Background: an optimization exercise with open tools, aiming at small area, a short achievable clock period and few clock cycles. Do not read the settings as production practice.
Only simulation tests tie the RTL to the original design; equivalence was not proved.
The series may have gaps, and a smaller design here may also do less where the tests do not look.

**design/flow/design.v**
```verilog
`default_nettype none
module or32_lzc (
    input  wire [31:0] i_v,
    output wire [5:0]  o_n     
);
    wire        z16 = ~|i_v[31:16];
    wire [15:0] v16 = z16 ? i_v[15:0] : i_v[31:16];
    wire        z8  = ~|v16[15:8];
    wire [7:0]  v8  = z8 ? v16[7:0] : v16[15:8];
    wire        z4  = ~|v8[7:4];
    wire [3:0]  v4  = z4 ? v8[3:0] : v8[7:4];
    wire        z2  = ~|v4[3:2];
    wire [1:0]  v2  = z2 ? v4[1:0] : v4[3:2];
    wire        z1  = ~v2[1];
    wire        zz  = ~|i_v;
    assign o_n = zz ? 6'd32 : {1'b0, z16, z8, z4, z2, z1};
endmodule
`default_nettype none
module or32(
    input               i_rst,
    input               i_clk,
    output reg [31:0]   o_addr,
    output reg [31:0]   o_dat_w,
    output reg [3:0]    o_we,
    input      [31:0]   i_dat_r,
    output reg          o_stb,
    input               i_ack
);
    reg         rst;                 
    reg [31:0]  r [0:14];            
    reg [31:0]  fpc;                 
    reg         bus_wait;            
    reg [1:0]   bk;                  
    reg         fkill;               
    reg         mem_pend;            
    reg         mem_ld;              
    reg         st_chk;              
    localparam BK_F = 2'd0, BK_L = 2'd1, BK_S = 2'd2;
    reg [31:0]  ir, fb;
    reg         ir_v, fb_v;
    reg [3:0]   q_r1a;               
    reg         q_p1r;               
    reg         q_use1, q_use2;      
    reg         q_wr;                
    reg         q_x;                 
    reg         q_jz, q_ims, q_shift, q_mul, q_div, q_ld, q_st;
    reg         q_stdat;             
    reg [11:0]  q_xo;                
    reg         q_inv;
    reg         x_v;
    reg [11:0]  xo;
    reg         x_inv;               
    reg         x_lb;                
    reg         x_w15;               
    reg         x_fin;               
    reg [3:0]   x_d;
    reg [7:0]   x_a1;
    reg [31:0]  x_a, x_b;
    reg [31:0]  acc;                 
    reg [31:0]  q;                   
    reg [4:0]   cnt;
    reg [1:0]   dph;                 
    reg         pb;                  
    reg         mfirst;              
    localparam XO_SUM = 0, XO_MUL = 1, XO_DIV = 2, XO_AND = 3, XO_OR = 4, XO_SHL = 5,
               XO_SHR = 6, XO_LD = 7, XO_ST = 8, XO_IMS = 9, XO_LTU = 10, XO_JZ = 11;
    reg         ld_pend;             
    reg         ld_wb;               
    reg [3:0]   ld_d;
    reg         ld_15;
    reg         ld_b;
    reg [1:0]   ld_sel;
    reg [31:0]  ld_data;
    wire [31:0] ir_in = fb_v ? fb : i_dat_r;
    wire [7:0]  n_op = ir_in[7:0];
    wire [7:0]  n_a1 = ir_in[15:8];
    wire [7:0]  n_a2 = ir_in[23:16];
    wire [7:0]  n_a3 = ir_in[31:24];
    wire        n_is7 = (n_op[7:4] == 4'h7);
    wire [3:0]  n_opc = n_op[3:0];
    wire [15:0] n_oh = n_is7 ? (16'd1 << n_opc) : 16'd0;
    wire n_alu  = n_oh[0] | n_oh[1] | n_oh[4] | n_oh[5] | n_oh[6] | n_oh[7] | n_oh[13];
    wire n_mul  = n_oh[2];
    wire n_div  = n_oh[3];
    wire n_ld   = n_oh[8] | n_oh[10];
    wire n_st   = n_oh[9] | n_oh[11];
    wire n_ims  = n_oh[12];
    wire n_jz   = n_oh[14];
    wire n_a1r  = (n_a1[7:4] == 4'h8);
    wire n_a2r  = (n_a2[7:4] == 4'h8);
    wire n_a3r  = (n_a3[7:4] == 4'h8);
    wire n_two  = n_alu | n_mul | n_div | n_ld | n_st;
    wire [7:0] a1 = ir[15:8];
    wire [7:0] a2 = ir[23:16];
    wire [7:0] a3 = ir[31:24];
    wire [3:0] dd = a1[3:0];
    wire [31:0] rv [0:15];
    genvar gi;
    generate
        for (gi = 0; gi < 15; gi = gi + 1) begin : g_rv
            assign rv[gi] = r[gi];
        end
    endgenerate
    assign rv[15] = fpc;
    wire        x_st = xo[XO_ST];
    wire        x_sthold = x_v & x_st;
    wire [3:0]  p1a = x_sthold ? x_a1[3:0] : q_r1a;
    wire [31:0] p1 = rv[p1a];
    wire [31:0] p2 = rv[a3[3:0]];
    wire [7:0]  pimm = q_jz ? a1 : a2;
    wire [31:0] Ap1 = q_p1r ? p1 : {{24{pimm[7]}}, pimm};
    wire [31:0] A3  = (a3[7:4] == 4'h8) ? p2 : {{24{a3[7]}}, a3};
    wire [31:0] ims_v = {p1[15:0], a3, a2};
    wire [31:0] jz_tgt = fpc + {{14{a3[7]}}, a3, a2, 2'b00};
    wire [31:0] xa_in = q_ims ? ims_v : (q_shift ? A3 : Ap1);
    wire [31:0] xb_in = q_jz ? jz_tgt : (q_shift ? Ap1 : A3);
    wire        x_mul = xo[XO_MUL];
    wire        x_div = xo[XO_DIV];
    wire        x_ld  = xo[XO_LD];
    wire        x_jz  = xo[XO_JZ];
    wire        x_wr  = ~x_ld & ~x_st & ~x_jz;
    wire [32:0] sum33 = {1'b0, x_a} + {1'b0, x_inv ? ~x_b : x_b} + {32'd0, x_inv};
    wire [31:0] sum = sum33[31:0];
    wire        cout = sum33[32];
    wire [4:0]  sh_amt = x_div ? cnt : x_a[4:0];
    wire        sh_big = ~x_div & (|x_a[31:5]);
    wire [31:0] shl_r = sh_big ? 32'd0 : (x_b << sh_amt);
    wire [31:0] shr_r = sh_big ? 32'd0 : (x_b >> sh_amt);
    wire [2:0] bd0 = {x_b[1], x_b[0], pb};
    wire [2:0] bd1 = {x_b[3], x_b[2], x_b[1]};
    wire b0_one = bd0[0] ^ bd0[1];
    wire b0_two = (bd0 == 3'b011) | (bd0 == 3'b100);
    wire b0_neg = bd0[2] & ~(bd0[1] & bd0[0]);
    wire b1_one = bd1[0] ^ bd1[1];
    wire b1_two = (bd1 == 3'b011) | (bd1 == 3'b100);
    wire b1_neg = bd1[2] & ~(bd1[1] & bd1[0]);
    wire [31:0] m0 = b0_one ? x_a : (b0_two ? {x_a[30:0], 1'b0} : 32'd0);
    wire [31:0] m1 = b1_one ? {x_a[29:0], 2'b0} : (b1_two ? {x_a[28:0], 3'b0} : 32'd0);
    wire [31:0] row0 = b0_neg ? ~m0 : m0;
    wire [31:0] row1 = b1_neg ? ~m1 : m1;
    wire [31:0] cs_s = acc ^ row0 ^ row1;
    wire [31:0] cs_c = {(acc[30:0] & row0[30:0]) | (acc[30:0] & row1[30:0]) |
                        (row0[30:0] & row1[30:0]), b0_neg};
    wire [32:0] acc_n33 = {cs_s, 1'b1} + {cs_c, b1_neg};
    wire [31:0] acc_n = acc_n33[32:1];
    wire        m_last = (&x_b[31:3]) | ~(|x_b[31:3]);
    wire        sm_a = (&x_a[31:7]) | ~(|x_a[31:7]);
    wire        sm_b = (&x_b[31:7]) | ~(|x_b[31:7]);
    wire        m_swap = mfirst & ~sm_b & sm_a;
    wire [5:0] lz_a, lz_b;
    or32_lzc u_lza (.i_v(x_a), .o_n(lz_a));
    or32_lzc u_lzb (.i_v(x_b), .o_n(lz_b));
    wire       dv_dz  = lz_b[5];
    wire       dv_neg = (lz_a > lz_b);
    wire [4:0] dv_s   = lz_b[4:0] - lz_a[4:0];
    wire [31:0] q_n   = {q[30:0], cout};
    wire x_done = x_v & x_fin & ~(x_ld ? (mem_pend | ld_pend) :
                                  x_st ? mem_pend :
                                  x_jz ? 1'b0 : ld_wb);
    wire [31:0] x_res = ({32{xo[XO_SUM]}} & sum) |
                        ({32{xo[XO_MUL]}} & acc) |
                        ({32{xo[XO_DIV]}} & (dph[0] ? q : q_n)) |
                        ({32{xo[XO_AND]}} & (x_a & x_b)) |
                        ({32{xo[XO_OR]}}  & (x_a | x_b)) |
                        ({32{xo[XO_SHL]}} & shl_r) |
                        ({32{xo[XO_SHR]}} & shr_r) |
                        ({32{xo[XO_IMS]}} & x_a) |
                        {31'd0, xo[XO_LTU] & ~cout};
    wire [31:0] maddr = {sum[31:2], 2'b00};
    wire        x_a1r = (x_a1[7:4] == 4'h8);
    wire [31:0] fpcm4 = {fpc[31:2] - 30'd1, fpc[1:0]};
    wire [31:0] st_rip = ir_v ? fpcm4 : fpc;
    wire [31:0] st_d  = ~x_a1r ? {{24{x_a1[7]}}, x_a1} :
                        (x_a1[3:0] == 4'hF) ? st_rip : p1;
    reg  [3:0]  st_we;
    always @(*) begin
        case (sum[1:0])
            2'd0: st_we = 4'b0001;
            2'd1: st_we = 4'b0010;
            2'd2: st_we = 4'b0100;
            default: st_we = 4'b1000;
        endcase
        if (~x_lb) st_we = 4'b1111;
    end
    wire [31:0] st_dw = x_lb ? {4{st_d[7:0]}} : st_d;
    wire hz_x  = x_v & (x_wr | x_ld) & ((q_use1 & (q_r1a == x_d)) | (q_use2 & (a3[3:0] == x_d)) |
                                        (x_ld & q_wr & (dd == x_d)) |
                                        (x_ld & q_stdat & (dd == x_d)));
    wire hz_ld = ld_pend & ((q_use1 & (q_r1a == ld_d)) | (q_use2 & (a3[3:0] == ld_d)) |
                            ((q_wr | q_stdat) & (dd == ld_d)));
    wire x_blk   = x_v & (x_st | x_jz | x_w15);      
    wire r_stall = hz_x | hz_ld | x_blk | st_chk;
    wire x_free  = ~x_v | x_done;
    wire r_go    = ir_v & ~r_stall & (~q_x | x_free);
    wire r_free  = ~ir_v | r_go;
    wire jzt      = x_v & x_jz & ~(|x_a);
    wire hold     = (x_v & x_w15) | (ld_pend & ld_15);
    wire smc      = st_chk & ((ir_v & (o_addr[31:2] == fpcm4[31:2])) |
                              (o_addr[31:2] == fpc[31:2]));
    wire flush    = jzt | hold | smc;
    wire mem_go   = x_done & (x_ld | x_st);
    wire xj       = x_done & x_w15 & x_wr;
    wire [31:0] ld_val = ~ld_b ? ld_data :
                         {24'd0, (ld_sel == 2'd0) ? ld_data[7:0] :
                                 (ld_sel == 2'd1) ? ld_data[15:8] :
                                 (ld_sel == 2'd2) ? ld_data[23:16] : ld_data[31:24]};
    wire lj       = ld_wb & ld_15;
    wire arr      = i_ack & bus_wait & (bk == BK_F) & ~fkill;
    wire ir_load  = ~flush & r_free & (fb_v | arr);
    wire ir_v_nx  = ~flush & (r_free ? (fb_v | arr) : ir_v);
    wire fb_v_nx  = ~flush & ~r_free & (fb_v | arr);
    wire [31:0] fpc_base = jzt ? x_b : ((smc & ir_v) ? fpcm4 : fpc);
    wire [31:0] fpc_seq  = ir_load ? fpc + 32'd4 : fpc_base;
    wire can_issue = ~o_stb & (~bus_wait | i_ack);
    wire f_go = can_issue & ~mem_go & ~mem_pend & ~hold & ~fb_v & ~(ir_v & arr);
    wire        rf_we = (ld_wb & ~ld_15) | (x_done & x_wr & ~x_w15);
    wire [3:0]  rf_wa = ld_wb ? ld_d : x_d;
    wire [31:0] rf_wd = ld_wb ? ld_val : x_res;
    integer k;
    always @(posedge i_clk) begin
        rst <= i_rst;
        for (k = 0; k < 15; k = k + 1)
            if (rf_we && rf_wa == k) r[k] <= rf_wd;
        if (xj)
            fpc <= x_res;
        else if (lj)
            fpc <= ld_val;
        else
            fpc <= fpc_seq;
        if (r_free) begin
            ir      <= ir_in;
            q_r1a   <= (n_ims | n_jz) ? n_a1[3:0] : n_a2[3:0];
            q_p1r   <= n_jz ? n_a1r : n_a2r;
            q_use1  <= (n_two & n_a2r) | n_ims | (n_jz & n_a1r);
            q_use2  <= n_two & n_a3r;
            q_wr    <= n_alu | n_ims | n_mul | n_div | n_ld;
            q_x     <= n_two | n_ims | n_jz;
            q_jz    <= n_jz;
            q_ims   <= n_ims;
            q_shift <= n_oh[6] | n_oh[7];
            q_mul   <= n_mul;
            q_div   <= n_div;
            q_ld    <= n_ld;
            q_st    <= n_st;
            q_stdat <= n_st & n_a1r;
            q_xo    <= 12'd0;
            q_xo[XO_SUM] <= n_oh[0] | n_oh[1];
            q_xo[XO_MUL] <= n_mul;
            q_xo[XO_DIV] <= n_div;
            q_xo[XO_AND] <= n_oh[4];
            q_xo[XO_OR]  <= n_oh[5];
            q_xo[XO_SHL] <= n_oh[6];
            q_xo[XO_SHR] <= n_oh[7];
            q_xo[XO_LD]  <= n_ld;
            q_xo[XO_ST]  <= n_st;
            q_xo[XO_IMS] <= n_ims;
            q_xo[XO_LTU] <= n_oh[13];
            q_xo[XO_JZ]  <= n_jz;
            q_inv   <= n_oh[1] | n_oh[3] | n_oh[13];
        end
        if (~r_free & ~fb_v) fb <= i_dat_r;
        ir_v <= ir_v_nx;
        fb_v <= fb_v_nx;
        o_stb <= ~i_rst & can_issue & (mem_go | mem_pend | f_go);
        bus_wait <= o_stb | (bus_wait & ~i_ack);
        if (can_issue)
            bk <= (mem_go | mem_pend) ? ((mem_go ? x_ld : mem_ld) ? BK_L : BK_S) : BK_F;
        mem_pend <= (mem_go | mem_pend) & ~can_issue;
        if (mem_go) mem_ld <= x_ld;
        st_chk <= mem_go & x_st;
        if (can_issue & f_go) fkill <= 1'b0;
        else if (flush) fkill <= 1'b1;
        if (mem_go) begin
            o_addr  <= maddr;
            o_we    <= x_st ? st_we : 4'b0000;
            o_dat_w <= st_dw;
        end else if (~mem_pend) begin
            o_addr  <= fpc_seq;
            o_we    <= 4'b0000;
        end
        if (r_go & q_x) begin
            xo     <= q_xo;
            x_inv  <= q_inv;
            x_lb   <= ir[1];
            x_w15  <= q_wr & (dd == 4'hF);
            x_d    <= dd;
            x_a1   <= a1;
            x_a    <= xa_in;
            x_b    <= xb_in;
            acc    <= 32'd0;
            pb     <= 1'b0;
            dph    <= 2'd0;
            mfirst <= 1'b1;
            x_fin  <= ~(q_mul | q_div);
        end else if (x_v & x_mul & ~x_fin) begin
            mfirst <= 1'b0;
            if (m_swap) begin
                x_a   <= x_b;
                x_b   <= x_a;
            end else begin
                x_a   <= {x_a[27:0], 4'd0};
                x_b   <= {{4{x_b[31]}}, x_b[31:4]};
                pb    <= x_b[3];
                acc   <= acc_n;
                x_fin <= m_last;      
            end
        end else if (x_v & x_div) begin
            case (dph)
                2'd0: begin
                    if (dv_dz | dv_neg) begin
                        dph   <= 2'd3;       
                        x_fin <= 1'b1;
                    end else begin
                        cnt <= dv_s;
                        dph <= 2'd1;
                    end
                end
                2'd1: begin
                    x_b   <= shl_r;
                    dph   <= 2'd2;
                    x_fin <= (cnt == 5'd0);
                end
                2'd2: begin
                    if (~(x_fin & ld_wb)) begin
                        if (cout) x_a <= sum;
                        x_b   <= {1'b0, x_b[31:1]};
                        cnt   <= cnt - 5'd1;
                        x_fin <= (cnt == 5'd1);
                    end
                end
                default: ;
            endcase
        end
        if (x_v & x_div) begin
            if (dph == 2'd0) begin
                if (~dv_dz) q <= 32'd0;
            end else if (dph == 2'd2) begin
                if (~(x_fin & ld_wb)) q <= q_n;
            end
        end
        x_v <= (r_go & q_x) | (x_v & ~x_done);
        if (bus_wait & (bk == BK_L)) ld_data <= i_dat_r;
        ld_wb <= i_ack & bus_wait & (bk == BK_L);
        if (mem_go & x_ld) begin
            ld_pend <= 1'b1;
            ld_d    <= x_d;
            ld_15   <= x_w15;
            ld_b    <= x_lb;
            ld_sel  <= sum[1:0];
        end else if (ld_wb)
            ld_pend <= 1'b0;
        if (rst) begin
            o_stb      <= ~i_rst;        
            o_addr     <= 32'd0;
            o_we       <= 4'b0000;
            bk         <= BK_F;
            bus_wait   <= 1'b0;
            fkill      <= 1'b0;
            mem_pend   <= 1'b0;
            st_chk     <= 1'b0;
            fpc        <= 32'd0;
            r[14]      <= 32'd0;
            ir_v       <= 1'b0;
            fb_v       <= 1'b0;
            x_v        <= 1'b0;
            q          <= 32'd0;
            ld_pend    <= 1'b0;
            ld_wb      <= 1'b0;
        end
    end
endmodule
```
**design/flow/flow/run.sh**
```bash
#!/bin/bash
set -euo pipefail
bash standard.sh SETUP_SLACK_MARGIN=9 finish > standard.log 2>&1
```
**design/flow/standard.sh**
```bash
#!/bin/bash
# synth_recipe.tcl (not shown) runs the flow's synth.tcl, then flattens the netlist and writes it again
# the make line also repeats each setting of config.mk as NAME=value (left out here)
make -C /OpenROAD-flow-scripts/flow DESIGN_CONFIG=/design/flow/config.mk WORK_HOME=/design/flow/orfs CLKGATE_MAP_FILE= SYNTH_SCRIPT=/design/flow/synth_recipe.tcl "${@:-finish}"
```
**design/flow/config.mk**
```make
export PLATFORM = sky130hd
export DESIGN_NAME = or32
export DESIGN_NICKNAME = or32
export VERILOG_FILES = /design/flow/design.v
export SDC_FILE = /design/flow/constraint.sdc
export NUM_CORES = 4
export LEC_CHECK = 0
export ABC_CLOCK_PERIOD_IN_PS = 4000
export CAP_MARGIN = 20
export CORE_MARGIN = 2
export CORE_UTILIZATION = 40
export SLEW_MARGIN = 20
export TNS_END_PERCENT = 5
```
**design/flow/constraint.sdc**
```tcl
create_clock -name core_clock -period 13.0 [get_ports {i_clk}]
set_input_delay 2.6000 -clock core_clock [delete_from_list [all_inputs] [get_ports {i_clk}]]
set_output_delay 2.6000 -clock core_clock [all_outputs]
set_load 0.01 [all_outputs]
```
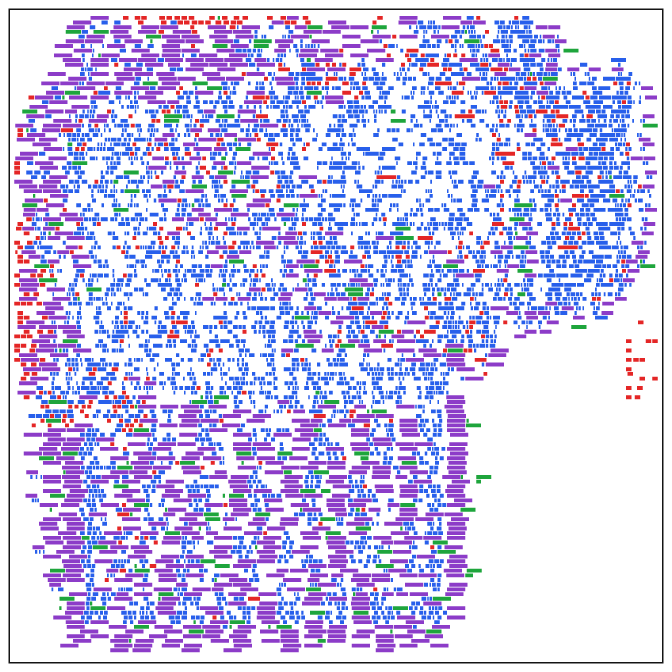
*Cells coloured by class, run 1*
legend:
  registers:
    colour: purple
    cells: 876
  remaining buffers and delay cells:
    colour: red
    cells: 517
  clock drivers and dummy loads:
    colour: green
    cells: 180
  remaining logic cells:
    colour: blue
    cells: 4354

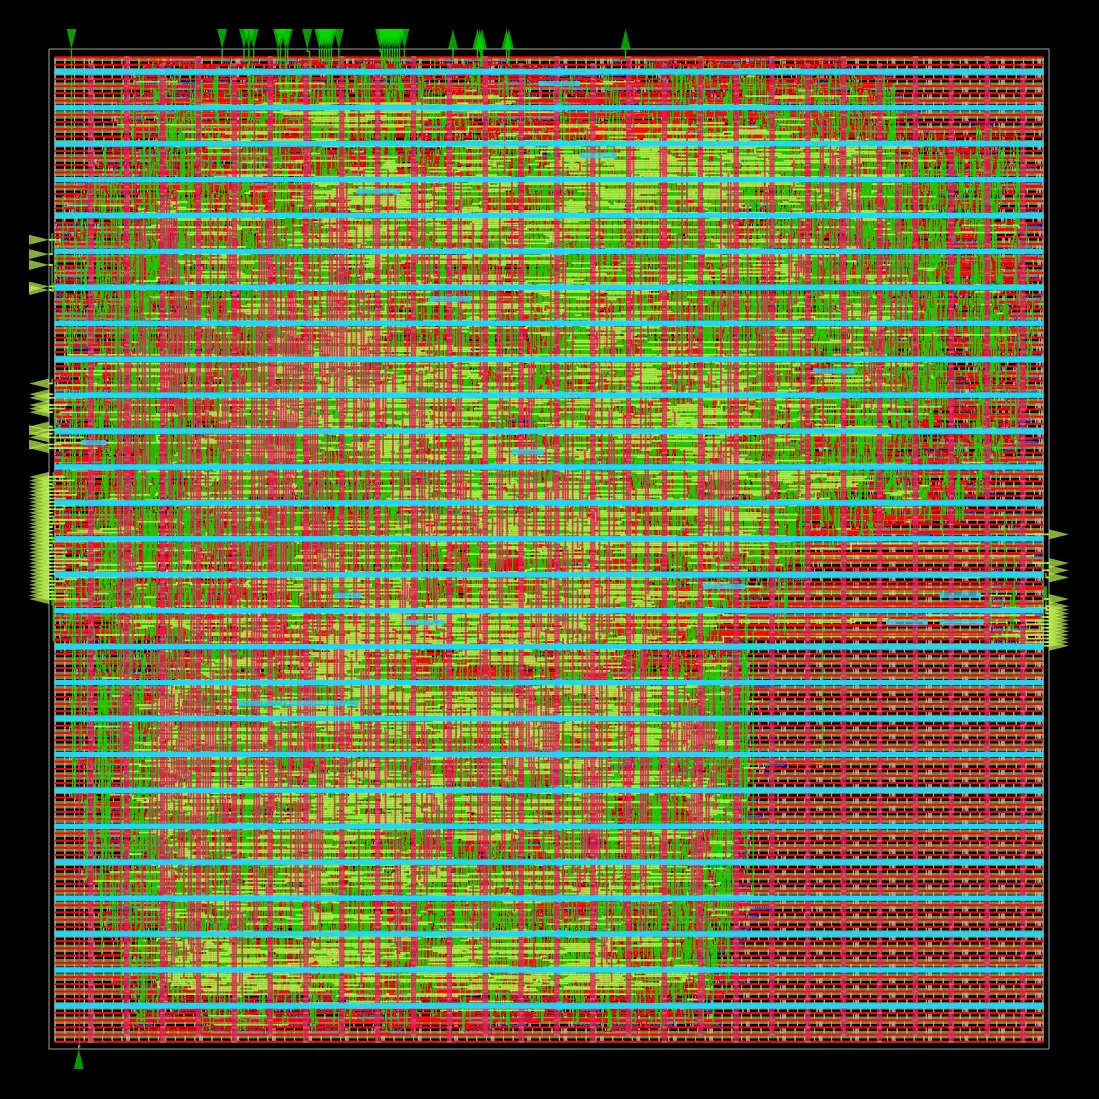
*Top view of the die, run 1*
width of the chip: 379 um
ports placed on the boundary: 104

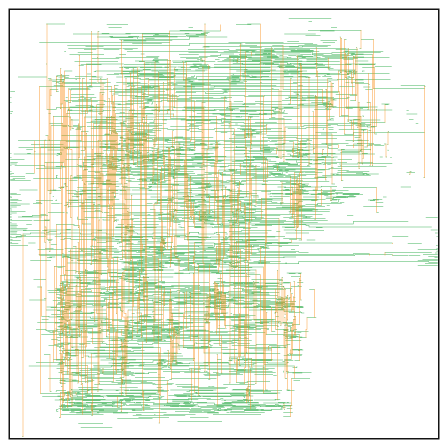
*Wiring by layer, run 1*
Only two layers are drawn.
legend:
  M3:
    colour: green
    wire_length: 45.7 mm
  M4:
    colour: orange
    wire_length: 23.8 mm

==> run notes, run 1 <==
The run finished with no timing, DRC or antenna violations. After global routing the overflow that remains totals 0. On the final layout, the worst clock skew is 0.0422 ns.

The length in cells of the worst reg-to-reg path is 12. Setup repair after global routing could not meet its margin everywhere. Setup violations remaining at the end of the flow were counted as 0. The run gives 60 as the maximum number of pins on one net before global-route repair. The count of multi-input combinational gates was 4252; the net count reported at finish was 6029. In this run, placement finished with an instance count of 7432. In this run, synthesis inferred 694 flip-flops with an integrated enable.

The path class of the tightest hold or removal check is reg -> reg. The instance count on the critical path is 12. After detailed routing, no signal wire sits above met5. The worst setup path is launched from a flip-flop. In the final layout, the multi-input gates occupy 31300 um2. The placed standard-cell area is 59900 um2. The xor and xnor area share after synthesis works out to 4.74%. Total of fill cells in the finished design: 12739. In this run the number of H-tree levels came out at 3. The register with the most flip-flops is r. The count of max-cap constraint violations came out at 0. The wire length of the first global-routing pass came out at 394 mm. Among all cell classes, the greatest summed area belongs to multi-input gates.

The largest fanout on the critical path is 16. The most critical setup path has its endpoint at x_b[15]. By count the netlist is led by 694 x sky130_fd_sc_hd__edfxtp_1, 473 x sky130_fd_sc_hd__a22oi_1, 462 x sky130_fd_sc_hd__nor2_1.

The worst setup path is captured at a flip-flop. The startpoint identified for the worst hold timing path is q_xo[4].

The maximum number of buffers from clock root to sink is 3. The timing startpoint of the critical path was x_a1[3]. In the final layout, flip-flops and latches occupy 24500 um2.

The finished layout holds 7810 standard cells, fillers aside. The floorplan has 137 rows. Global routing used 14.4% of the available met3 tracks. The layer flagged by global routing as most heavily used is met2.

Among cell families on the critical path, the largest total delay comes from compound AO/OA/AOI/OAI gates. For this run, the leading register cell type out of synthesis is sky130_fd_sc_hd__edfxtp_1. Summing the areas of all compound-gate instances in the mapped netlist gives 23.6% of the synthesized area. Leaving out fill and tap cells, the most frequent cells in the layout are 694 x sky130_fd_sc_hd__edfxtp_1, 454 x sky130_fd_sc_hd__a22oi_1, 407 x sky130_fd_sc_hd__nand2_1.

The slowest stage of the critical path belongs to the cell sky130_fd_sc_hd__a211oi_1. Global routing used 38.8% of the available tracks across all layers. Count of pins over their slew limit: 0. After technology mapping, the gate count stands at 5715.

Data on the critical path arrives at its endpoint at 5.39 ns. Ranked by total cell area, the synthesized netlist is headed by sky130_fd_sc_hd__edfxtp_1 37%, sky130_fd_sc_hd__dfxtp_1 6.5%, sky130_fd_sc_hd__a22oi_1 6.3%, sky130_fd_sc_hd__mux2i_1 4.4%, sky130_fd_sc_hd__a21oi_1 3.1%. The detail-routed via count per cell was 7.16; the flop-to-flop setup slack was 8.19 ns. The count of buffers from port buffering was 103; the number of global-route vias before repair was 50761. Counting distinct cell types in the post-synthesis netlist gives 93. Leaving out fill and tap cells, the most frequent cell in the layout is sky130_fd_sc_hd__edfxtp_1.

The final period demand of the worst path is 4.81 ns, and the routed length on met2 is 114 mm. For this run, the register share of the synthesized area comes to 43.6%. In the global route stage, met2 resource usage came out at 53.3%.

The biggest cell delay along the critical path works out to 0.77 ns. The detailed router placed 55883 vias in this run. The logs give 22.0% for the normalized max-slew margin and 5898 for the synthesized net count. Data on the critical path is required at its endpoint by 13.58 ns. The clock distribution area overhead in the final layout is 4.92%. During tapcell insertion the tool placed 1876 well taps. For the final routed database, the setup TNS stands at 0 ns.

The number of gates resized after CTS was 291. The tools report the end of the worst hold path as xo[4]. The post-synthesis simple-gate area fraction came out at 13.2%.

Most prevalent standard cell on the critical path: sky130_fd_sc_hd__a21oi_1. Of the total standard cell area in the layout, the multi-input combinational portion is 46.9%. The antenna cell count was 7. The number of sequential storage elements is 876. Setup slack closes at 8.19 ns. The tools report the terminus of the critical flop-to-flop path as x_b[15]. The register with the most flip-flops in the layout has 480 of them. Warning count from the yosys run: 2. Of the cells placed in the final design, the portion with a size suffix greater than 1 is 17.4%. The non-clock inverters instantiated in the layout total 102. The count of plain and timing-repair buffers in the layout was 517; the global routing met1 resource utilization was 51.0%. Worst hold slack: 0.402 ns.

The cell type with the largest total area after synthesis was sky130_fd_sc_hd__edfxtp_1. Averaged over all synthesized cells, the footprint is 9.82 um2. The setup fix buffers added after clock tree synthesis is 128, and the final weighted congestion in routability-driven placement is 1.07.

The final standard cell utilization of the core came out at 47.9%. Count of nets left with antenna violations after detail routing: 0.

The synthesized design contains 876 register bits. Register share of the cell area: 36.8%. The number of buffers inserted during clock tree synthesis was 97; the cell depth of the worst hold path was 0.

Clock latency on the worst-skew pair, taken at its later pin, is 0.74 ns. The final clock period utilization by the worst path is 37.0%, and the area of the mapped netlist is 56100 um2. The logs give 0 for the number of hold violations in the final report and 6.90 ns for the pre-CTS setup slack. Once the floorplan was initialized, standard cells occupied 40.3% of the core.

The highest clock frequency the design can meet is 208 MHz. The routed design has 287 mm of wire. The average wire per cell in the routed design came out at 36.8 um.

Launch point of the worst reg-to-reg path: x_a1[3]. TritonCTS built the clock tree. Counting both buffers and inverters, the worst setup path holds a total of 2. The detailed router's first-iteration violation count was 11089; the post-synthesis adder-cell area fraction was 3.75%. The clock transition at the registers of the reported paths is 0.08 ns.

The run gives 66700 um2 as the final design area excluding fillers. The floorplan die area came out at 143000 um2. The tree built by TritonCTS fans out to 876 sinks. For this run, the detailed router's first-pass iteration total came to 10. Detailed routing placed a total of 45.7 mm of wire on met3.

The largest family of logic cells by synthesized area was compound AO/OA/AOI/OAI gates. The area overhead of the layout relative to synthesis was 18.8%. The cell at the root of the clock tree is sky130_fd_sc_hd__clkbuf_16. The placeable core region came out at 139000 um2. In the synthesized netlist, mux cells make up 7.07% of the area.
Testbench counts for the RTL of run 1, summed over its fixed seeds: cycles 176,329.
### Placement density heat map, run 1

The die is cut into 38 by 38 equal tiles; dark purple is low, yellow is high, 0 to 100% covered.
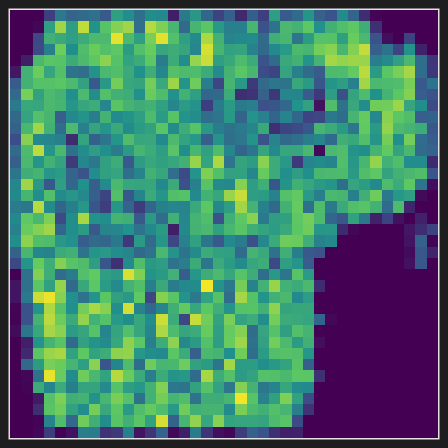

==> run 2: a larger rewrite; changed files in full <==
==> design/flow/design.v <==
`default_nettype none
module or32_lzc (
    input  wire [31:0] i_v,
    output wire [5:0]  o_n     
);
    wire        z16 = ~|i_v[31:16];
    wire [15:0] v16 = z16 ? i_v[15:0] : i_v[31:16];
    wire        z8  = ~|v16[15:8];
    wire [7:0]  v8  = z8 ? v16[7:0] : v16[15:8];
    wire        z4  = ~|v8[7:4];
    wire [3:0]  v4  = z4 ? v8[3:0] : v8[7:4];
    wire        z2  = ~|v4[3:2];
    wire [1:0]  v2  = z2 ? v4[1:0] : v4[3:2];
    wire        z1  = ~v2[1];
    wire        zz  = ~|i_v;
    assign o_n = zz ? 6'd32 : {1'b0, z16, z8, z4, z2, z1};
endmodule
`default_nettype none
module or32(
    input               i_rst,
    input               i_clk,
    output reg [31:0]   o_addr,
    output reg [31:0]   o_dat_w,
    output reg [3:0]    o_we,
    input      [31:0]   i_dat_r,
    output reg          o_stb,
    input               i_ack
);
    reg         rst;                 
    reg [31:0]  r [0:14];            
    reg [31:0]  fpc;                 
    reg         bus_wait;            
    reg [1:0]   bk;                  
    reg         fkill;               
    reg         mem_pend;            
    reg         mem_ld;              
    reg         st_chk;              
    localparam BK_F = 2'd0, BK_L = 2'd1, BK_S = 2'd2;
    reg [31:0]  ir, fb;
    reg         ir_v, fb_v;
    reg [3:0]   q_r1a;               
    reg [3:0]   q_r2a;               
    reg         q_p2r;               
    reg         q_use1, q_use2;      
    reg         q_wr;                
    reg         q_x;                 
    reg         q_jz, q_ims, q_shift, q_mul, q_div, q_ld, q_st;
    reg         q_rj;                
    reg         q_stdat;             
    reg [11:0]  q_xo;                
    reg         q_inv;
    reg [15:0]  sel1, sel2;          
    reg         x_v;
    reg [11:0]  xo;
    reg         x_inv;               
    reg         x_as;                
    reg         x_lb;                
    reg         x_w15;               
    reg         x_fin;               
    reg [3:0]   x_d;
    reg [7:0]   x_a1;
    reg [31:0]  x_a, x_b;
    reg [31:0]  acc;                 
    reg [31:0]  q;                   
    reg [4:0]   cnt;
    reg [1:0]   dph;                 
    reg         mfirst;              
    reg         dvz, dneg;           
    reg [2:0]   bc0, bc1;            
    localparam XO_SUM = 0, XO_MUL = 1, XO_DIV = 2, XO_AND = 3, XO_OR = 4, XO_SHL = 5,
               XO_SHR = 6, XO_LD = 7, XO_ST = 8, XO_IMS = 9, XO_LTU = 10, XO_JZ = 11;
    reg         ld_pend;             
    reg         ld_rdy;              
    reg [3:0]   ld_d;
    reg         ld_15;
    reg         ld_b;
    reg [1:0]   ld_sel;
    reg [31:0]  ld_data;
    reg         w_v;
    reg [3:0]   w_d;
    reg         w_15;
    reg [31:0]  w_data;
    wire [31:0] ir_in = fb_v ? fb : i_dat_r;
    wire [7:0]  n_op = ir_in[7:0];
    wire [7:0]  n_a1 = ir_in[15:8];
    wire [7:0]  n_a2 = ir_in[23:16];
    wire [7:0]  n_a3 = ir_in[31:24];
    wire        n_is7 = (n_op[7:4] == 4'h7);
    wire [3:0]  n_opc = n_op[3:0];
    wire [15:0] n_oh = n_is7 ? (16'd1 << n_opc) : 16'd0;
    wire n_alu  = n_oh[0] | n_oh[1] | n_oh[4] | n_oh[5] | n_oh[6] | n_oh[7] | n_oh[13];
    wire n_mul  = n_oh[2];
    wire n_div  = n_oh[3];
    wire n_ld   = n_oh[8] | n_oh[10];
    wire n_st   = n_oh[9] | n_oh[11];
    wire n_ims  = n_oh[12];
    wire n_jz   = n_oh[14];
    wire n_a1r  = (n_a1[7:4] == 4'h8);
    wire n_a2r  = (n_a2[7:4] == 4'h8);
    wire n_a3r  = (n_a3[7:4] == 4'h8);
    wire n_two  = n_alu | n_mul | n_div | n_ld | n_st;
    wire n_jz0   = n_jz & (n_a1 == 8'h00);
    wire n_addpc = n_oh[0] & (n_a1[3:0] == 4'hF) & (n_a2 == 8'h8F) & ~n_a3r;
    wire n_rj    = n_jz0 | n_addpc;
    wire [7:0] d_a1 = i_dat_r[15:8];
    wire [7:0] d_a2 = i_dat_r[23:16];
    wire       d_rj = (i_dat_r[7:0] == 8'h7E & d_a1 == 8'h00) |
                      (i_dat_r[7:0] == 8'h70 & d_a1[3:0] == 4'hF & d_a2 == 8'h8F &
                       i_dat_r[31:28] != 4'h8);
    wire [7:0] a1 = ir[15:8];
    wire [7:0] a2 = ir[23:16];
    wire [7:0] a3 = ir[31:24];
    wire [3:0] dd = a1[3:0];
    wire [31:0] rv [0:15];
    genvar gi;
    generate
        for (gi = 0; gi < 15; gi = gi + 1) begin : g_rv
            assign rv[gi] = r[gi];
        end
    endgenerate
    assign rv[15] = fpc;
    wire        x_st = xo[XO_ST];
    wire        x_sthold = x_v & x_st;
    wire [3:0]  p1a = x_sthold ? x_a1[3:0] : q_r1a;
    reg  [31:0] p1r, p2r;
    integer j;
    always @(*) begin
        p1r = 32'd0;
        p2r = 32'd0;
        for (j = 0; j < 16; j = j + 1) begin
            p1r = p1r | ({32{sel1[j]}} & rv[j]);
            p2r = p2r | ({32{sel2[j]}} & rv[j]);
        end
    end
    wire [31:0] p1 = (w_v & ~w_15 & (w_d == p1a)) ? w_data : p1r;
    wire [31:0] p2 = (w_v & ~w_15 & (w_d == q_r2a)) ? w_data : p2r;
    wire [7:0]  pimm = q_jz ? a1 : a3;
    wire [31:0] A2  = (a2[7:4] == 4'h8) ? p1 : {{24{a2[7]}}, a2};
    wire [31:0] B2  = q_p2r ? p2 : {{24{pimm[7]}}, pimm};      
    wire [31:0] ims_v = {p2[15:0], a3, a2};
    wire [31:0] jz_tgt = fpc + (q_jz ? {{14{a3[7]}}, a3, a2, 2'b00} : {{24{a3[7]}}, a3});
    wire [31:0] xa_in = q_ims ? ims_v : ((q_jz | q_shift) ? B2 : A2);
    wire [31:0] xb_in = q_jz ? jz_tgt : (q_shift ? A2 : B2);
    function [2:0] booth(input [2:0] b);     
        booth = {b[2] & ~(b[1] & b[0]), (b == 3'b011) | (b == 3'b100), b[1] ^ b[0]};
    endfunction
    wire        x_mul = xo[XO_MUL];
    wire        x_div = xo[XO_DIV];
    wire        x_ld  = xo[XO_LD];
    wire        x_jz  = xo[XO_JZ];
    wire        x_wr  = ~x_ld & ~x_st & ~x_jz;
    wire        inv = x_div ? ~x_as : x_inv;
    wire [32:0] sum33 = {x_as, x_a} + (inv ? ~{1'b0, x_b} : {1'b0, x_b}) + {32'd0, inv};
    wire [31:0] sum = sum33[31:0];
    wire [4:0]  sh_amt = x_div ? cnt : x_a[4:0];
    wire        sh_big = ~x_div & (|x_a[31:5]);
    wire [31:0] shl_r = sh_big ? 32'd0 : (x_b << sh_amt);
    wire [31:0] shr_r = sh_big ? 32'd0 : (x_b >> sh_amt);
    wire b0_one = bc0[0];
    wire b0_two = bc0[1];
    wire b0_neg = bc0[2];
    wire b1_one = bc1[0];
    wire b1_two = bc1[1];
    wire b1_neg = bc1[2];
    wire [31:0] m0 = b0_one ? x_a : (b0_two ? {x_a[30:0], 1'b0} : 32'd0);
    wire [31:0] m1 = b1_one ? {x_a[29:0], 2'b0} : (b1_two ? {x_a[28:0], 3'b0} : 32'd0);
    wire [31:0] row0 = b0_neg ? ~m0 : m0;
    wire [31:0] row1 = b1_neg ? ~m1 : m1;
    wire [31:0] cs_s = acc ^ row0 ^ row1;
    wire [31:0] cs_c = {(acc[30:0] & row0[30:0]) | (acc[30:0] & row1[30:0]) |
                        (row0[30:0] & row1[30:0]), b0_neg};
    wire [32:0] acc_n33 = {cs_s, 1'b1} + {cs_c, b1_neg};
    wire [31:0] acc_n = acc_n33[32:1];
    wire        m_last = (&x_b[31:3]) | ~(|x_b[31:3]);
    wire        sm_a = (&x_a[31:7]) | ~(|x_a[31:7]);
    wire        sm_b = (&x_b[31:7]) | ~(|x_b[31:7]);
    wire        m_swap = mfirst & ~sm_b & sm_a;
    wire [5:0] lz_a, lz_b;
    or32_lzc u_lza (.i_v(x_a), .o_n(lz_a));
    or32_lzc u_lzb (.i_v(x_b), .o_n(lz_b));
    wire [31:0] q_n   = {q[30:0], ~sum33[32]};
    wire x_done = x_v & x_fin & ~(x_ld ? (mem_pend | ld_pend) :
                                  x_st & mem_pend);
    wire [31:0] x_res = ({32{xo[XO_SUM]}} & sum) |
                        ({32{xo[XO_MUL]}} & acc) |
                        ({32{xo[XO_DIV]}} & (dph[0] ? q : q_n)) |
                        ({32{xo[XO_AND]}} & (x_a & x_b)) |
                        ({32{xo[XO_OR]}}  & (x_a | x_b)) |
                        ({32{xo[XO_SHL]}} & shl_r) |
                        ({32{xo[XO_SHR]}} & shr_r) |
                        ({32{xo[XO_IMS]}} & x_a) |
                        {31'd0, xo[XO_LTU] & sum33[32]};    
    wire [31:0] maddr = {sum[31:2], 2'b00};
    wire        x_a1r = (x_a1[7:4] == 4'h8);
    wire [31:0] fpcm4 = {fpc[31:2] - 30'd1, fpc[1:0]};
    wire [31:0] st_rip = ir_v ? fpcm4 : fpc;
    wire [31:0] st_d  = ~x_a1r ? {{24{x_a1[7]}}, x_a1} :
                        (x_a1[3:0] == 4'hF) ? st_rip : p1;
    reg  [3:0]  st_we;
    always @(*) begin
        case (sum[1:0])
            2'd0: st_we = 4'b0001;
            2'd1: st_we = 4'b0010;
            2'd2: st_we = 4'b0100;
            default: st_we = 4'b1000;
        endcase
        if (~x_lb) st_we = 4'b1111;
    end
    wire [31:0] st_dw = x_lb ? {4{st_d[7:0]}} : st_d;
    wire hz_x  = x_v & (x_wr | x_ld) & ((q_use1 & (q_r1a == x_d)) | (q_use2 & (q_r2a == x_d)) |
                                        (x_ld & q_wr & (dd == x_d)) |
                                        (x_ld & q_stdat & (dd == x_d)));
    wire hz_ld = ld_pend & ((q_use1 & (q_r1a == ld_d)) | (q_use2 & (q_r2a == ld_d)) |
                            ((q_wr | q_stdat) & (dd == ld_d)));
    wire x_blk   = x_v & (x_st | x_jz | x_w15);      
    wire r_stall = hz_x | hz_ld | x_blk | st_chk;
    wire x_free  = ~x_v | x_done;
    wire r_go    = ir_v & ~r_stall & (~q_x | x_free);
    wire r_free  = ~ir_v | r_go;
    wire jzt      = x_v & x_jz & ~(|x_a);
    wire hold     = (x_v & x_w15) | (w_v & w_15) | (ld_pend & ld_15);
    wire smc      = st_chk & ((ir_v & (o_addr[31:2] == fpcm4[31:2])) |
                              (o_addr[31:2] == fpc[31:2]));
    wire rj       = r_go & q_rj;
    wire flush    = jzt | hold | smc | rj;
    wire mem_go   = x_done & (x_ld | x_st);
    wire [31:0] ld_val = ~ld_b ? ld_data :
                         {24'd0, (ld_sel == 2'd0) ? ld_data[7:0] :
                                 (ld_sel == 2'd1) ? ld_data[15:8] :
                                 (ld_sel == 2'd2) ? ld_data[23:16] : ld_data[31:24]};
    wire ld_wr    = ld_rdy & ~w_v;         
    wire arr      = i_ack & bus_wait & (bk == BK_F) & ~fkill;
    wire ir_load  = ~flush & r_free & (fb_v | arr);
    wire ir_v_nx  = ~flush & (r_free ? (fb_v | arr) : ir_v);
    wire fb_v_nx  = ~flush & ~r_free & (fb_v | arr);
    wire [31:0] fpc_base = rj ? jz_tgt : jzt ? x_b : ((smc & ir_v) ? fpcm4 : fpc);
    wire [31:0] fpc_seq  = ir_load ? fpc + 32'd4 : fpc_base;
    wire can_issue = ~o_stb & (~bus_wait | i_ack);
    wire f_go = can_issue & ~mem_go & ~mem_pend & ~hold & ~fb_v & ~(ir_v & arr) & ~(arr & d_rj);
    wire        rf_we = w_v ? ~w_15 : (ld_wr & ~ld_15);
    wire [3:0]  rf_wa = w_v ? w_d : ld_d;
    wire [31:0] rf_wd = w_v ? w_data : ld_val;
    integer k;
    always @(posedge i_clk) begin
        rst <= i_rst;
        for (k = 0; k < 15; k = k + 1)
            if (rf_we && rf_wa == k) r[k] <= rf_wd;
        if (w_v & w_15)
            fpc <= w_data;
        else if (ld_wr & ld_15)
            fpc <= ld_val;
        else
            fpc <= fpc_seq;
        if (r_free) begin
            ir      <= ir_in;
            q_r1a   <= n_a2[3:0];
            q_r2a   <= (n_ims | n_jz) ? n_a1[3:0] : n_a3[3:0];
            q_p2r   <= n_jz ? n_a1r : n_a3r;
            q_use1  <= n_two & n_a2r & ~n_rj;
            q_use2  <= ((n_two & n_a3r) | n_ims | (n_jz & n_a1r)) & ~n_rj;
            q_wr    <= (n_alu | n_ims | n_mul | n_div | n_ld) & ~n_rj;
            q_x     <= (n_two | n_ims | n_jz) & ~n_rj;
            q_rj    <= n_rj;
            q_jz    <= n_jz;
            q_ims   <= n_ims;
            q_shift <= n_oh[6] | n_oh[7];
            q_mul   <= n_mul;
            q_div   <= n_div;
            q_ld    <= n_ld;
            q_st    <= n_st;
            q_stdat <= n_st & n_a1r;
            q_xo    <= 12'd0;
            q_xo[XO_SUM] <= n_oh[0] | n_oh[1];
            q_xo[XO_MUL] <= n_mul;
            q_xo[XO_DIV] <= n_div;
            q_xo[XO_AND] <= n_oh[4];
            q_xo[XO_OR]  <= n_oh[5];
            q_xo[XO_SHL] <= n_oh[6];
            q_xo[XO_SHR] <= n_oh[7];
            q_xo[XO_LD]  <= n_ld;
            q_xo[XO_ST]  <= n_st;
            q_xo[XO_IMS] <= n_ims;
            q_xo[XO_LTU] <= n_oh[13];
            q_xo[XO_JZ]  <= n_jz;
            q_inv   <= n_oh[1] | n_oh[3] | n_oh[13];
        end
        if (~r_free & ~fb_v) fb <= i_dat_r;
        if (r_go & q_st)
            sel1 <= 16'd1 << dd;                 
        else if (r_free)
            sel1 <= 16'd1 << n_a2[3:0];
        else if (x_sthold & x_done)
            sel1 <= 16'd1 << q_r1a;
        if (r_free)
            sel2 <= (n_ims | n_jz) ? (16'd1 << n_a1[3:0]) : (16'd1 << n_a3[3:0]);
        ir_v <= ir_v_nx;
        fb_v <= fb_v_nx;
        o_stb <= ~i_rst & can_issue & (mem_go | mem_pend | f_go);
        bus_wait <= o_stb | (bus_wait & ~i_ack);
        if (can_issue)
            bk <= (mem_go | mem_pend) ? ((mem_go ? x_ld : mem_ld) ? BK_L : BK_S) : BK_F;
        mem_pend <= (mem_go | mem_pend) & ~can_issue;
        if (mem_go) mem_ld <= x_ld;
        st_chk <= mem_go & x_st;
        if (can_issue & f_go) fkill <= 1'b0;
        else if (flush) fkill <= 1'b1;
        if (mem_go) begin
            o_addr  <= maddr;
            o_we    <= x_st ? st_we : 4'b0000;
            o_dat_w <= st_dw;
        end else if (~mem_pend) begin
            o_addr  <= fpc_seq;
            o_we    <= 4'b0000;
        end
        if (r_go & q_x) begin
            xo     <= q_xo;
            x_inv  <= q_inv;
            x_as   <= 1'b0;
            x_lb   <= ir[1];
            x_w15  <= q_wr & (dd == 4'hF);
            x_d    <= dd;
            x_a1   <= a1;
            x_a    <= xa_in;
            x_b    <= xb_in;
            acc    <= 32'd0;
            bc0    <= booth({xb_in[1:0], 1'b0});
            bc1    <= booth(xb_in[3:1]);
            dph    <= 2'd0;
            mfirst <= 1'b1;
            x_fin  <= ~(q_mul | q_div);
        end else if (x_v & x_mul & ~x_fin) begin
            mfirst <= 1'b0;
            if (m_swap) begin
                x_a   <= x_b;
                x_b   <= x_a;
                bc0   <= booth({x_a[1:0], 1'b0});
                bc1   <= booth(x_a[3:1]);
            end else begin
                x_a   <= {x_a[27:0], 4'd0};
                x_b   <= {{4{x_b[31]}}, x_b[31:4]};
                bc0   <= booth(x_b[5:3]);
                bc1   <= booth(x_b[7:5]);
                acc   <= acc_n;
                x_fin <= m_last;      
            end
        end else if (x_v & x_div) begin
            case (dph)
                2'd0: begin
                    cnt   <= lz_b[4:0] - lz_a[4:0];
                    dvz   <= lz_b[5];
                    dneg  <= (lz_a > lz_b);
                    dph   <= 2'd1;
                    x_fin <= ~(|x_b);        
                end
                2'd1: begin
                    if (dvz | dneg) begin
                        dph   <= 2'd3;       
                        x_fin <= 1'b1;
                    end else begin
                        x_b   <= shl_r;
                        dph   <= 2'd2;
                        x_fin <= (cnt == 5'd0);
                    end
                end
                2'd2: begin
                    x_a   <= sum;
                    x_as  <= sum33[32];
                    x_b   <= {1'b0, x_b[31:1]};
                    cnt   <= cnt - 5'd1;
                    x_fin <= (cnt == 5'd1);
                end
                default: ;
            endcase
        end
        if (x_v & x_div) begin
            if (dph == 2'd1) begin
                if (~dvz) q <= 32'd0;
            end else if (dph == 2'd2) begin
                q <= q_n;
            end
        end
        x_v <= (r_go & q_x) | (x_v & ~x_done);
        if (bus_wait & (bk == BK_L)) ld_data <= i_dat_r;
        ld_rdy <= (ld_rdy & ~ld_wr) | (i_ack & bus_wait & (bk == BK_L));
        if (mem_go & x_ld) begin
            ld_pend <= 1'b1;
            ld_d    <= x_d;
            ld_15   <= x_w15;
            ld_b    <= x_lb;
            ld_sel  <= sum[1:0];
        end else if (ld_wr)
            ld_pend <= 1'b0;
        w_v <= x_done & x_wr;
        if (x_done) begin
            w_d    <= x_d;
            w_15   <= x_w15;
            w_data <= x_res;
        end
        if (rst) begin
            o_stb      <= ~i_rst;        
            o_addr     <= 32'd0;
            o_we       <= 4'b0000;
            bk         <= BK_F;
            bus_wait   <= 1'b0;
            fkill      <= 1'b0;
            mem_pend   <= 1'b0;
            st_chk     <= 1'b0;
            fpc        <= 32'd0;
            r[14]      <= 32'd0;
            ir_v       <= 1'b0;
            fb_v       <= 1'b0;
            x_v        <= 1'b0;
            q          <= 32'd0;
            ld_pend    <= 1'b0;
            ld_rdy     <= 1'b0;
            w_v        <= 1'b0;
        end
    end
endmodule
==> design/flow/flow/run.sh <==
#!/bin/bash
set -euo pipefail
bash standard.sh SETUP_SLACK_MARGIN=9 "BUFFER_PORTS_ARGS=-buffer_cell sky130_fd_sc_hd__buf_4" finish > standard.log 2>&1
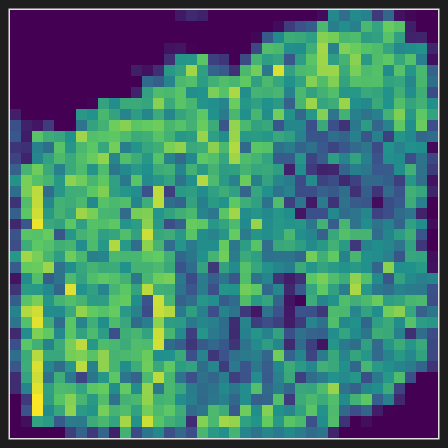
*Placement density heat map, run 2*
The die is cut into 39 by 39 equal tiles; dark purple is low, yellow is high, 0 to 100% covered.
tiles over 75% full: 9.3%
emptiest ninth of the die: top left
fullest tile: 99%
mean over tiles: 44%

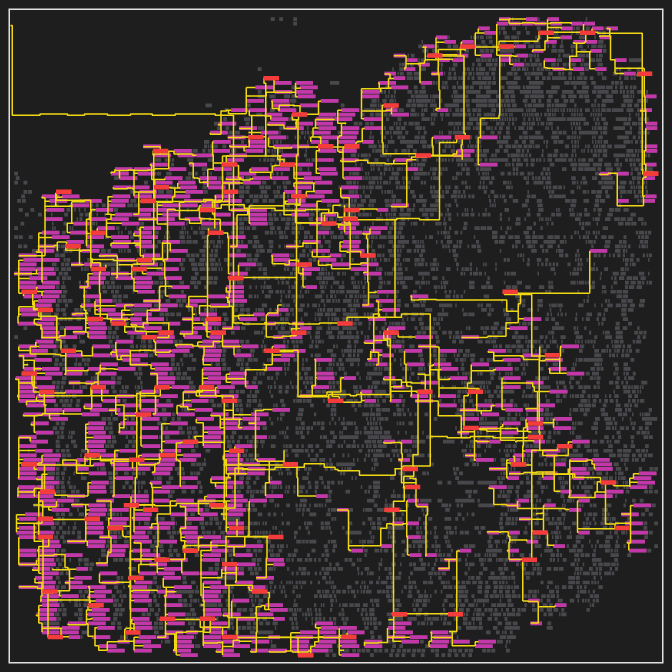
*Routed clock nets over the placement, run 2*
legend:
  clock-net drivers:
    colour: red
    count: 106
  clock wires:
    colour: yellow
    length: 13100 um
  flip-flops:
    colour: magenta
    count: 955
flops lie: all over the die
routed clock nets: 107

==> run 2 against run 1 <==
Worst setup slack better by 0.29 ns; clock-buffer cell count is 4 higher; first-iteration DRC count is 7.2% lower; critical endpoint is now dneg; synthesized area is 6.4% higher; global-route usage is 0.24 points higher; die area is 6.3% higher; clock skew is 0.057 ns higher.
==> run notes, run 2 <==
The synthesized netlist devotes 3.70% of its cell area to adder and majority cells. met2 is the most crowded layer. The number of global-route vias before repair is 52856. Counting the fill cells in the layout gives 13819.

For flop-to-flop paths, the worst setup slack is 8.47 ns. The warning count from the yosys run is 2, and the count of max-cap constraint violations is 0. In the layout the commonest cells are 772 x sky130_fd_sc_hd__edfxtp_1, 529 x sky130_fd_sc_hd__nand2_1, 488 x sky130_fd_sc_hd__nor2_1.

The sequential element share of the synthesized area is 45.0%. In the final layout, the multi-input gates occupy 31900 um2. On the final layout, the worst hold slack is 0.417 ns. Static timing analysis puts the maximum clock frequency at 221 MHz.

Register share of the cell area: 38.4%. Setup repair after global routing could not meet its margin everywhere. The total overflow left after global routing is 0.

The critical path ends at dneg. The count of pins on the block boundary is 104, and the final standard cell utilization of the core is 47.3%. The routed layout has 57535 vias. STA classifies the critical path startpoint as a flip-flop. The tools report the total length of routed met3 wires as 44.0 mm. Among all flip-flop cells after synthesis, the most frequent one is sky130_fd_sc_hd__edfxtp_1. The first global-routing pass estimated 422 mm of wire. The floorplan step set the die width to 390 um.

The run gives 92 as the number of distinct library cells after synthesis. The maximum number of buffers from clock root to sink is 3, and the global-route usage over all layers is 39.1%. The area growth from synthesis to layout is 17.1%.

In the synthesized netlist, mux cells make up 5.85% of the area. The post-synthesis simple-gate area fraction works out to 13.6%. Count of plain and timing-repair buffers in the layout: 494. For the number of tap cells added at floorplan, the log shows 1930.

For this design, the slowest cell found on the critical path is sky130_fd_sc_hd__edfxtp_1. The floorplan die area came out at 152000 um2. In the finished design the tool counted flip-flops and latches totalling 955.

The tools report the first-pass iteration count of the detailed router as 8. For met2 alone, demand over resource in global routing was 56.3%. Row generation in the floorplan step produced 141 rows.

Normalized max-slew margin: 12.3%. Class of the most critical hold timing path: reg -> reg. The synthesized net count is 6339. The synthesized netlist occupies a cell area of 59700 um2. Wire length after detailed routing: 308 mm. Setup violations remaining at the end of the flow were counted as 0.

The tools report the origin of the worst min-delay path as q_xo[3]. The maximum number of pins on one net before global-route repair came out at 68. The run gives 126 mm as the routed length on met2.

The later pin in the worst-skew pair is clocked with a latency of 0.84 ns. The commonest non-fill, non-tap cell in the layout was sky130_fd_sc_hd__edfxtp_1. The register with the most flip-flops is r. The count of pins over their slew limit was 0; the share of post-route cells with drive strength above 1 was 16.4%.

Starting density of the core: 40.3%. In this design, the stage delay of the slowest critical-path cell is 0.76 ns. For this run, the post-layout net count is 6415.

The tools report the global routing met1 resource utilization as 50.0%. The run finished with no timing, DRC or antenna violations. The number of flip-flops under the largest register name was 480. The biggest cell category by area in the final layout was multi-input gates. For the worst setup path, the data arrival time is 5.00 ns. The final period demand of the worst path works out to 4.53 ns. The instance count on the critical path came out at 17.
Testbench counts for the RTL of run 2, summed over its fixed seeds: cycles 173,888.
### Cells coloured by class, run 2

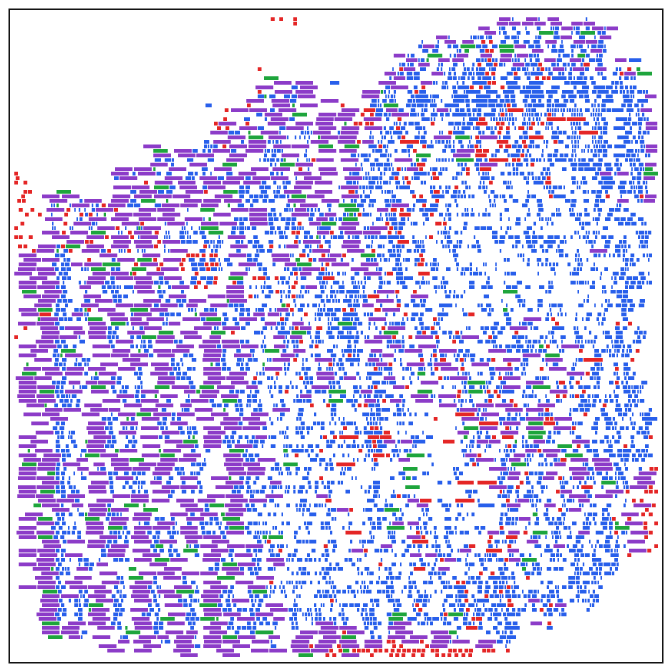

## Run 3: what changed since run 2
--- a/design/flow/config.mk
+++ b/design/flow/config.mk
@@ -7,3 +7,3 @@
 export LEC_CHECK = 0
-export ABC_CLOCK_PERIOD_IN_PS = 4000
+export ABC_AREA = 1
 export CAP_MARGIN = 20
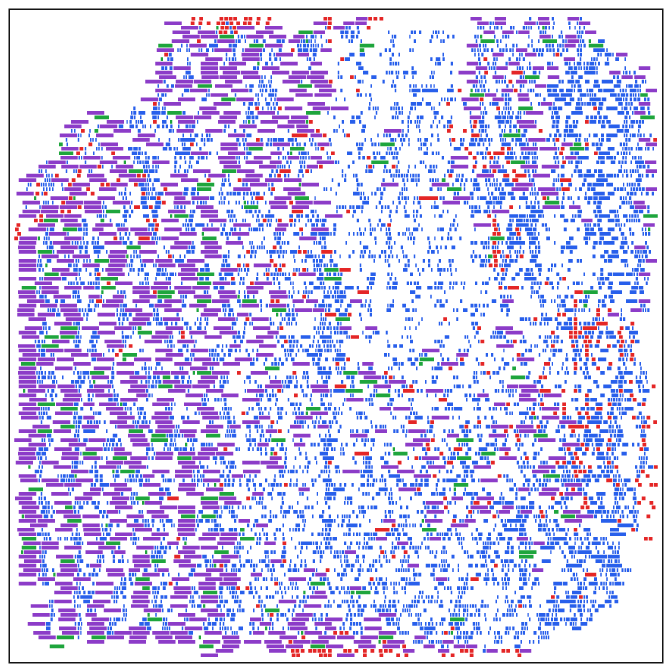
*Cells coloured by class, run 3*
legend:
  clock drivers and dummy loads:
    colour: green
    cells: 208
  remaining buffers and delay cells:
    colour: red
    cells: 490
  registers:
    colour: purple
    cells: 955
  remaining logic cells:
    colour: blue
    cells: 6252

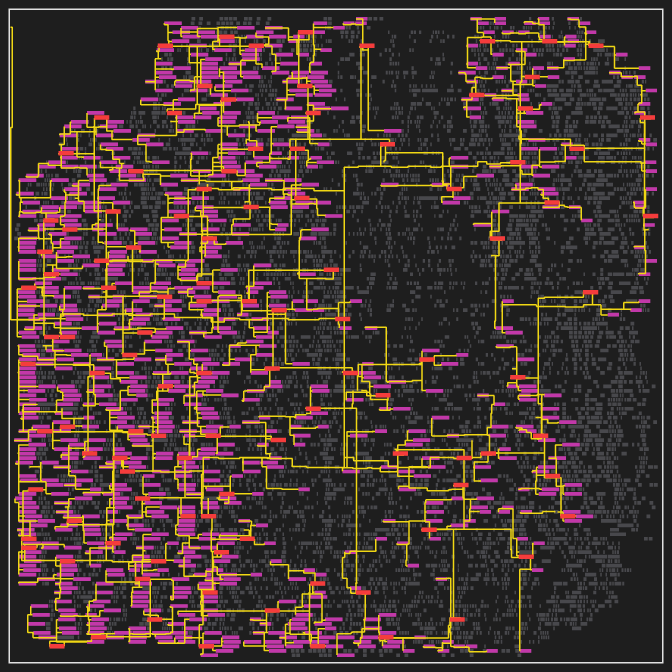
*Routed clock nets over the placement, run 3*
legend:
  clock wires:
    colour: yellow
    length: 13800 um
  clock-net drivers:
    colour: red
    count: 110
  flip-flops:
    colour: magenta
    count: 955
routed clock nets: 111

==> run 3 against run 2 <==
Highest routed layer unchanged; wire length grew 14%; largest cell class unchanged; cell count grew 21%; register-to-register slack gained 0.17 ns; core utilization is essentially flat; final area grew 2.7%; synthesized cell count grew 24%.
==> run notes, run 3 <==
Cells with a size suffix above 1 make up 13.9% of the layout. Summing the areas of all compound-gate instances in the mapped netlist gives 20.3% of the synthesized area. The filler cells instantiated in the layout total 14939. In the synthesized netlist, the cells that appear most often are 1833 x sky130_fd_sc_hd__nand2_1, 778 x sky130_fd_sc_hd__o21ai_0, 772 x sky130_fd_sc_hd__edfxtp_1. The cell depth of the worst hold path was 0. Buffers added to address setup during post-CTS repair amount to 91. The clock network takes up 5.19% of total cell area after layout.

The total length of routed met3 wires was 47.5 mm. In this run the worst setup path begins at x_v. After detailed placement, the total cell area comes to 64700 um2. After routing, the total negative slack on setup checks comes to 0 ns. The run gives 58802 as the number of global-route vias before repair. The top cell family by delay on the critical path is compound AO/OA/AOI/OAI gates. The global routing met1 resource utilization is 52.0%. The number of cells produced by synthesis is 7641.

For the worst flop-to-flop path, the logic depth is 13. For the routed length on met2, the log shows 144 mm. The final clock period utilization by the worst path was 33.5%; the area overhead of the layout relative to synthesis was 17.1%. The class of the most critical hold timing path is reg -> reg. The pre-antenna-repair detailed-routing pass consisted of 9 iterations.

For this design, the slowest cell found on the critical path is sky130_fd_sc_hd__o21ai_0. Yosys mapped the design onto 71 distinct sky130hd cell types. The number of flip-flops under the largest register name was 480.

Global routing used 62.2% of the available met2 tracks. By area the synthesized netlist is led by sky130_fd_sc_hd__edfxtp_1 38%, sky130_fd_sc_hd__nand2_1 11%, sky130_fd_sc_hd__o21ai_0 6.3%, sky130_fd_sc_hd__dfxtp_1 6.0%, sky130_fd_sc_hd__a21oi_1 4.9%. The synthesized netlist devotes 3.60% of its cell area to XOR and XNOR gates. The tools report the critical path endpoint as x_a[27]. The slack of the critical path is 8.64 ns. The most frequently used flop master after synthesis was sky130_fd_sc_hd__edfxtp_1. The sequential element share of the synthesized area is 43.8%.

The floorplan step set the die width to 396 um. The later pin in the worst-skew pair is clocked with a latency of 0.83 ns. The clock transition at the registers of the reported paths is 0.06 ns. After global routing the overflow that remains totals 0.

The number of tap cells added at floorplan was 2030. By area, multi-input gates come first. Entering global routing, the biggest net connects 84 pins. The post-synthesis adder-cell area fraction came out at 3.60%.

The tools report the end of the worst hold path as xo[3]. The logs give 152000 um2 for the placeable core region and 65088 for the overall via count from detail_route. The final weighted congestion in routability-driven placement was 1.13; the floorplan die area was 157000 um2. STA classifies the critical path startpoint as a flip-flop. Timing would allow up to 230 MHz. After synthesis the cells add up to 61400 um2.

The sequential cells in the finished layout cover a total of 26900 um2. Leaving out fill and tap cells, the most frequent cell in the layout is sky130_fd_sc_hd__nand2_1. Across the whole layout, storage elements make up 37.4% of the cell area. The register with the most flip-flops in the final layout is r. Prior to clock tree synthesis, the placed netlist has a worst setup slack of 7.66 ns. The run finished with no timing, DRC or antenna violations.

The average footprint of a synthesized cell came out at 8.03 um2. Number of sequential storage elements: 955. The cell type with the largest total area after synthesis is sky130_fd_sc_hd__edfxtp_1. Uppermost layer routed: met5. The tools report the count of pins on the block boundary as 104. TritonCTS built the clock tree. In this run the tool buffered the top-level ports with 103 buffer cells. After layout, the inverter instance count without clock inverters stands at 653. Cells fill 47.2% of the core in the end. The synthesized design contains 772 enable-type register cells.

For this run, the number of Yosys warnings is 2. The tools report the antenna cell count as 21. The worst register-to-register path ends at x_a[27]. The met3 capacity usage during global routing came out at 15.3%.

The number of clock sinks seen by CTS is 955. The detail-routed via count per cell is 6.54. The area of combinational cells with multiple inputs came out at 31900 um2. Share of the final layout cell area in multi-input gates: 44.4%.

The run gives 40.3% as the starting density of the core. For the finished layout, the period the worst path requires is 4.36 ns. The worst register-to-register path begins at x_v. STA classifies the critical path endpoint as a flip-flop. The run gives 0 as the number of setup violations in the final report. The buffers plus inverters on the worst setup path came out at 2.

The worst hold path begins at q_xo[3]. The detailed router's first-iteration violation count is 10531, and the worst hold slack is 0.414 ns. The number of nets handed over by synthesis was 7832. After floorplanning, the core was divided into 143 placement rows.

The biggest cell delay along the critical path was 0.55 ns. The count of multi-input combinational gates was 5599; the final design area excluding fillers was 71800 um2. Of the total synthesized cell area, the portion taken by AND, OR, NAND and NOR gates is 21.3%. The logs give 0 for the count of pins over their slew limit and 0 for the number of hold violations in the final report. Leaving out fill and tap cells, the most frequent cells in the layout are 1809 x sky130_fd_sc_hd__nand2_1, 772 x sky130_fd_sc_hd__edfxtp_1, 702 x sky130_fd_sc_hd__o21ai_0. The register bit total from synthesis is 955. Setup repair after global routing could not meet its margin everywhere.

The run gives 10.7% as the normalized max-slew margin. The first global-routing pass estimated 472 mm of wire.

After the last flow step, the layout net total stands at 8000. STA puts the critical path data arrival time at 5.02 ns. After detailed routing, the average wire length per cell comes to 35.1 um.

The cell sitting at the root of the clock tree is a sky130_fd_sc_hd__clkbuf_16. Buffers inserted during clock tree synthesis total 110. Counting buffers and inverters, the worst setup path is 13 cells deep. For the post-route clock skew, the log shows 0.0959 ns. Along the worst path, the maximum fanout reaches 54.

Once placement completed, the tool counted placed cells totaling 9539. The global routing stage identified its most utilized layer as met2. The count of nets left with antenna violations after detail routing was 0; the deepest level of the CTS H-tree was 3. In this design, the critical path's most frequently occurring cell is sky130_fd_sc_hd__o21ai_0. Data required time of the critical path: 13.66 ns.
### Top view of the die, run 3

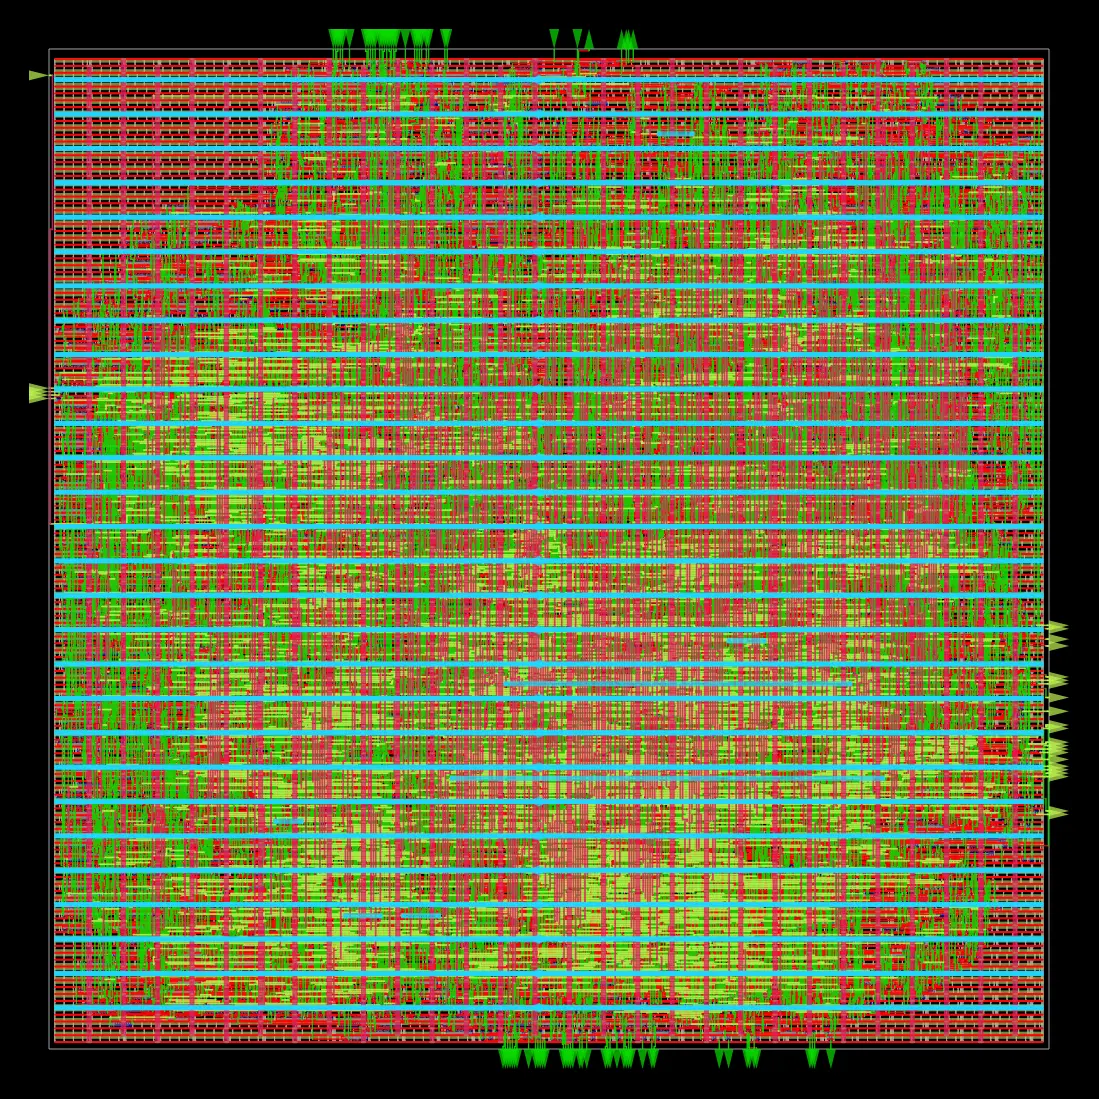

## Run 4: what changed since run 3
--- a/design/flow/design.v
+++ b/design/flow/design.v
@@ -31,3 +31,3 @@
     reg [31:0]  fpc;                 
-    reg         bus_wait;            
+    reg         pend;                
     reg [1:0]   bk;                  
@@ -37,5 +37,6 @@
     reg         st_chk;              
+    reg [13:2]  st_lo;               
     localparam BK_F = 2'd0, BK_L = 2'd1, BK_S = 2'd2;
-    reg [31:0]  ir, fb;
-    reg         ir_v, fb_v;
+    reg [31:0]  ir;
+    reg         ir_v;
     reg [3:0]   q_r1a;               
@@ -82,3 +83,3 @@
     reg [31:0]  w_data;
-    wire [31:0] ir_in = fb_v ? fb : i_dat_r;
+    wire [31:0] ir_in = i_dat_r;
     wire [7:0]  n_op = ir_in[7:0];
@@ -221,4 +222,3 @@
     wire hold     = (x_v & x_w15) | (w_v & w_15) | (ld_pend & ld_15);
-    wire smc      = st_chk & ((ir_v & (o_addr[31:2] == fpcm4[31:2])) |
-                              (o_addr[31:2] == fpc[31:2]));
+    wire smc      = st_chk & ((ir_v & (st_lo == fpcm4[13:2])) | (st_lo == fpc[13:2]));
     wire rj       = r_go & q_rj;
@@ -231,10 +231,10 @@
     wire ld_wr    = ld_rdy & ~w_v;         
-    wire arr      = i_ack & bus_wait & (bk == BK_F) & ~fkill;
-    wire ir_load  = ~flush & r_free & (fb_v | arr);
-    wire ir_v_nx  = ~flush & (r_free ? (fb_v | arr) : ir_v);
-    wire fb_v_nx  = ~flush & ~r_free & (fb_v | arr);
+    wire arr      = i_ack & pend & (bk == BK_F) & ~fkill;
+    wire ir_load  = ~flush & r_free & arr;
+    wire ir_v_nx  = ~flush & (r_free ? arr : ir_v);
     wire [31:0] fpc_base = rj ? jz_tgt : jzt ? x_b : ((smc & ir_v) ? fpcm4 : fpc);
     wire [31:0] fpc_seq  = ir_load ? fpc + 32'd4 : fpc_base;
-    wire can_issue = ~o_stb & (~bus_wait | i_ack);
-    wire f_go = can_issue & ~mem_go & ~mem_pend & ~hold & ~fb_v & ~(ir_v & arr) & ~(arr & d_rj);
+    wire can_issue = ~pend | i_ack;
+    wire issue     = ~i_rst & can_issue & (mem_go | mem_pend | f_go);
+    wire f_go = can_issue & ~mem_go & ~mem_pend & ~hold & ~(ir_v & arr) & ~(arr & d_rj);
     wire        rf_we = w_v ? ~w_15 : (ld_wr & ~ld_15);
@@ -286,3 +286,2 @@
         end
-        if (~r_free & ~fb_v) fb <= i_dat_r;
         if (r_go & q_st)
@@ -296,5 +295,4 @@
         ir_v <= ir_v_nx;
-        fb_v <= fb_v_nx;
-        o_stb <= ~i_rst & can_issue & (mem_go | mem_pend | f_go);
-        bus_wait <= o_stb | (bus_wait & ~i_ack);
+        o_stb <= issue;
+        pend  <= issue | (pend & ~i_ack);
         if (can_issue)
@@ -307,2 +305,3 @@
         if (mem_go) begin
+            st_lo   <= maddr[13:2];
             o_addr  <= maddr;
@@ -382,4 +381,4 @@
         x_v <= (r_go & q_x) | (x_v & ~x_done);
-        if (bus_wait & (bk == BK_L)) ld_data <= i_dat_r;
-        ld_rdy <= (ld_rdy & ~ld_wr) | (i_ack & bus_wait & (bk == BK_L));
+        if (pend & (bk == BK_L)) ld_data <= i_dat_r;
+        ld_rdy <= (ld_rdy & ~ld_wr) | (i_ack & pend & (bk == BK_L));
         if (mem_go & x_ld) begin
@@ -403,3 +402,3 @@
             bk         <= BK_F;
-            bus_wait   <= 1'b0;
+            pend       <= ~i_rst;
             fkill      <= 1'b0;
@@ -410,3 +409,2 @@
             ir_v       <= 1'b0;
-            fb_v       <= 1'b0;
             x_v        <= 1'b0;
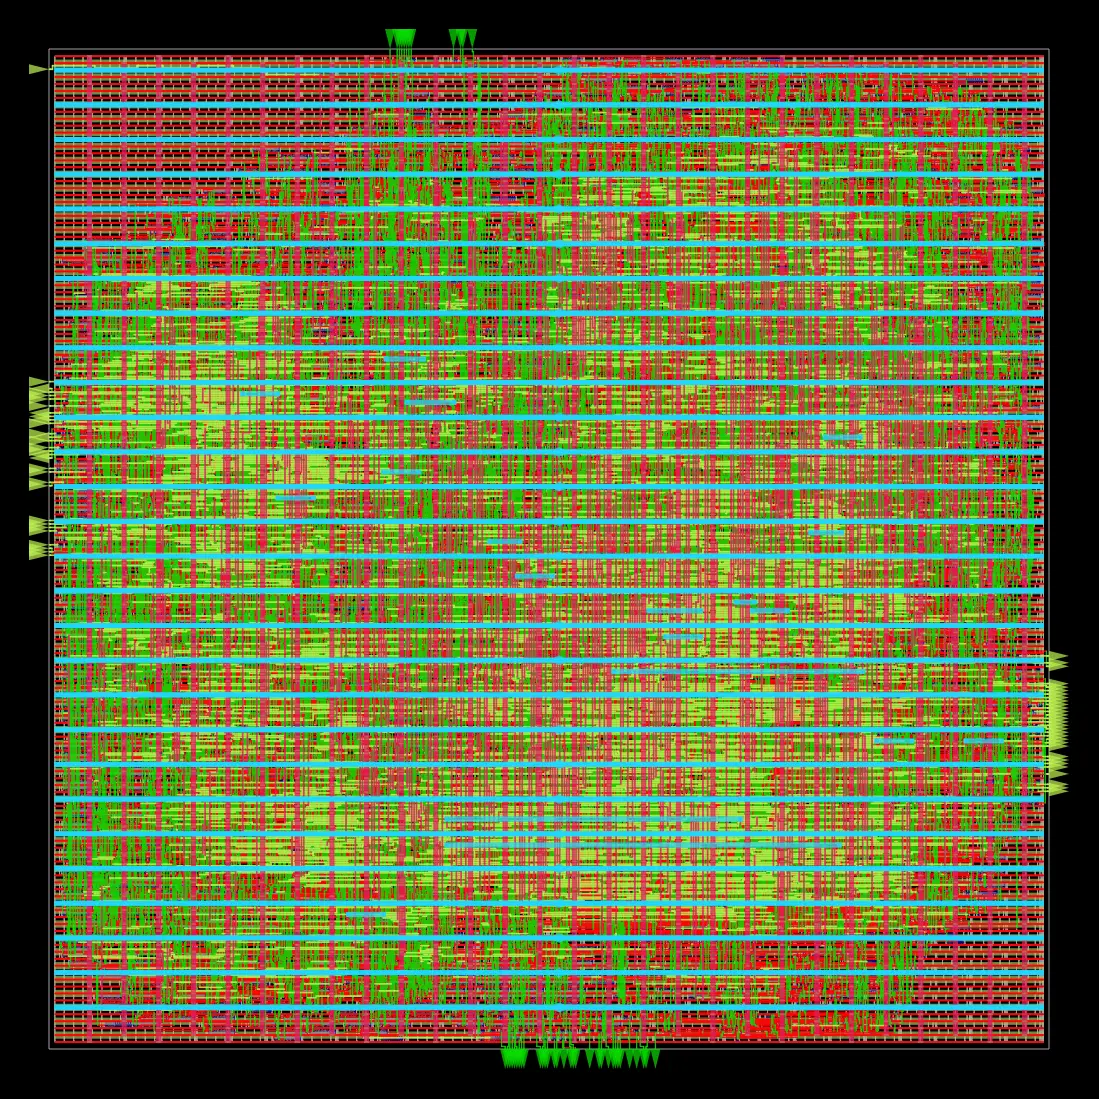
*Top view of the die, run 4*
post-route standard cell area excluding fillers: 68900 um2
Die Span Y: 392 um
cell row count: 142
die area: 153000 um2
total wire length after detailed routing: 340 mm

==> run 4 against run 3 <==
Still clean; non-clock buffer count decreased by 78.
==> run notes, run 4 <==
The run finished with no timing, DRC or antenna violations. Synthesis produced 7664 cells. The mapped netlist covers 60200 um2. The share of post-route cells with drive strength above 1 was 10.9%; the initial antenna violation count was 32.

The tools report the terminus of the critical flop-to-flop path as w_data[24]. The flop-to-flop setup slack is 8.63 ns. The number of global-route vias before repair is 57253. Maximum number of pins on one net before global-route repair: 79. Synthesis produced a netlist with a net count of 7855.

The buffers plus inverters on the worst setup path is 3. The tools report the first-pass iteration count of the detailed router as 10. Register share of the cell area: 38.1%. For the met3 capacity usage during global routing, the log shows 17.6%. The count of max-cap constraint violations was 0; the total of fill cells in the finished design was 14943. The routed length on met2 is 139 mm.

STA classifies the critical path endpoint as a flip-flop. For this run, the share of the core covered by cells in the final layout is 46.0%. Highest-utilization routing layer at the global route stage: met2.

The area of combinational cells with multiple inputs was 30700 um2. Of the available clock period, the critical path in the final layout requires 33.6%. The worst register-to-register path begins at x_a[15].

Of the post-synthesis cell area, the dominant cell type holds 37.5%. For this run, the post-layout net count is 7933. Uppermost layer routed: met5. The wire-length estimate of the detail-placed layout is 242 mm. The clock distribution area overhead in the final layout was 5.24%; the aggregate global routing overflow was 0. By area the synthesized netlist is led by sky130_fd_sc_hd__edfxtp_1 38%, sky130_fd_sc_hd__nand2_1 13%, sky130_fd_sc_hd__dfxtp_1 6.1%, sky130_fd_sc_hd__o21ai_0 5.9%, sky130_fd_sc_hd__a21oi_1 5.0%. The overall via count from detail_route was 64224; the met2 usage was 61.3%. The number of enable-type register cells in the synthesized netlist is 752.

The clock arrives with 0.101 ns of skew.

The run gives 0 as the number of hold violations in the final report. Number of setup violations in the final report: 0. For the final routed database, the setup TNS stands at 0 ns. Among cell families on the critical path, the largest total delay comes from simple AND/OR/NAND/NOR gates.

Of the total synthesized cell area, the portion taken by AND, OR, NAND and NOR gates is 22.9%. The run gives 460 mm as the wire length of the first global-routing pass. Highest clock frequency the design can meet: 229 MHz.

Along the worst path, the maximum fanout reaches 13. The total length of routed met3 wires is 50.5 mm, and the post-cts gate resize count is 97. The most critical setup path has its startpoint at x_a[15]. The register with the most flip-flops in the layout has 480 of them. By area, the combinational part of the netlist is dominated by simple AND/OR/NAND/NOR gates. The run gives 54 as the setup fix buffers added after clock tree synthesis. The sequential element share of the synthesized area was 43.6%; the detailed router's first-iteration violation count was 10859. The routed length on met1 is 124 mm. The worst-margin pin slew was 1.36 ns; the number of tap cells added at floorplan was 2016. Once detail routing completed, the nets flagged for antenna violations numbered 0.

The H-tree generated during clock tree synthesis spans 3 levels. Counting instances, the worst hold path has a depth of 0. The sequential cell area in the final layout is 26200 um2, and the biggest cell delay along the critical path is 0.87 ns. The global-route usage over all layers is 42.9%. The number of different library cells used by synthesis comes to 71.

The initial utilization of the core area, before any placement, comes to 40.2%. 104 I/O pins were placed. For this run, asynchronously set or reset flops after synthesis account for 0%. The path class of the tightest hold or removal check is reg -> reg. Setup repair after global routing could not meet its margin everywhere. The top cell types in the final layout, fill and taps aside, are 2129 x sky130_fd_sc_hd__nand2_1, 752 x sky130_fd_sc_hd__edfxtp_1, 668 x sky130_fd_sc_hd__o21ai_0. The element type at the critical path start is a flip-flop.

The instance count on the critical path was 15. The master of the slowest instance on the critical path is sky130_fd_sc_hd__edfxtp_1. After detailed routing, the average wire length per cell comes to 34.4 um. The congestion estimate from routability-driven global placement came to 1.11. Buffers inserted to repair hold after CTS numbered 0. Ranked by instance count, the synthesized netlist is headed by 2144 x sky130_fd_sc_hd__nand2_1, 752 x sky130_fd_sc_hd__edfxtp_1, 706 x sky130_fd_sc_hd__o21ai_0.

The count of buffers from port buffering works out to 103. Biggest cell category by area in the final layout: multi-input gates. The length in cells of the worst reg-to-reg path is 15. Following the worst setup path forward leads to its endpoint at w_data[24].

The origin of the worst min-delay path was q_inv. Summing the areas of all compound-gate instances in the mapped netlist gives 19.4% of the synthesized area. Count of inverters other than clock inverters in the layout: 600.

Classification of the worst setup path: reg -> reg. The xor and xnor area share after synthesis is 3.09%. The largest total area in the synthesized netlist belongs to sky130_fd_sc_hd__edfxtp_1.

For the placed standard-cell area, the log shows 63400 um2. In the layout the tool counted multi-input logic cells amounting to 5690. Counting flops and latches in the post-synthesis netlist gives 934.

For this run, the leading register cell type out of synthesis is sky130_fd_sc_hd__edfxtp_1. The end of the worst hold path was x_inv. The run gives 7.56 ns as the pre-CTS setup slack. Summing the areas of all fa, ha and maj instances in the mapped netlist gives 3.67% of the synthesized area. The count of plain and timing-repair buffers in the layout came out at 412. The DRC violation count after routing is 0. For this run, global-route usage on met1 was measured as 53.3%. The proportion of synthesized area in mux cells is 0.449%, and the clock tree buffer count of the final layout is 149. The worst hold slack was 0.412 ns; the number of sequential storage elements was 934. STA puts the critical path data arrival time at 4.80 ns. The final period demand of the worst path was 4.37 ns. The register with the most flip-flops in the final layout is r. The core region is 150000 um2. In the final layout, multi-input gates take up 44.6% of the cell area. Worst-skew pair later-pin latency: 0.82 ns. The Yosys step of the flow raised 2 warnings. The tools report the slack of the critical path as 8.63 ns. TritonCTS built the clock tree. Counting along the longest clock path gives a buffer depth of 3.

The relative area of non-clock buffer cells in the final design is 4.75%. Walking the worst path, the cells encountered are inv_1 > nand2_1 > nor3_1 > nand2_1 > nor2_1 > inv_1 > nor2_1 > nor2_1 > nor2_1 > nand2_1 > inv_1 > nand2_1 > o2111ai_1 > a21oi_1 > o21ai_0. For the worst setup path, the data required time is 13.43 ns. The die is 392 um wide. After clock tree synthesis, the clock-pin slew on the worst setup and hold paths is 0.06 ns. The post-route non-filler standard cell count is 9876. The detail-routed via count per cell is 6.50, and the antenna cell count is 26. Headroom to the max-slew limit came out at 9.11%. From synthesis to final layout, the design area changed by 14.5%. For the count of pins over their slew limit, the log shows 0.

The number of buffers inserted during clock tree synthesis came out at 104. Dividing the synthesized area by the synthesized cell count gives 7.85 um2. The total instance count after detailed placement was 9540.

The library cell used most frequently in the layout, excluding fill and tap cells, is sky130_fd_sc_hd__nand2_1.
Testbench counts for the RTL of run 4, summed over its fixed seeds: cycles 174,885.
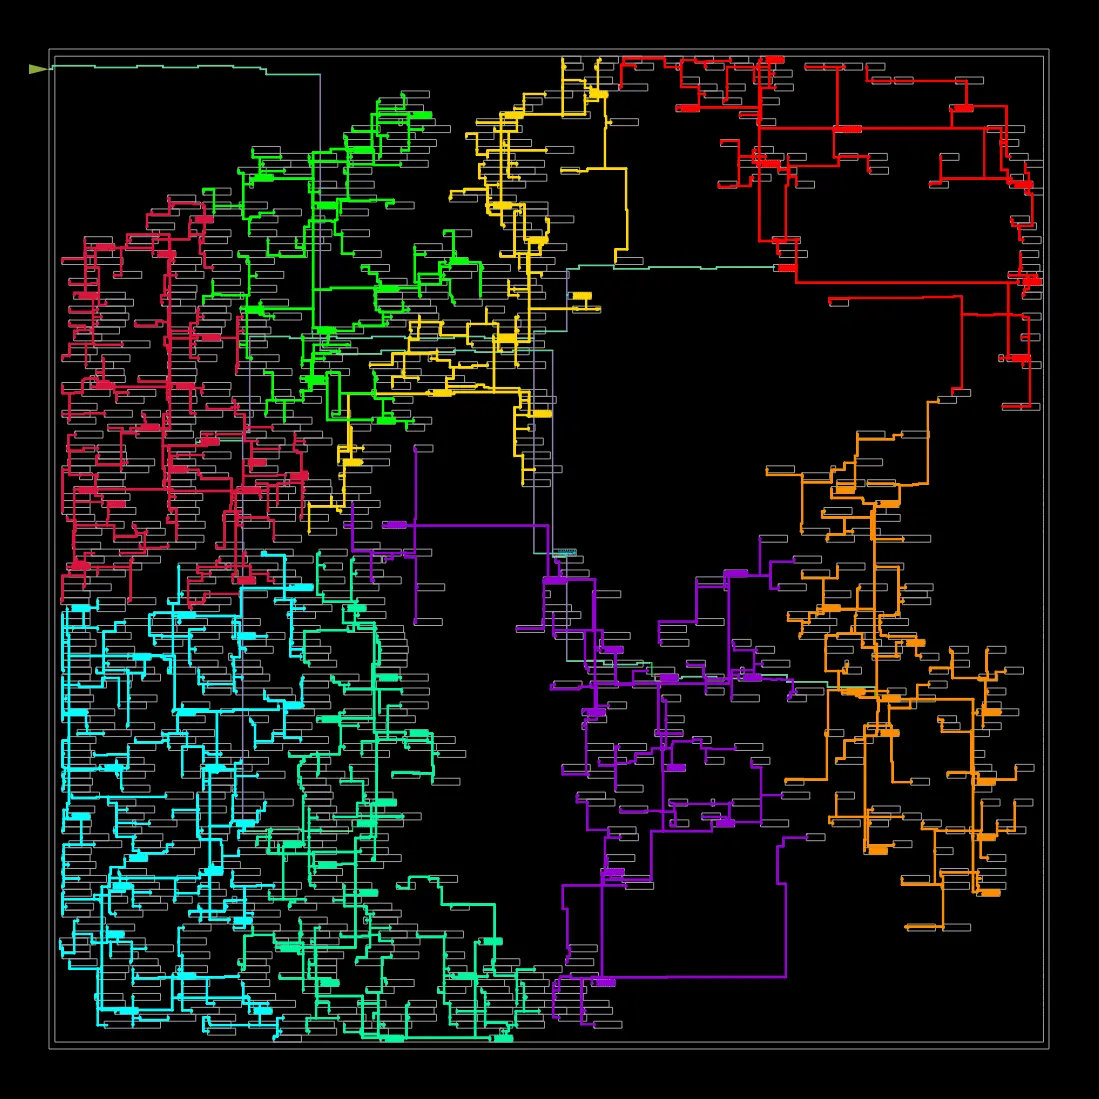
*The clock tree on the layout, run 4*
root buf cell: sky130_fd_sc_hd__clkbuf_16
total clock sinks: 934

### Cells coloured by class, run 4

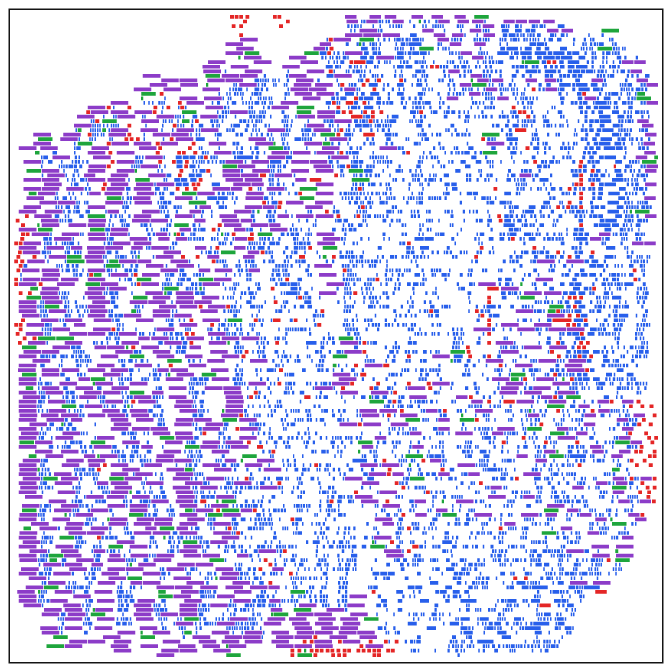

## Run 5: what changed since run 4
--- a/design/flow/config.mk
+++ b/design/flow/config.mk
@@ -12,2 +12,2 @@
 export SLEW_MARGIN = 20
-export TNS_END_PERCENT = 5
+export TNS_END_PERCENT = 100
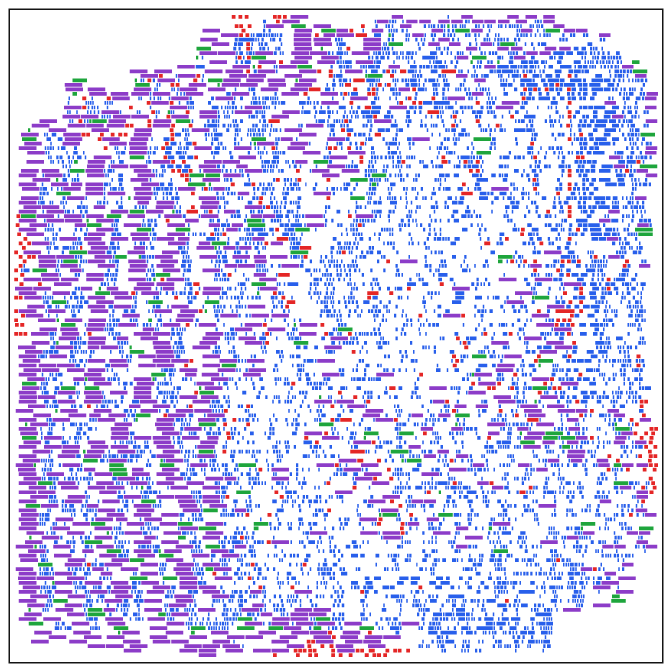
*Cells coloured by class, run 5*
legend:
  registers:
    colour: purple
    cells: 934
  clock drivers and dummy loads:
    colour: green
    cells: 203
  remaining buffers and delay cells:
    colour: red
    cells: 454
  remaining logic cells:
    colour: blue
    cells: 6290

==> run 5 against run 4 <==
Register-to-register slack gained 0.28 ns; critical path depth shrank 7; fmax grew 6.9%; critical path type unchanged; critical endpoint is now o_dat_w[19]; highest routed layer unchanged.
==> run notes, run 5 <==
The number of global-route vias before repair is 57606. Walking the worst path, the cells encountered are inv_1 > nor4_2 > buf_4 > inv_1 > nor2_2 > o22ai_1 > nand2_1 > o21ai_0.

The floorplan die area is 153000 um2, and the final period demand of the worst path is 4.08 ns. The maximum number of buffers from clock root to sink was 3; the routed length on met1 was 126 mm. The logs give 3 for the deepest level of the CTS H-tree and 38 for the initial antenna violation count. The count of pins over their slew limit is 0, and the pre-CTS setup slack is 7.68 ns. For the number of hold violations in the final report, the log shows 0. The count of pins on the block boundary came out at 104. Largest family of logic cells by synthesized area: simple AND/OR/NAND/NOR gates.

Among all stages on the critical path, the largest delay is contributed by sky130_fd_sc_hd__inv_1. The clock net in this run drives a total of 934 sinks. In this run the remaining antenna-violating nets after routing total 0. The number of flip-flops under the largest register name was 480. Before antenna repair, the detailed router went through 12 iterations. Of all cell types, the one taking the most synthesized area is sky130_fd_sc_hd__edfxtp_1. Of the total standard cell area in the layout, the multi-input combinational portion is 44.4%. The clock buffers instantiated in the layout total 133.

Row generation in the floorplan step produced 142 rows. The count of inverters other than clock inverters in the layout is 599. The later pin in the worst-skew pair is clocked with a latency of 0.82 ns.

The post-synthesis adder-cell area fraction is 3.67%. For the antenna cell count, the log shows 23. After global routing the overflow that remains totals 0.

Area of the mapped netlist: 60200 um2. The critical path is of the reg -> reg type. For the final routed database, the setup TNS stands at 0 ns. Most frequently used flop master after synthesis: sky130_fd_sc_hd__edfxtp_1.

The run finished with no timing, DRC or antenna violations. Global routing used 54.6% of the available met1 tracks. The post-route clock skew came out at 0.0886 ns. For the count of multi-input combinational gates, the log shows 5691.

In the layout the commonest cells are 2129 x sky130_fd_sc_hd__nand2_1, 752 x sky130_fd_sc_hd__edfxtp_1, 658 x sky130_fd_sc_hd__o21ai_0. Wire segments on met3 add up to 51.8 mm in the final route. For this run, the total global-route usage over all layers was measured as 44.0%. By count the netlist is led by 2144 x sky130_fd_sc_hd__nand2_1, 752 x sky130_fd_sc_hd__edfxtp_1, 706 x sky130_fd_sc_hd__o21ai_0.

The run gives 71 as the setup fix buffers added after clock tree synthesis. The fraction of post-synthesis cell area in the top cell type by area works out to 37.5%. The relative area of non-clock buffer cells in the final design is 5.28%.

The warning count from the yosys run was 2. The register share of the cell area came out at 37.7%. The tools report the element type at the critical path start as a flip-flop.

The routed length on met2 is 141 mm. The tools report the met3 capacity usage during global routing as 17.6%. The layer flagged by global routing as most heavily used is met2. The starting density of the core was 40.2%.

The width of the die was 392 um. Counting every net in the synthesized netlist gives 7855. The run gives 7664 as the number of cells produced by synthesis. Across all register-to-register paths, the minimum setup slack is 8.92 ns. Counting buffers and inverters, the worst setup path is 8 cells deep.

The post-cts gate resize count came out at 177. Sorting the synthesized cells by area gives the leading types as sky130_fd_sc_hd__edfxtp_1 38%, sky130_fd_sc_hd__nand2_1 13%, sky130_fd_sc_hd__dfxtp_1 6.1%, sky130_fd_sc_hd__o21ai_0 5.9%, sky130_fd_sc_hd__a21oi_1 5.0%. Signal routing reaches up to met5.

The most critical setup path has its endpoint at o_dat_w[19]. On the critical path the largest part of the delay comes from buffers and inverters. The startpoint identified for the worst hold timing path is q_xo[10].

Measured against its own limit, the worst slew margin works out to 13.8%. Derived from the worst setup path, the maximum achievable clock frequency is 245 MHz. Of all nets on the critical path, the largest fanout is 48. The class of the most critical hold timing path was reg -> reg.

The clock distribution area overhead in the final layout is 5.30%, and the final design area excluding fillers is 69600 um2. The most prevalent standard cell on the critical path is sky130_fd_sc_hd__inv_1. The clock transition at the registers of the reported paths was 0.06 ns.

The design has 934 sequential cells. For the number of tap cells added at floorplan, the log shows 2016. Commonest non-fill, non-tap cell in the layout: sky130_fd_sc_hd__nand2_1.

The final route contains 64348 vias. Across the whole layout, storage elements account for 26300 um2. Hold timing on the final database bottoms out at a slack of 0.418 ns. The cell at the root of the clock tree was sky130_fd_sc_hd__clkbuf_16.

The logs give 0 for the count of max-cap constraint violations and 469 mm for the wire length of the first global-routing pass. The synthesized netlist devotes 19.4% of its cell area to compound gates. At the worst endpoint, the required time is 13.45 ns. Including well taps, the total number of placed cells is 9540. The synthesized design contains 934 register bits.
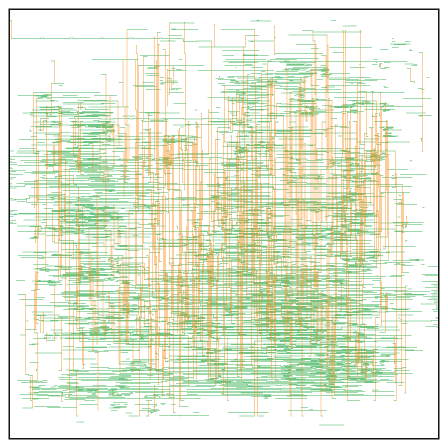
*Wiring by layer, run 5*
Only two layers are drawn.
legend:
  M3:
    colour: green
    wire_length: 51.8 mm
  M4:
    colour: orange
    wire_length: 30.2 mm

### Placement density heat map, run 5

The die is cut into 39 by 39 equal tiles; dark purple is low, yellow is high, 0 to 100% covered.
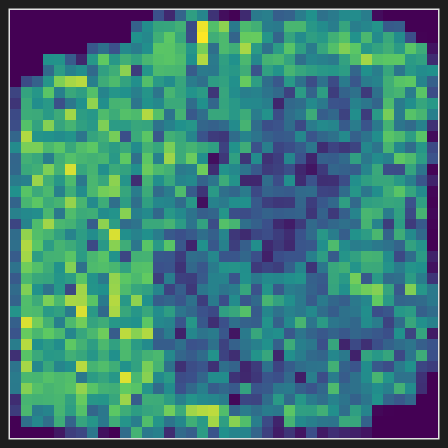

## Run 6: what changed since run 5
==> design/flow/flow/run.sh (replaced) <==
#!/bin/bash
set -euo pipefail
bash standard.sh SETUP_SLACK_MARGIN=9.6 "BUFFER_PORTS_ARGS=-buffer_cell sky130_fd_sc_hd__buf_4" finish > standard.log 2>&1
--- a/design/flow/config.mk
+++ b/design/flow/config.mk
@@ -12,2 +12,2 @@
 export SLEW_MARGIN = 20
-export TNS_END_PERCENT = 100
+export TNS_END_PERCENT = 30
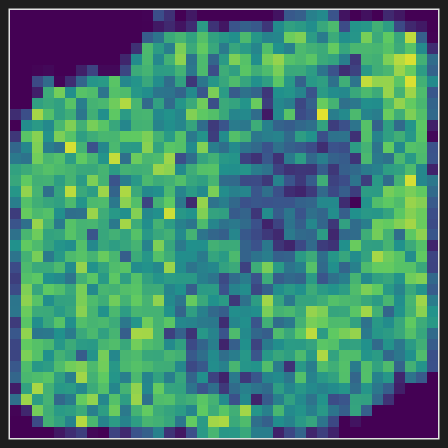
*Placement density heat map, run 6*
The die is cut into 39 by 39 equal tiles; dark purple is low, yellow is high, 0 to 100% covered.
tiles over 75% full: 10%
mean over tiles: 47%
nearly empty tiles: 8.4%
densest ninth of the die: left middle
emptiest ninth of the die: top left

==> run 6 against run 5 <==
Still clean; cell count up 1.7%; core utilization grew 3.6 points; critical path depth increased by 6; first-iteration DRC count is 0.98% lower; critical endpoint is now fpc[22].
==> run notes, run 6 <==
The class of the most critical hold timing path was reg -> reg. The run gives 71 as the number of distinct library cells after synthesis. The layout has 14398 filler cells. Tracing the worst setup path back leads to its startpoint at fpc[5].

The most used flip-flop cell after synthesis is sky130_fd_sc_hd__edfxtp_1. The fraction of registers with async set or reset after synthesis was 0%; the data arrival time of the critical path was 4.87 ns. The routed layout has 66205 vias. The number of flip-flops under the largest register name came out at 480. Launch point of the worst reg-to-reg path: fpc[5]. The critical path goes through nand3_1 > nor2_1 > inv_1 > nor2_1 > nand3_1 > nor2_1 > nand2_1 > nor2_1 > nand4_1 > o21ai_0 > nand3_1 > nand3_2 > nand2_1 > a21oi_2. Register share of the cell area: 35.1%. The net count reported at finish is 8150, and the DRC violation count after routing is 0. The average footprint of a synthesized cell was 7.85 um2.

The run gives 8.85 ns as the slack of the critical path. Ranked by total area, the top cell class in this layout is multi-input gates. Count of pins on the block boundary: 104. r holds more flip-flops than any other register. The tree is rooted in a sky130_fd_sc_hd__clkbuf_16.

The worst-skew pair later-pin latency is 0.84 ns. The maximum number of pins on one net before global-route repair is 79.

Headroom to the max-slew limit came out at 5.90%. The proportion of synthesized area in mux cells was 0.449%. The element type at the critical path start was a flip-flop. The tools report the clock tree buffer count of the final layout as 130. The area of the mapped netlist is 60200 um2. The sequential element share of the synthesized area is 43.6%, and the count of plain and timing-repair buffers in the layout is 620. The synthesized design contains 752 enable-type register cells. The area of combinational cells with multiple inputs is 33800 um2, and the y dimension of the die is 392 um. The run gives 5692 as the count of multi-input combinational gates. The number of tap cells added at floorplan is 2016. The classification of the worst setup path is reg -> reg. The initial utilization of the core area, before any placement, comes to 40.2%.

The run gives 0 as the number of hold violations in the final report. The instance count on the critical path is 14.

The routed design uses 56.0 mm of met3 wire. For the worst setup path, the data required time is 13.72 ns. The global-route usage over all layers was 44.2%. The share of the final layout cell area in multi-input gates came out at 45.1%. Between clock sinks in the finished design, the worst skew comes to 0.0835 ns.

Sorting the synthesized cells by area gives the leading types as sky130_fd_sc_hd__edfxtp_1 38%, sky130_fd_sc_hd__nand2_1 13%, sky130_fd_sc_hd__dfxtp_1 6.1%, sky130_fd_sc_hd__o21ai_0 5.9%, sky130_fd_sc_hd__a21oi_1 5.0%. Row count: 142. The detailed router finished its first iteration with 11430 violations.

The post-synthesis simple-gate area fraction is 22.9%. Of all cell types, the one taking the most synthesized area is sky130_fd_sc_hd__edfxtp_1. The run gives 60087 as the number of global-route vias before repair.

After layout, the inverter instance count without clock inverters stands at 604. The die is 392 um wide.

After routing the design area is 74900 um2. The core region is 150000 um2. The biggest cell delay along the critical path is 0.83 ns. After legalization and detailed placement, the total HPWL measured 240 mm. The most critical setup path has its endpoint at fpc[22]. Counting cells, the worst reg-to-reg path comes to 14. Largest family of logic cells by synthesized area: simple AND/OR/NAND/NOR gates. Gates resized during post-CTS repair numbered 767. The tools report the end of the worst hold path as xo[7]. Along the worst hold path, the cell count comes to 0. Measured on the finished design, the core utilization comes to 50.1%. Of all nets on the critical path, the largest fanout is 8. The worst register-to-register path ends at fpc[22]. Setup violations remaining at the end of the flow were counted as 0.

Setup repair after global routing could not meet its margin everywhere. The run finished with no timing, DRC or antenna violations. The relative area of non-clock buffer cells in the final design is 7.82%.

Summing the areas of all xor and xnor instances in the mapped netlist gives 3.09% of the synthesized area. After synthesis the netlist holds a flip-flop and latch count of 934. The pre-CTS setup slack is 7.68 ns. In this run the tool buffered the top-level ports with 103 buffer cells. The wire length of the first global-routing pass was 474 mm. The global routing stage identified its most utilized layer as met2. The post-route netlist has 19.9% of its cells at a drive strength greater than 1.

TritonCTS built the clock tree. The detail-routed via count per cell is 6.56. Top cell family by delay on the critical path: simple AND/OR/NAND/NOR gates.

When the netlist entered floorplanning its net count stood at 7855. The final clock period utilization by the worst path is 32.0%. In the layout the commonest cells are 1998 x sky130_fd_sc_hd__nand2_1, 752 x sky130_fd_sc_hd__edfxtp_1, 614 x sky130_fd_sc_hd__o21ai_0. Counting stages on the worst path, the most repeated cell is sky130_fd_sc_hd__nor2_1. After global routing the overflow that remains totals 0.

The initial antenna violation count is 25. For this run, global-route usage on met2 was measured as 62.0%. For the number of clock sinks seen by CTS, the log shows 934. The tool flagged a number of max-cap violations equal to 0. STA classifies the critical path endpoint as a flip-flop. For the wire length after detailed routing, the log shows 353 mm.

Area overhead of the layout relative to synthesis: 24.5%.
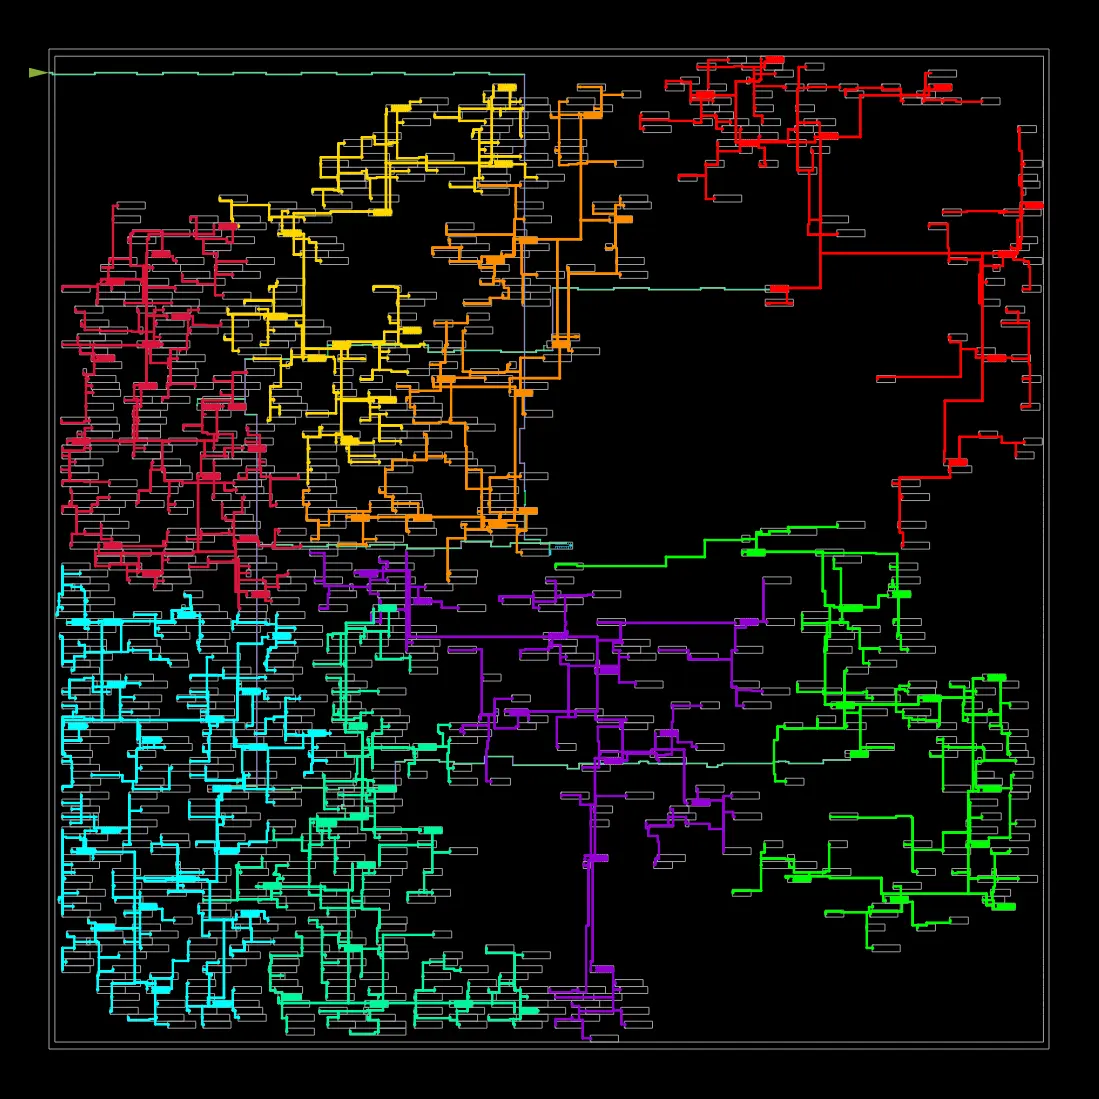
*The clock tree on the layout, run 6*
TritonCTS Buffers: 107
sequential cell count: 934
number of levels the H-tree was split into: 3

### Routed clock nets over the placement, run 6

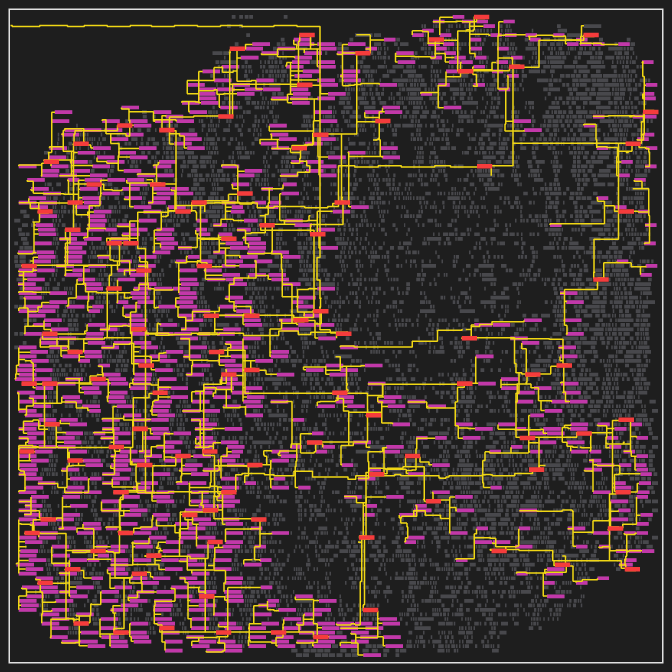

## Run 7: what changed since run 6
==> design/flow/flow/run.sh (replaced) <==
#!/bin/bash
set -euo pipefail
bash standard.sh SETUP_SLACK_MARGIN=8.8 "BUFFER_PORTS_ARGS=-buffer_cell sky130_fd_sc_hd__buf_4" finish > standard.log 2>&1
--- a/design/flow/config.mk
+++ b/design/flow/config.mk
@@ -12,2 +12,2 @@
 export SLEW_MARGIN = 20
-export TNS_END_PERCENT = 30
+export TNS_END_PERCENT = 100
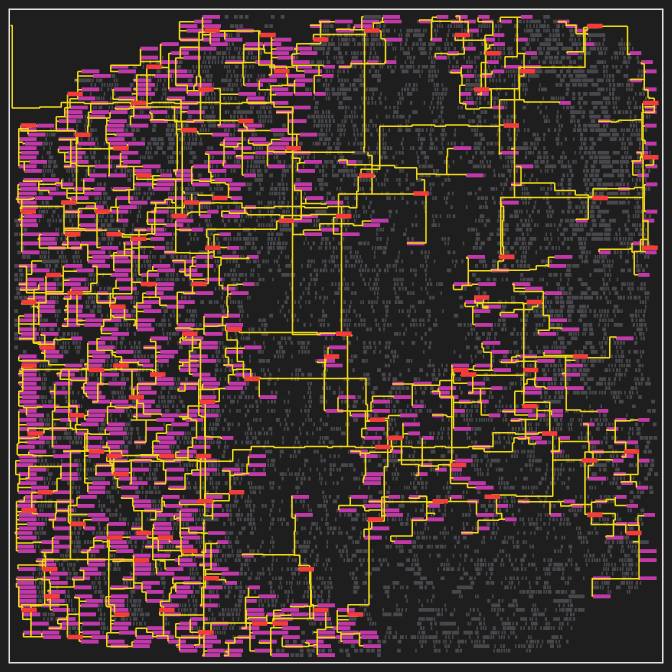
*Routed clock nets over the placement, run 7*
legend:
  flip-flops:
    colour: magenta
    count: 934
  clock wires:
    colour: yellow
    length: 13800 um
  clock-net drivers:
    colour: red
    count: 108
routed clock nets: 109
flops lie: all over the die

==> run 7 against run 6 <==
Still clean on timing, DRC and antenna; global-route usage is 0.13 points lower; first-iteration DRC count fell by 3.0%; hold slack worse by 0.0023 ns; register-to-register slack got worse by 0.30 ns; critical path type unchanged; largest cell class unchanged.
==> run notes, run 7 <==
The flow ran to the end and the layout has no timing, DRC or antenna violations. For this run, asynchronously set or reset flops after synthesis account for 0%. TritonCTS built the clock tree. Sequential cells make up 38.2% of the cell area. The cell depth of the worst hold path is 0, and the count of multi-input combinational gates is 5690.

The final critical path takes up 34.3% of the cycle. The wire-length estimate of the detail-placed layout is 251 mm. Entering global routing, the biggest net connects 79 pins.

The most frequently used flop master after synthesis is sky130_fd_sc_hd__edfxtp_1. The library cell used most frequently in the layout, excluding fill and tap cells, is sky130_fd_sc_hd__nand2_1. Global routing consumed, on the met3 layer, 16.8% of the routing resources. At the pin with the least slew margin, the transition time is 1.31 ns.

After synthesis, the mean cell area works out to 7.85 um2. In this run the critical register-to-register path is captured at w_data[15]. The starting density of the core was 40.2%. The critical path goes through buf_4 > clkinvlp_4 > xor2_1 > ha_1 > a21oi_1 > o21ai_0 > a21oi_1 > nand2_1 > nand2_1 > nand2_1 > xor2_1 > a221oi_1 > o21ai_0.

Excluding fillers, the count of instances in the completed layout stands at 9866. The tools report the met2 usage as 62.3%. After clock tree synthesis, the clock-pin slew on the worst setup and hold paths is 0.07 ns. Across all hold checks on the routed design, the worst slack comes to 0.418 ns. STA classifies the critical path endpoint as a flip-flop. Pin placement for this block handled 104 I/O pins. The DRC violation count after routing came out at 0. The tools report the warning count from the yosys run as 2. The total length of routed met3 wires is 51.0 mm. The tree is rooted in a sky130_fd_sc_hd__clkbuf_16.

In this run, synthesis inferred 752 flip-flops with an integrated enable. The routed design could run at a clock period as short as 4.46 ns. By count the netlist is led by 2144 x sky130_fd_sc_hd__nand2_1, 752 x sky130_fd_sc_hd__edfxtp_1, 706 x sky130_fd_sc_hd__o21ai_0. In the final routing, the length of wire on met1 measures 129 mm. The tools report the floorplan die area as 153000 um2.

The biggest cell delay along the critical path works out to 0.75 ns. Setup slack on the worst reg-to-reg path comes out at 8.54 ns. In this run the number of cells on the critical path is 13. After global routing the overflow that remains totals 0.

The largest fanout on the critical path was 8; the average wire per cell in the routed design was 35.3 um. The synthesized netlist devotes 19.4% of its cell area to compound gates. Sequential elements use 43.6% of the synthesized area. The run gives 349 mm as the wire length after detailed routing. Yosys attributes the largest share of cell area to sky130_fd_sc_hd__edfxtp_1 38%, sky130_fd_sc_hd__nand2_1 13%, sky130_fd_sc_hd__dfxtp_1 6.1%, sky130_fd_sc_hd__o21ai_0 5.9%, sky130_fd_sc_hd__a21oi_1 5.0%. The top cell types in the final layout, fill and taps aside, are 2137 x sky130_fd_sc_hd__nand2_1, 752 x sky130_fd_sc_hd__edfxtp_1, 672 x sky130_fd_sc_hd__o21ai_0.

In this run the worst hold path is classified as reg -> reg. The highest clock frequency the design can meet is 224 MHz, and the count of nets left with antenna violations after detail routing is 0. The pre-CTS setup slack is 7.85 ns.

The clock passes through at most 3 buffers. The run gives 934 as the number of sequential storage elements. The register with the most flip-flops is r. The master of the slowest instance on the critical path is sky130_fd_sc_hd__a221oi_1. The register with the most flip-flops in the layout has 480 of them. Using the TritonRoute via totals, the vias-per-cell ratio works out to 6.49. The congestion estimate from routability-driven global placement came to 1.12. The sequential cells in the finished layout cover a total of 26200 um2. Summing all non-filler instances in the final layout gives an area of 68700 um2. The number of global-route vias before repair is 57328, and the data required time of the critical path is 13.43 ns. Buffers inserted to repair hold after CTS numbered 0.

Number of hold violations in the final report: 0. The placeable core region was 150000 um2; the proportion of synthesized area in mux cells was 0.449%. For this block, the initial DRC count from the detailed router was 11083. The synthesized net count is 7855, and the buffers plus inverters on the worst setup path is 2. Area overhead of the layout relative to synthesis: 14.2%. The tools report the post-cts gate resize count as 76. Setup TNS after final layout: 0 ns. Summing all placed instances gives a cell area of 63400 um2. The tools report the normalized max-slew margin as 11.5%.

For the global routing met1 resource utilization, the log shows 56.4%. The synthesized design spends more area on one cell type than any other, namely sky130_fd_sc_hd__edfxtp_1. The kind of cell with the highest combined delay along the critical path is compound AO/OA/AOI/OAI gates. Multi-input gates account for 44.5% of the area.

The width of the die works out to 392 um. The flow inserted 2016 tap cells. Y dimension of the die: 392 um. By area, the combinational part of the netlist is dominated by simple AND/OR/NAND/NOR gates.

The count of buffers from port buffering came out at 103. The count of inverters other than clock inverters in the layout was 598. The clock tree buffer count of the final layout came out at 143. Setup repair after global routing could not meet its margin everywhere. After the last flow step, the layout net total stands at 7923.

Clock skew on the completed layout was measured at 0.0903 ns. STA puts the critical path data arrival time at 4.89 ns. The logs give 30600 um2 for the area of combinational cells with multiple inputs and 0 for the number of setup violations in the final report. The count of pins over their slew limit is 0, and the number of distinct library cells after synthesis is 71. The classification of the worst setup path was reg -> reg. The tools report the end of the worst hold path as xo[10]. Launch point of the worst reg-to-reg path: x_b[6]. The xor and xnor area share after synthesis is 3.09%, and the final standard cell utilization of the core is 45.9%. The area of the mapped netlist came out at 60200 um2. The total instance count after detailed placement was 9548; the setup fix buffers added after clock tree synthesis was 30. The post-synthesis adder-cell area fraction is 3.67%. In this run the worst setup path terminates at w_data[15]. The first TritonRoute pass finished after 6 iterations. The number of cells produced by synthesis is 7664.

The run gives 41 as the initial antenna violation count. In the detailed route, the total length drawn on met2 is 141 mm. Among all cell classes, the greatest summed area belongs to multi-input gates.

The tools report the element type at the critical path start as a flip-flop. The run gives 8.54 ns as the slack of the critical path. The repair_antennas step left the layout with diodes totalling 22.

Routed signal wires occupy layers up through met5. CTS saw 934 sinks. The fraction of post-synthesis cell area in the top cell type by area is 37.5%, and the count of max-cap constraint violations is 0.

The H-tree was split into 3 levels. For the wire length of the first global-routing pass, the log shows 470 mm. In the final layout, clock buffers and inverters account for 5.47% of the cell area. The share of post-route cells with drive strength above 1 works out to 10.3%. The most critical setup path has its startpoint at x_b[6]. After synthesis the netlist holds a flip-flop and latch count of 934. The tools report the row count as 142. Across every metal layer, demand over resource in global routing totals 44.1%. The count of plain and timing-repair buffers in the layout works out to 400. Origin of the worst min-delay path: q_xo[10]. The later pin in the worst-skew pair is clocked with a latency of 0.83 ns.

met2 is the most crowded layer. Post-synthesis simple-gate area fraction: 22.9%. Counting cells, the worst reg-to-reg path comes to 13.
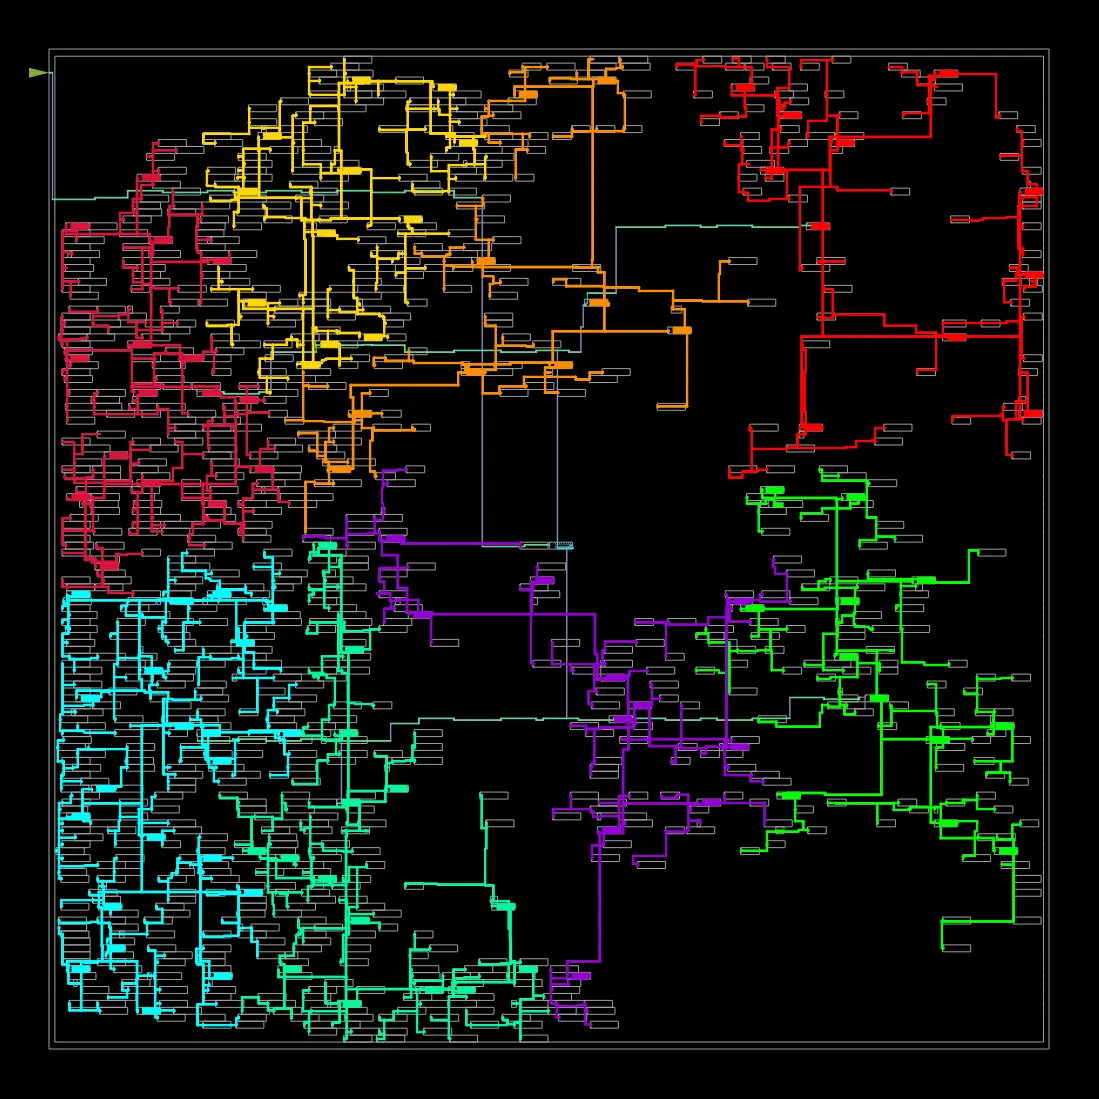
*The clock tree on the layout, run 7*
TritonCTS Buffers: 108


==> notes/layouts.md <==
Pictures saved along the way, in no particular order.

Top view of the die.
shot_01.png
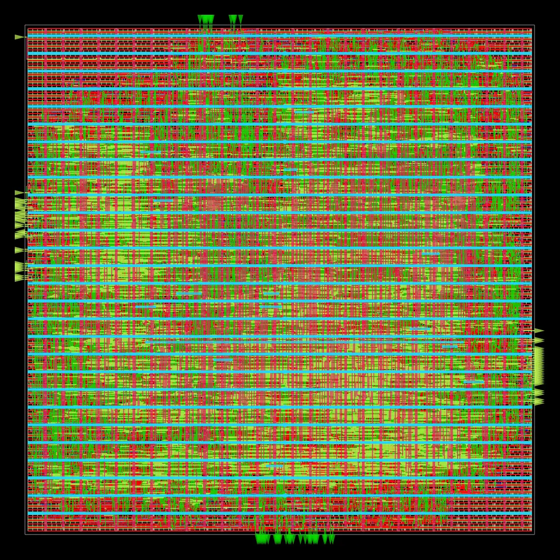
shot_02.png
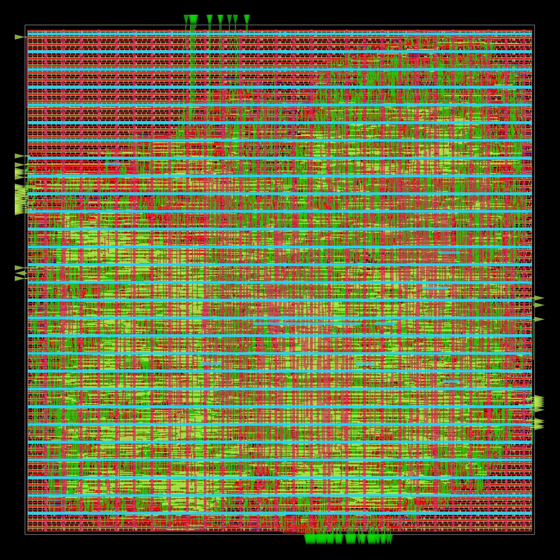
- shot_01.png = run 5
- shot_02.png = run 2
The one with the most cells is shot_01.png.


==> layout pictures side by side <==
Placement density heat map.
panel A
The die is cut into 39 by 39 equal tiles; dark purple is low, yellow is high, 0 to 100% covered.
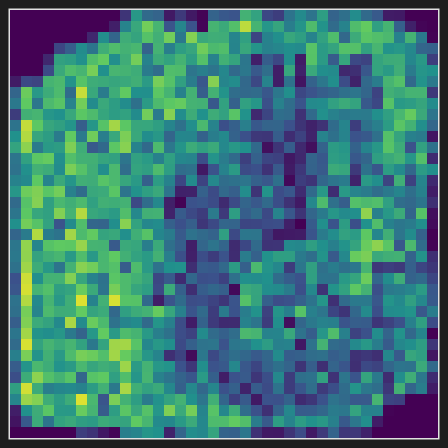
panel B
The die is cut into 40 by 40 equal tiles; dark purple is low, yellow is high, 0 to 100% covered.
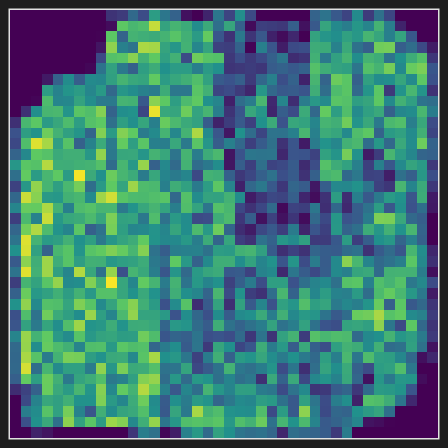
Panel A comes from run 7.
Panel B comes from run 3.

Key to panel B:
mean over tiles: 44%
densest ninth of the die: left middle
tiles over 75% full: 7.4%
fullest tile: 99%
nearly empty tiles: 7.4%

-- what the ideal ports hide --
No port has a modelled driver above. Below, the same layouts with a new extraction and two added sets of constraints. Step 1: set_driving_cell puts a clkbuf_16 on i_clk and a buf_2 on each other input, an assumption about the parent block. Step 2, shift: input delay + t, output delay - t, t = (earliest + latest rising clock arrival at the registers) / 2. This alone moves slack from input paths to output paths. a / b / c = ideal ports / drivers / drivers and shift; a / b = the first two.
run	shift t [ns]	slack for setup (ns)	hold slack, ns	clock arrival spread, ns	worst data-port slew with drivers (ns)
run 1	0.806	8.188 / 8.188 / 7.750	0.402 / 0.402 / 0.402	0.044 / 0.045	0.05
run 2	0.861	8.474 / 8.474 / 7.707	0.417 / 0.417 / 0.417	0.105 / 0.105	0.08
run 3	0.863	8.645 / 8.645 / 8.141	0.414 / 0.414 / 0.414	0.099 / 0.099	0.04
run 4	0.853	8.634 / 8.634 / 7.927	0.412 / 0.412 / 0.412	0.107 / 0.106	0.13
run 5	0.856	8.917 / 8.917 / 8.178	0.418 / 0.418 / 0.418	0.096 / 0.096	0.13
run 6	0.879	8.846 / 8.846 / 8.198	0.420 / 0.420 / 0.420	0.085 / 0.085	0.15
run 7	0.873	8.542 / 8.542 / 8.118	0.418 / 0.418 / 0.418	0.093 / 0.093	0.04
After both steps setup and hold are still met in every run listed. The setup slack of run 2, which loses most, moves by 0.000 ns with the drivers and by -0.767 ns with both steps.
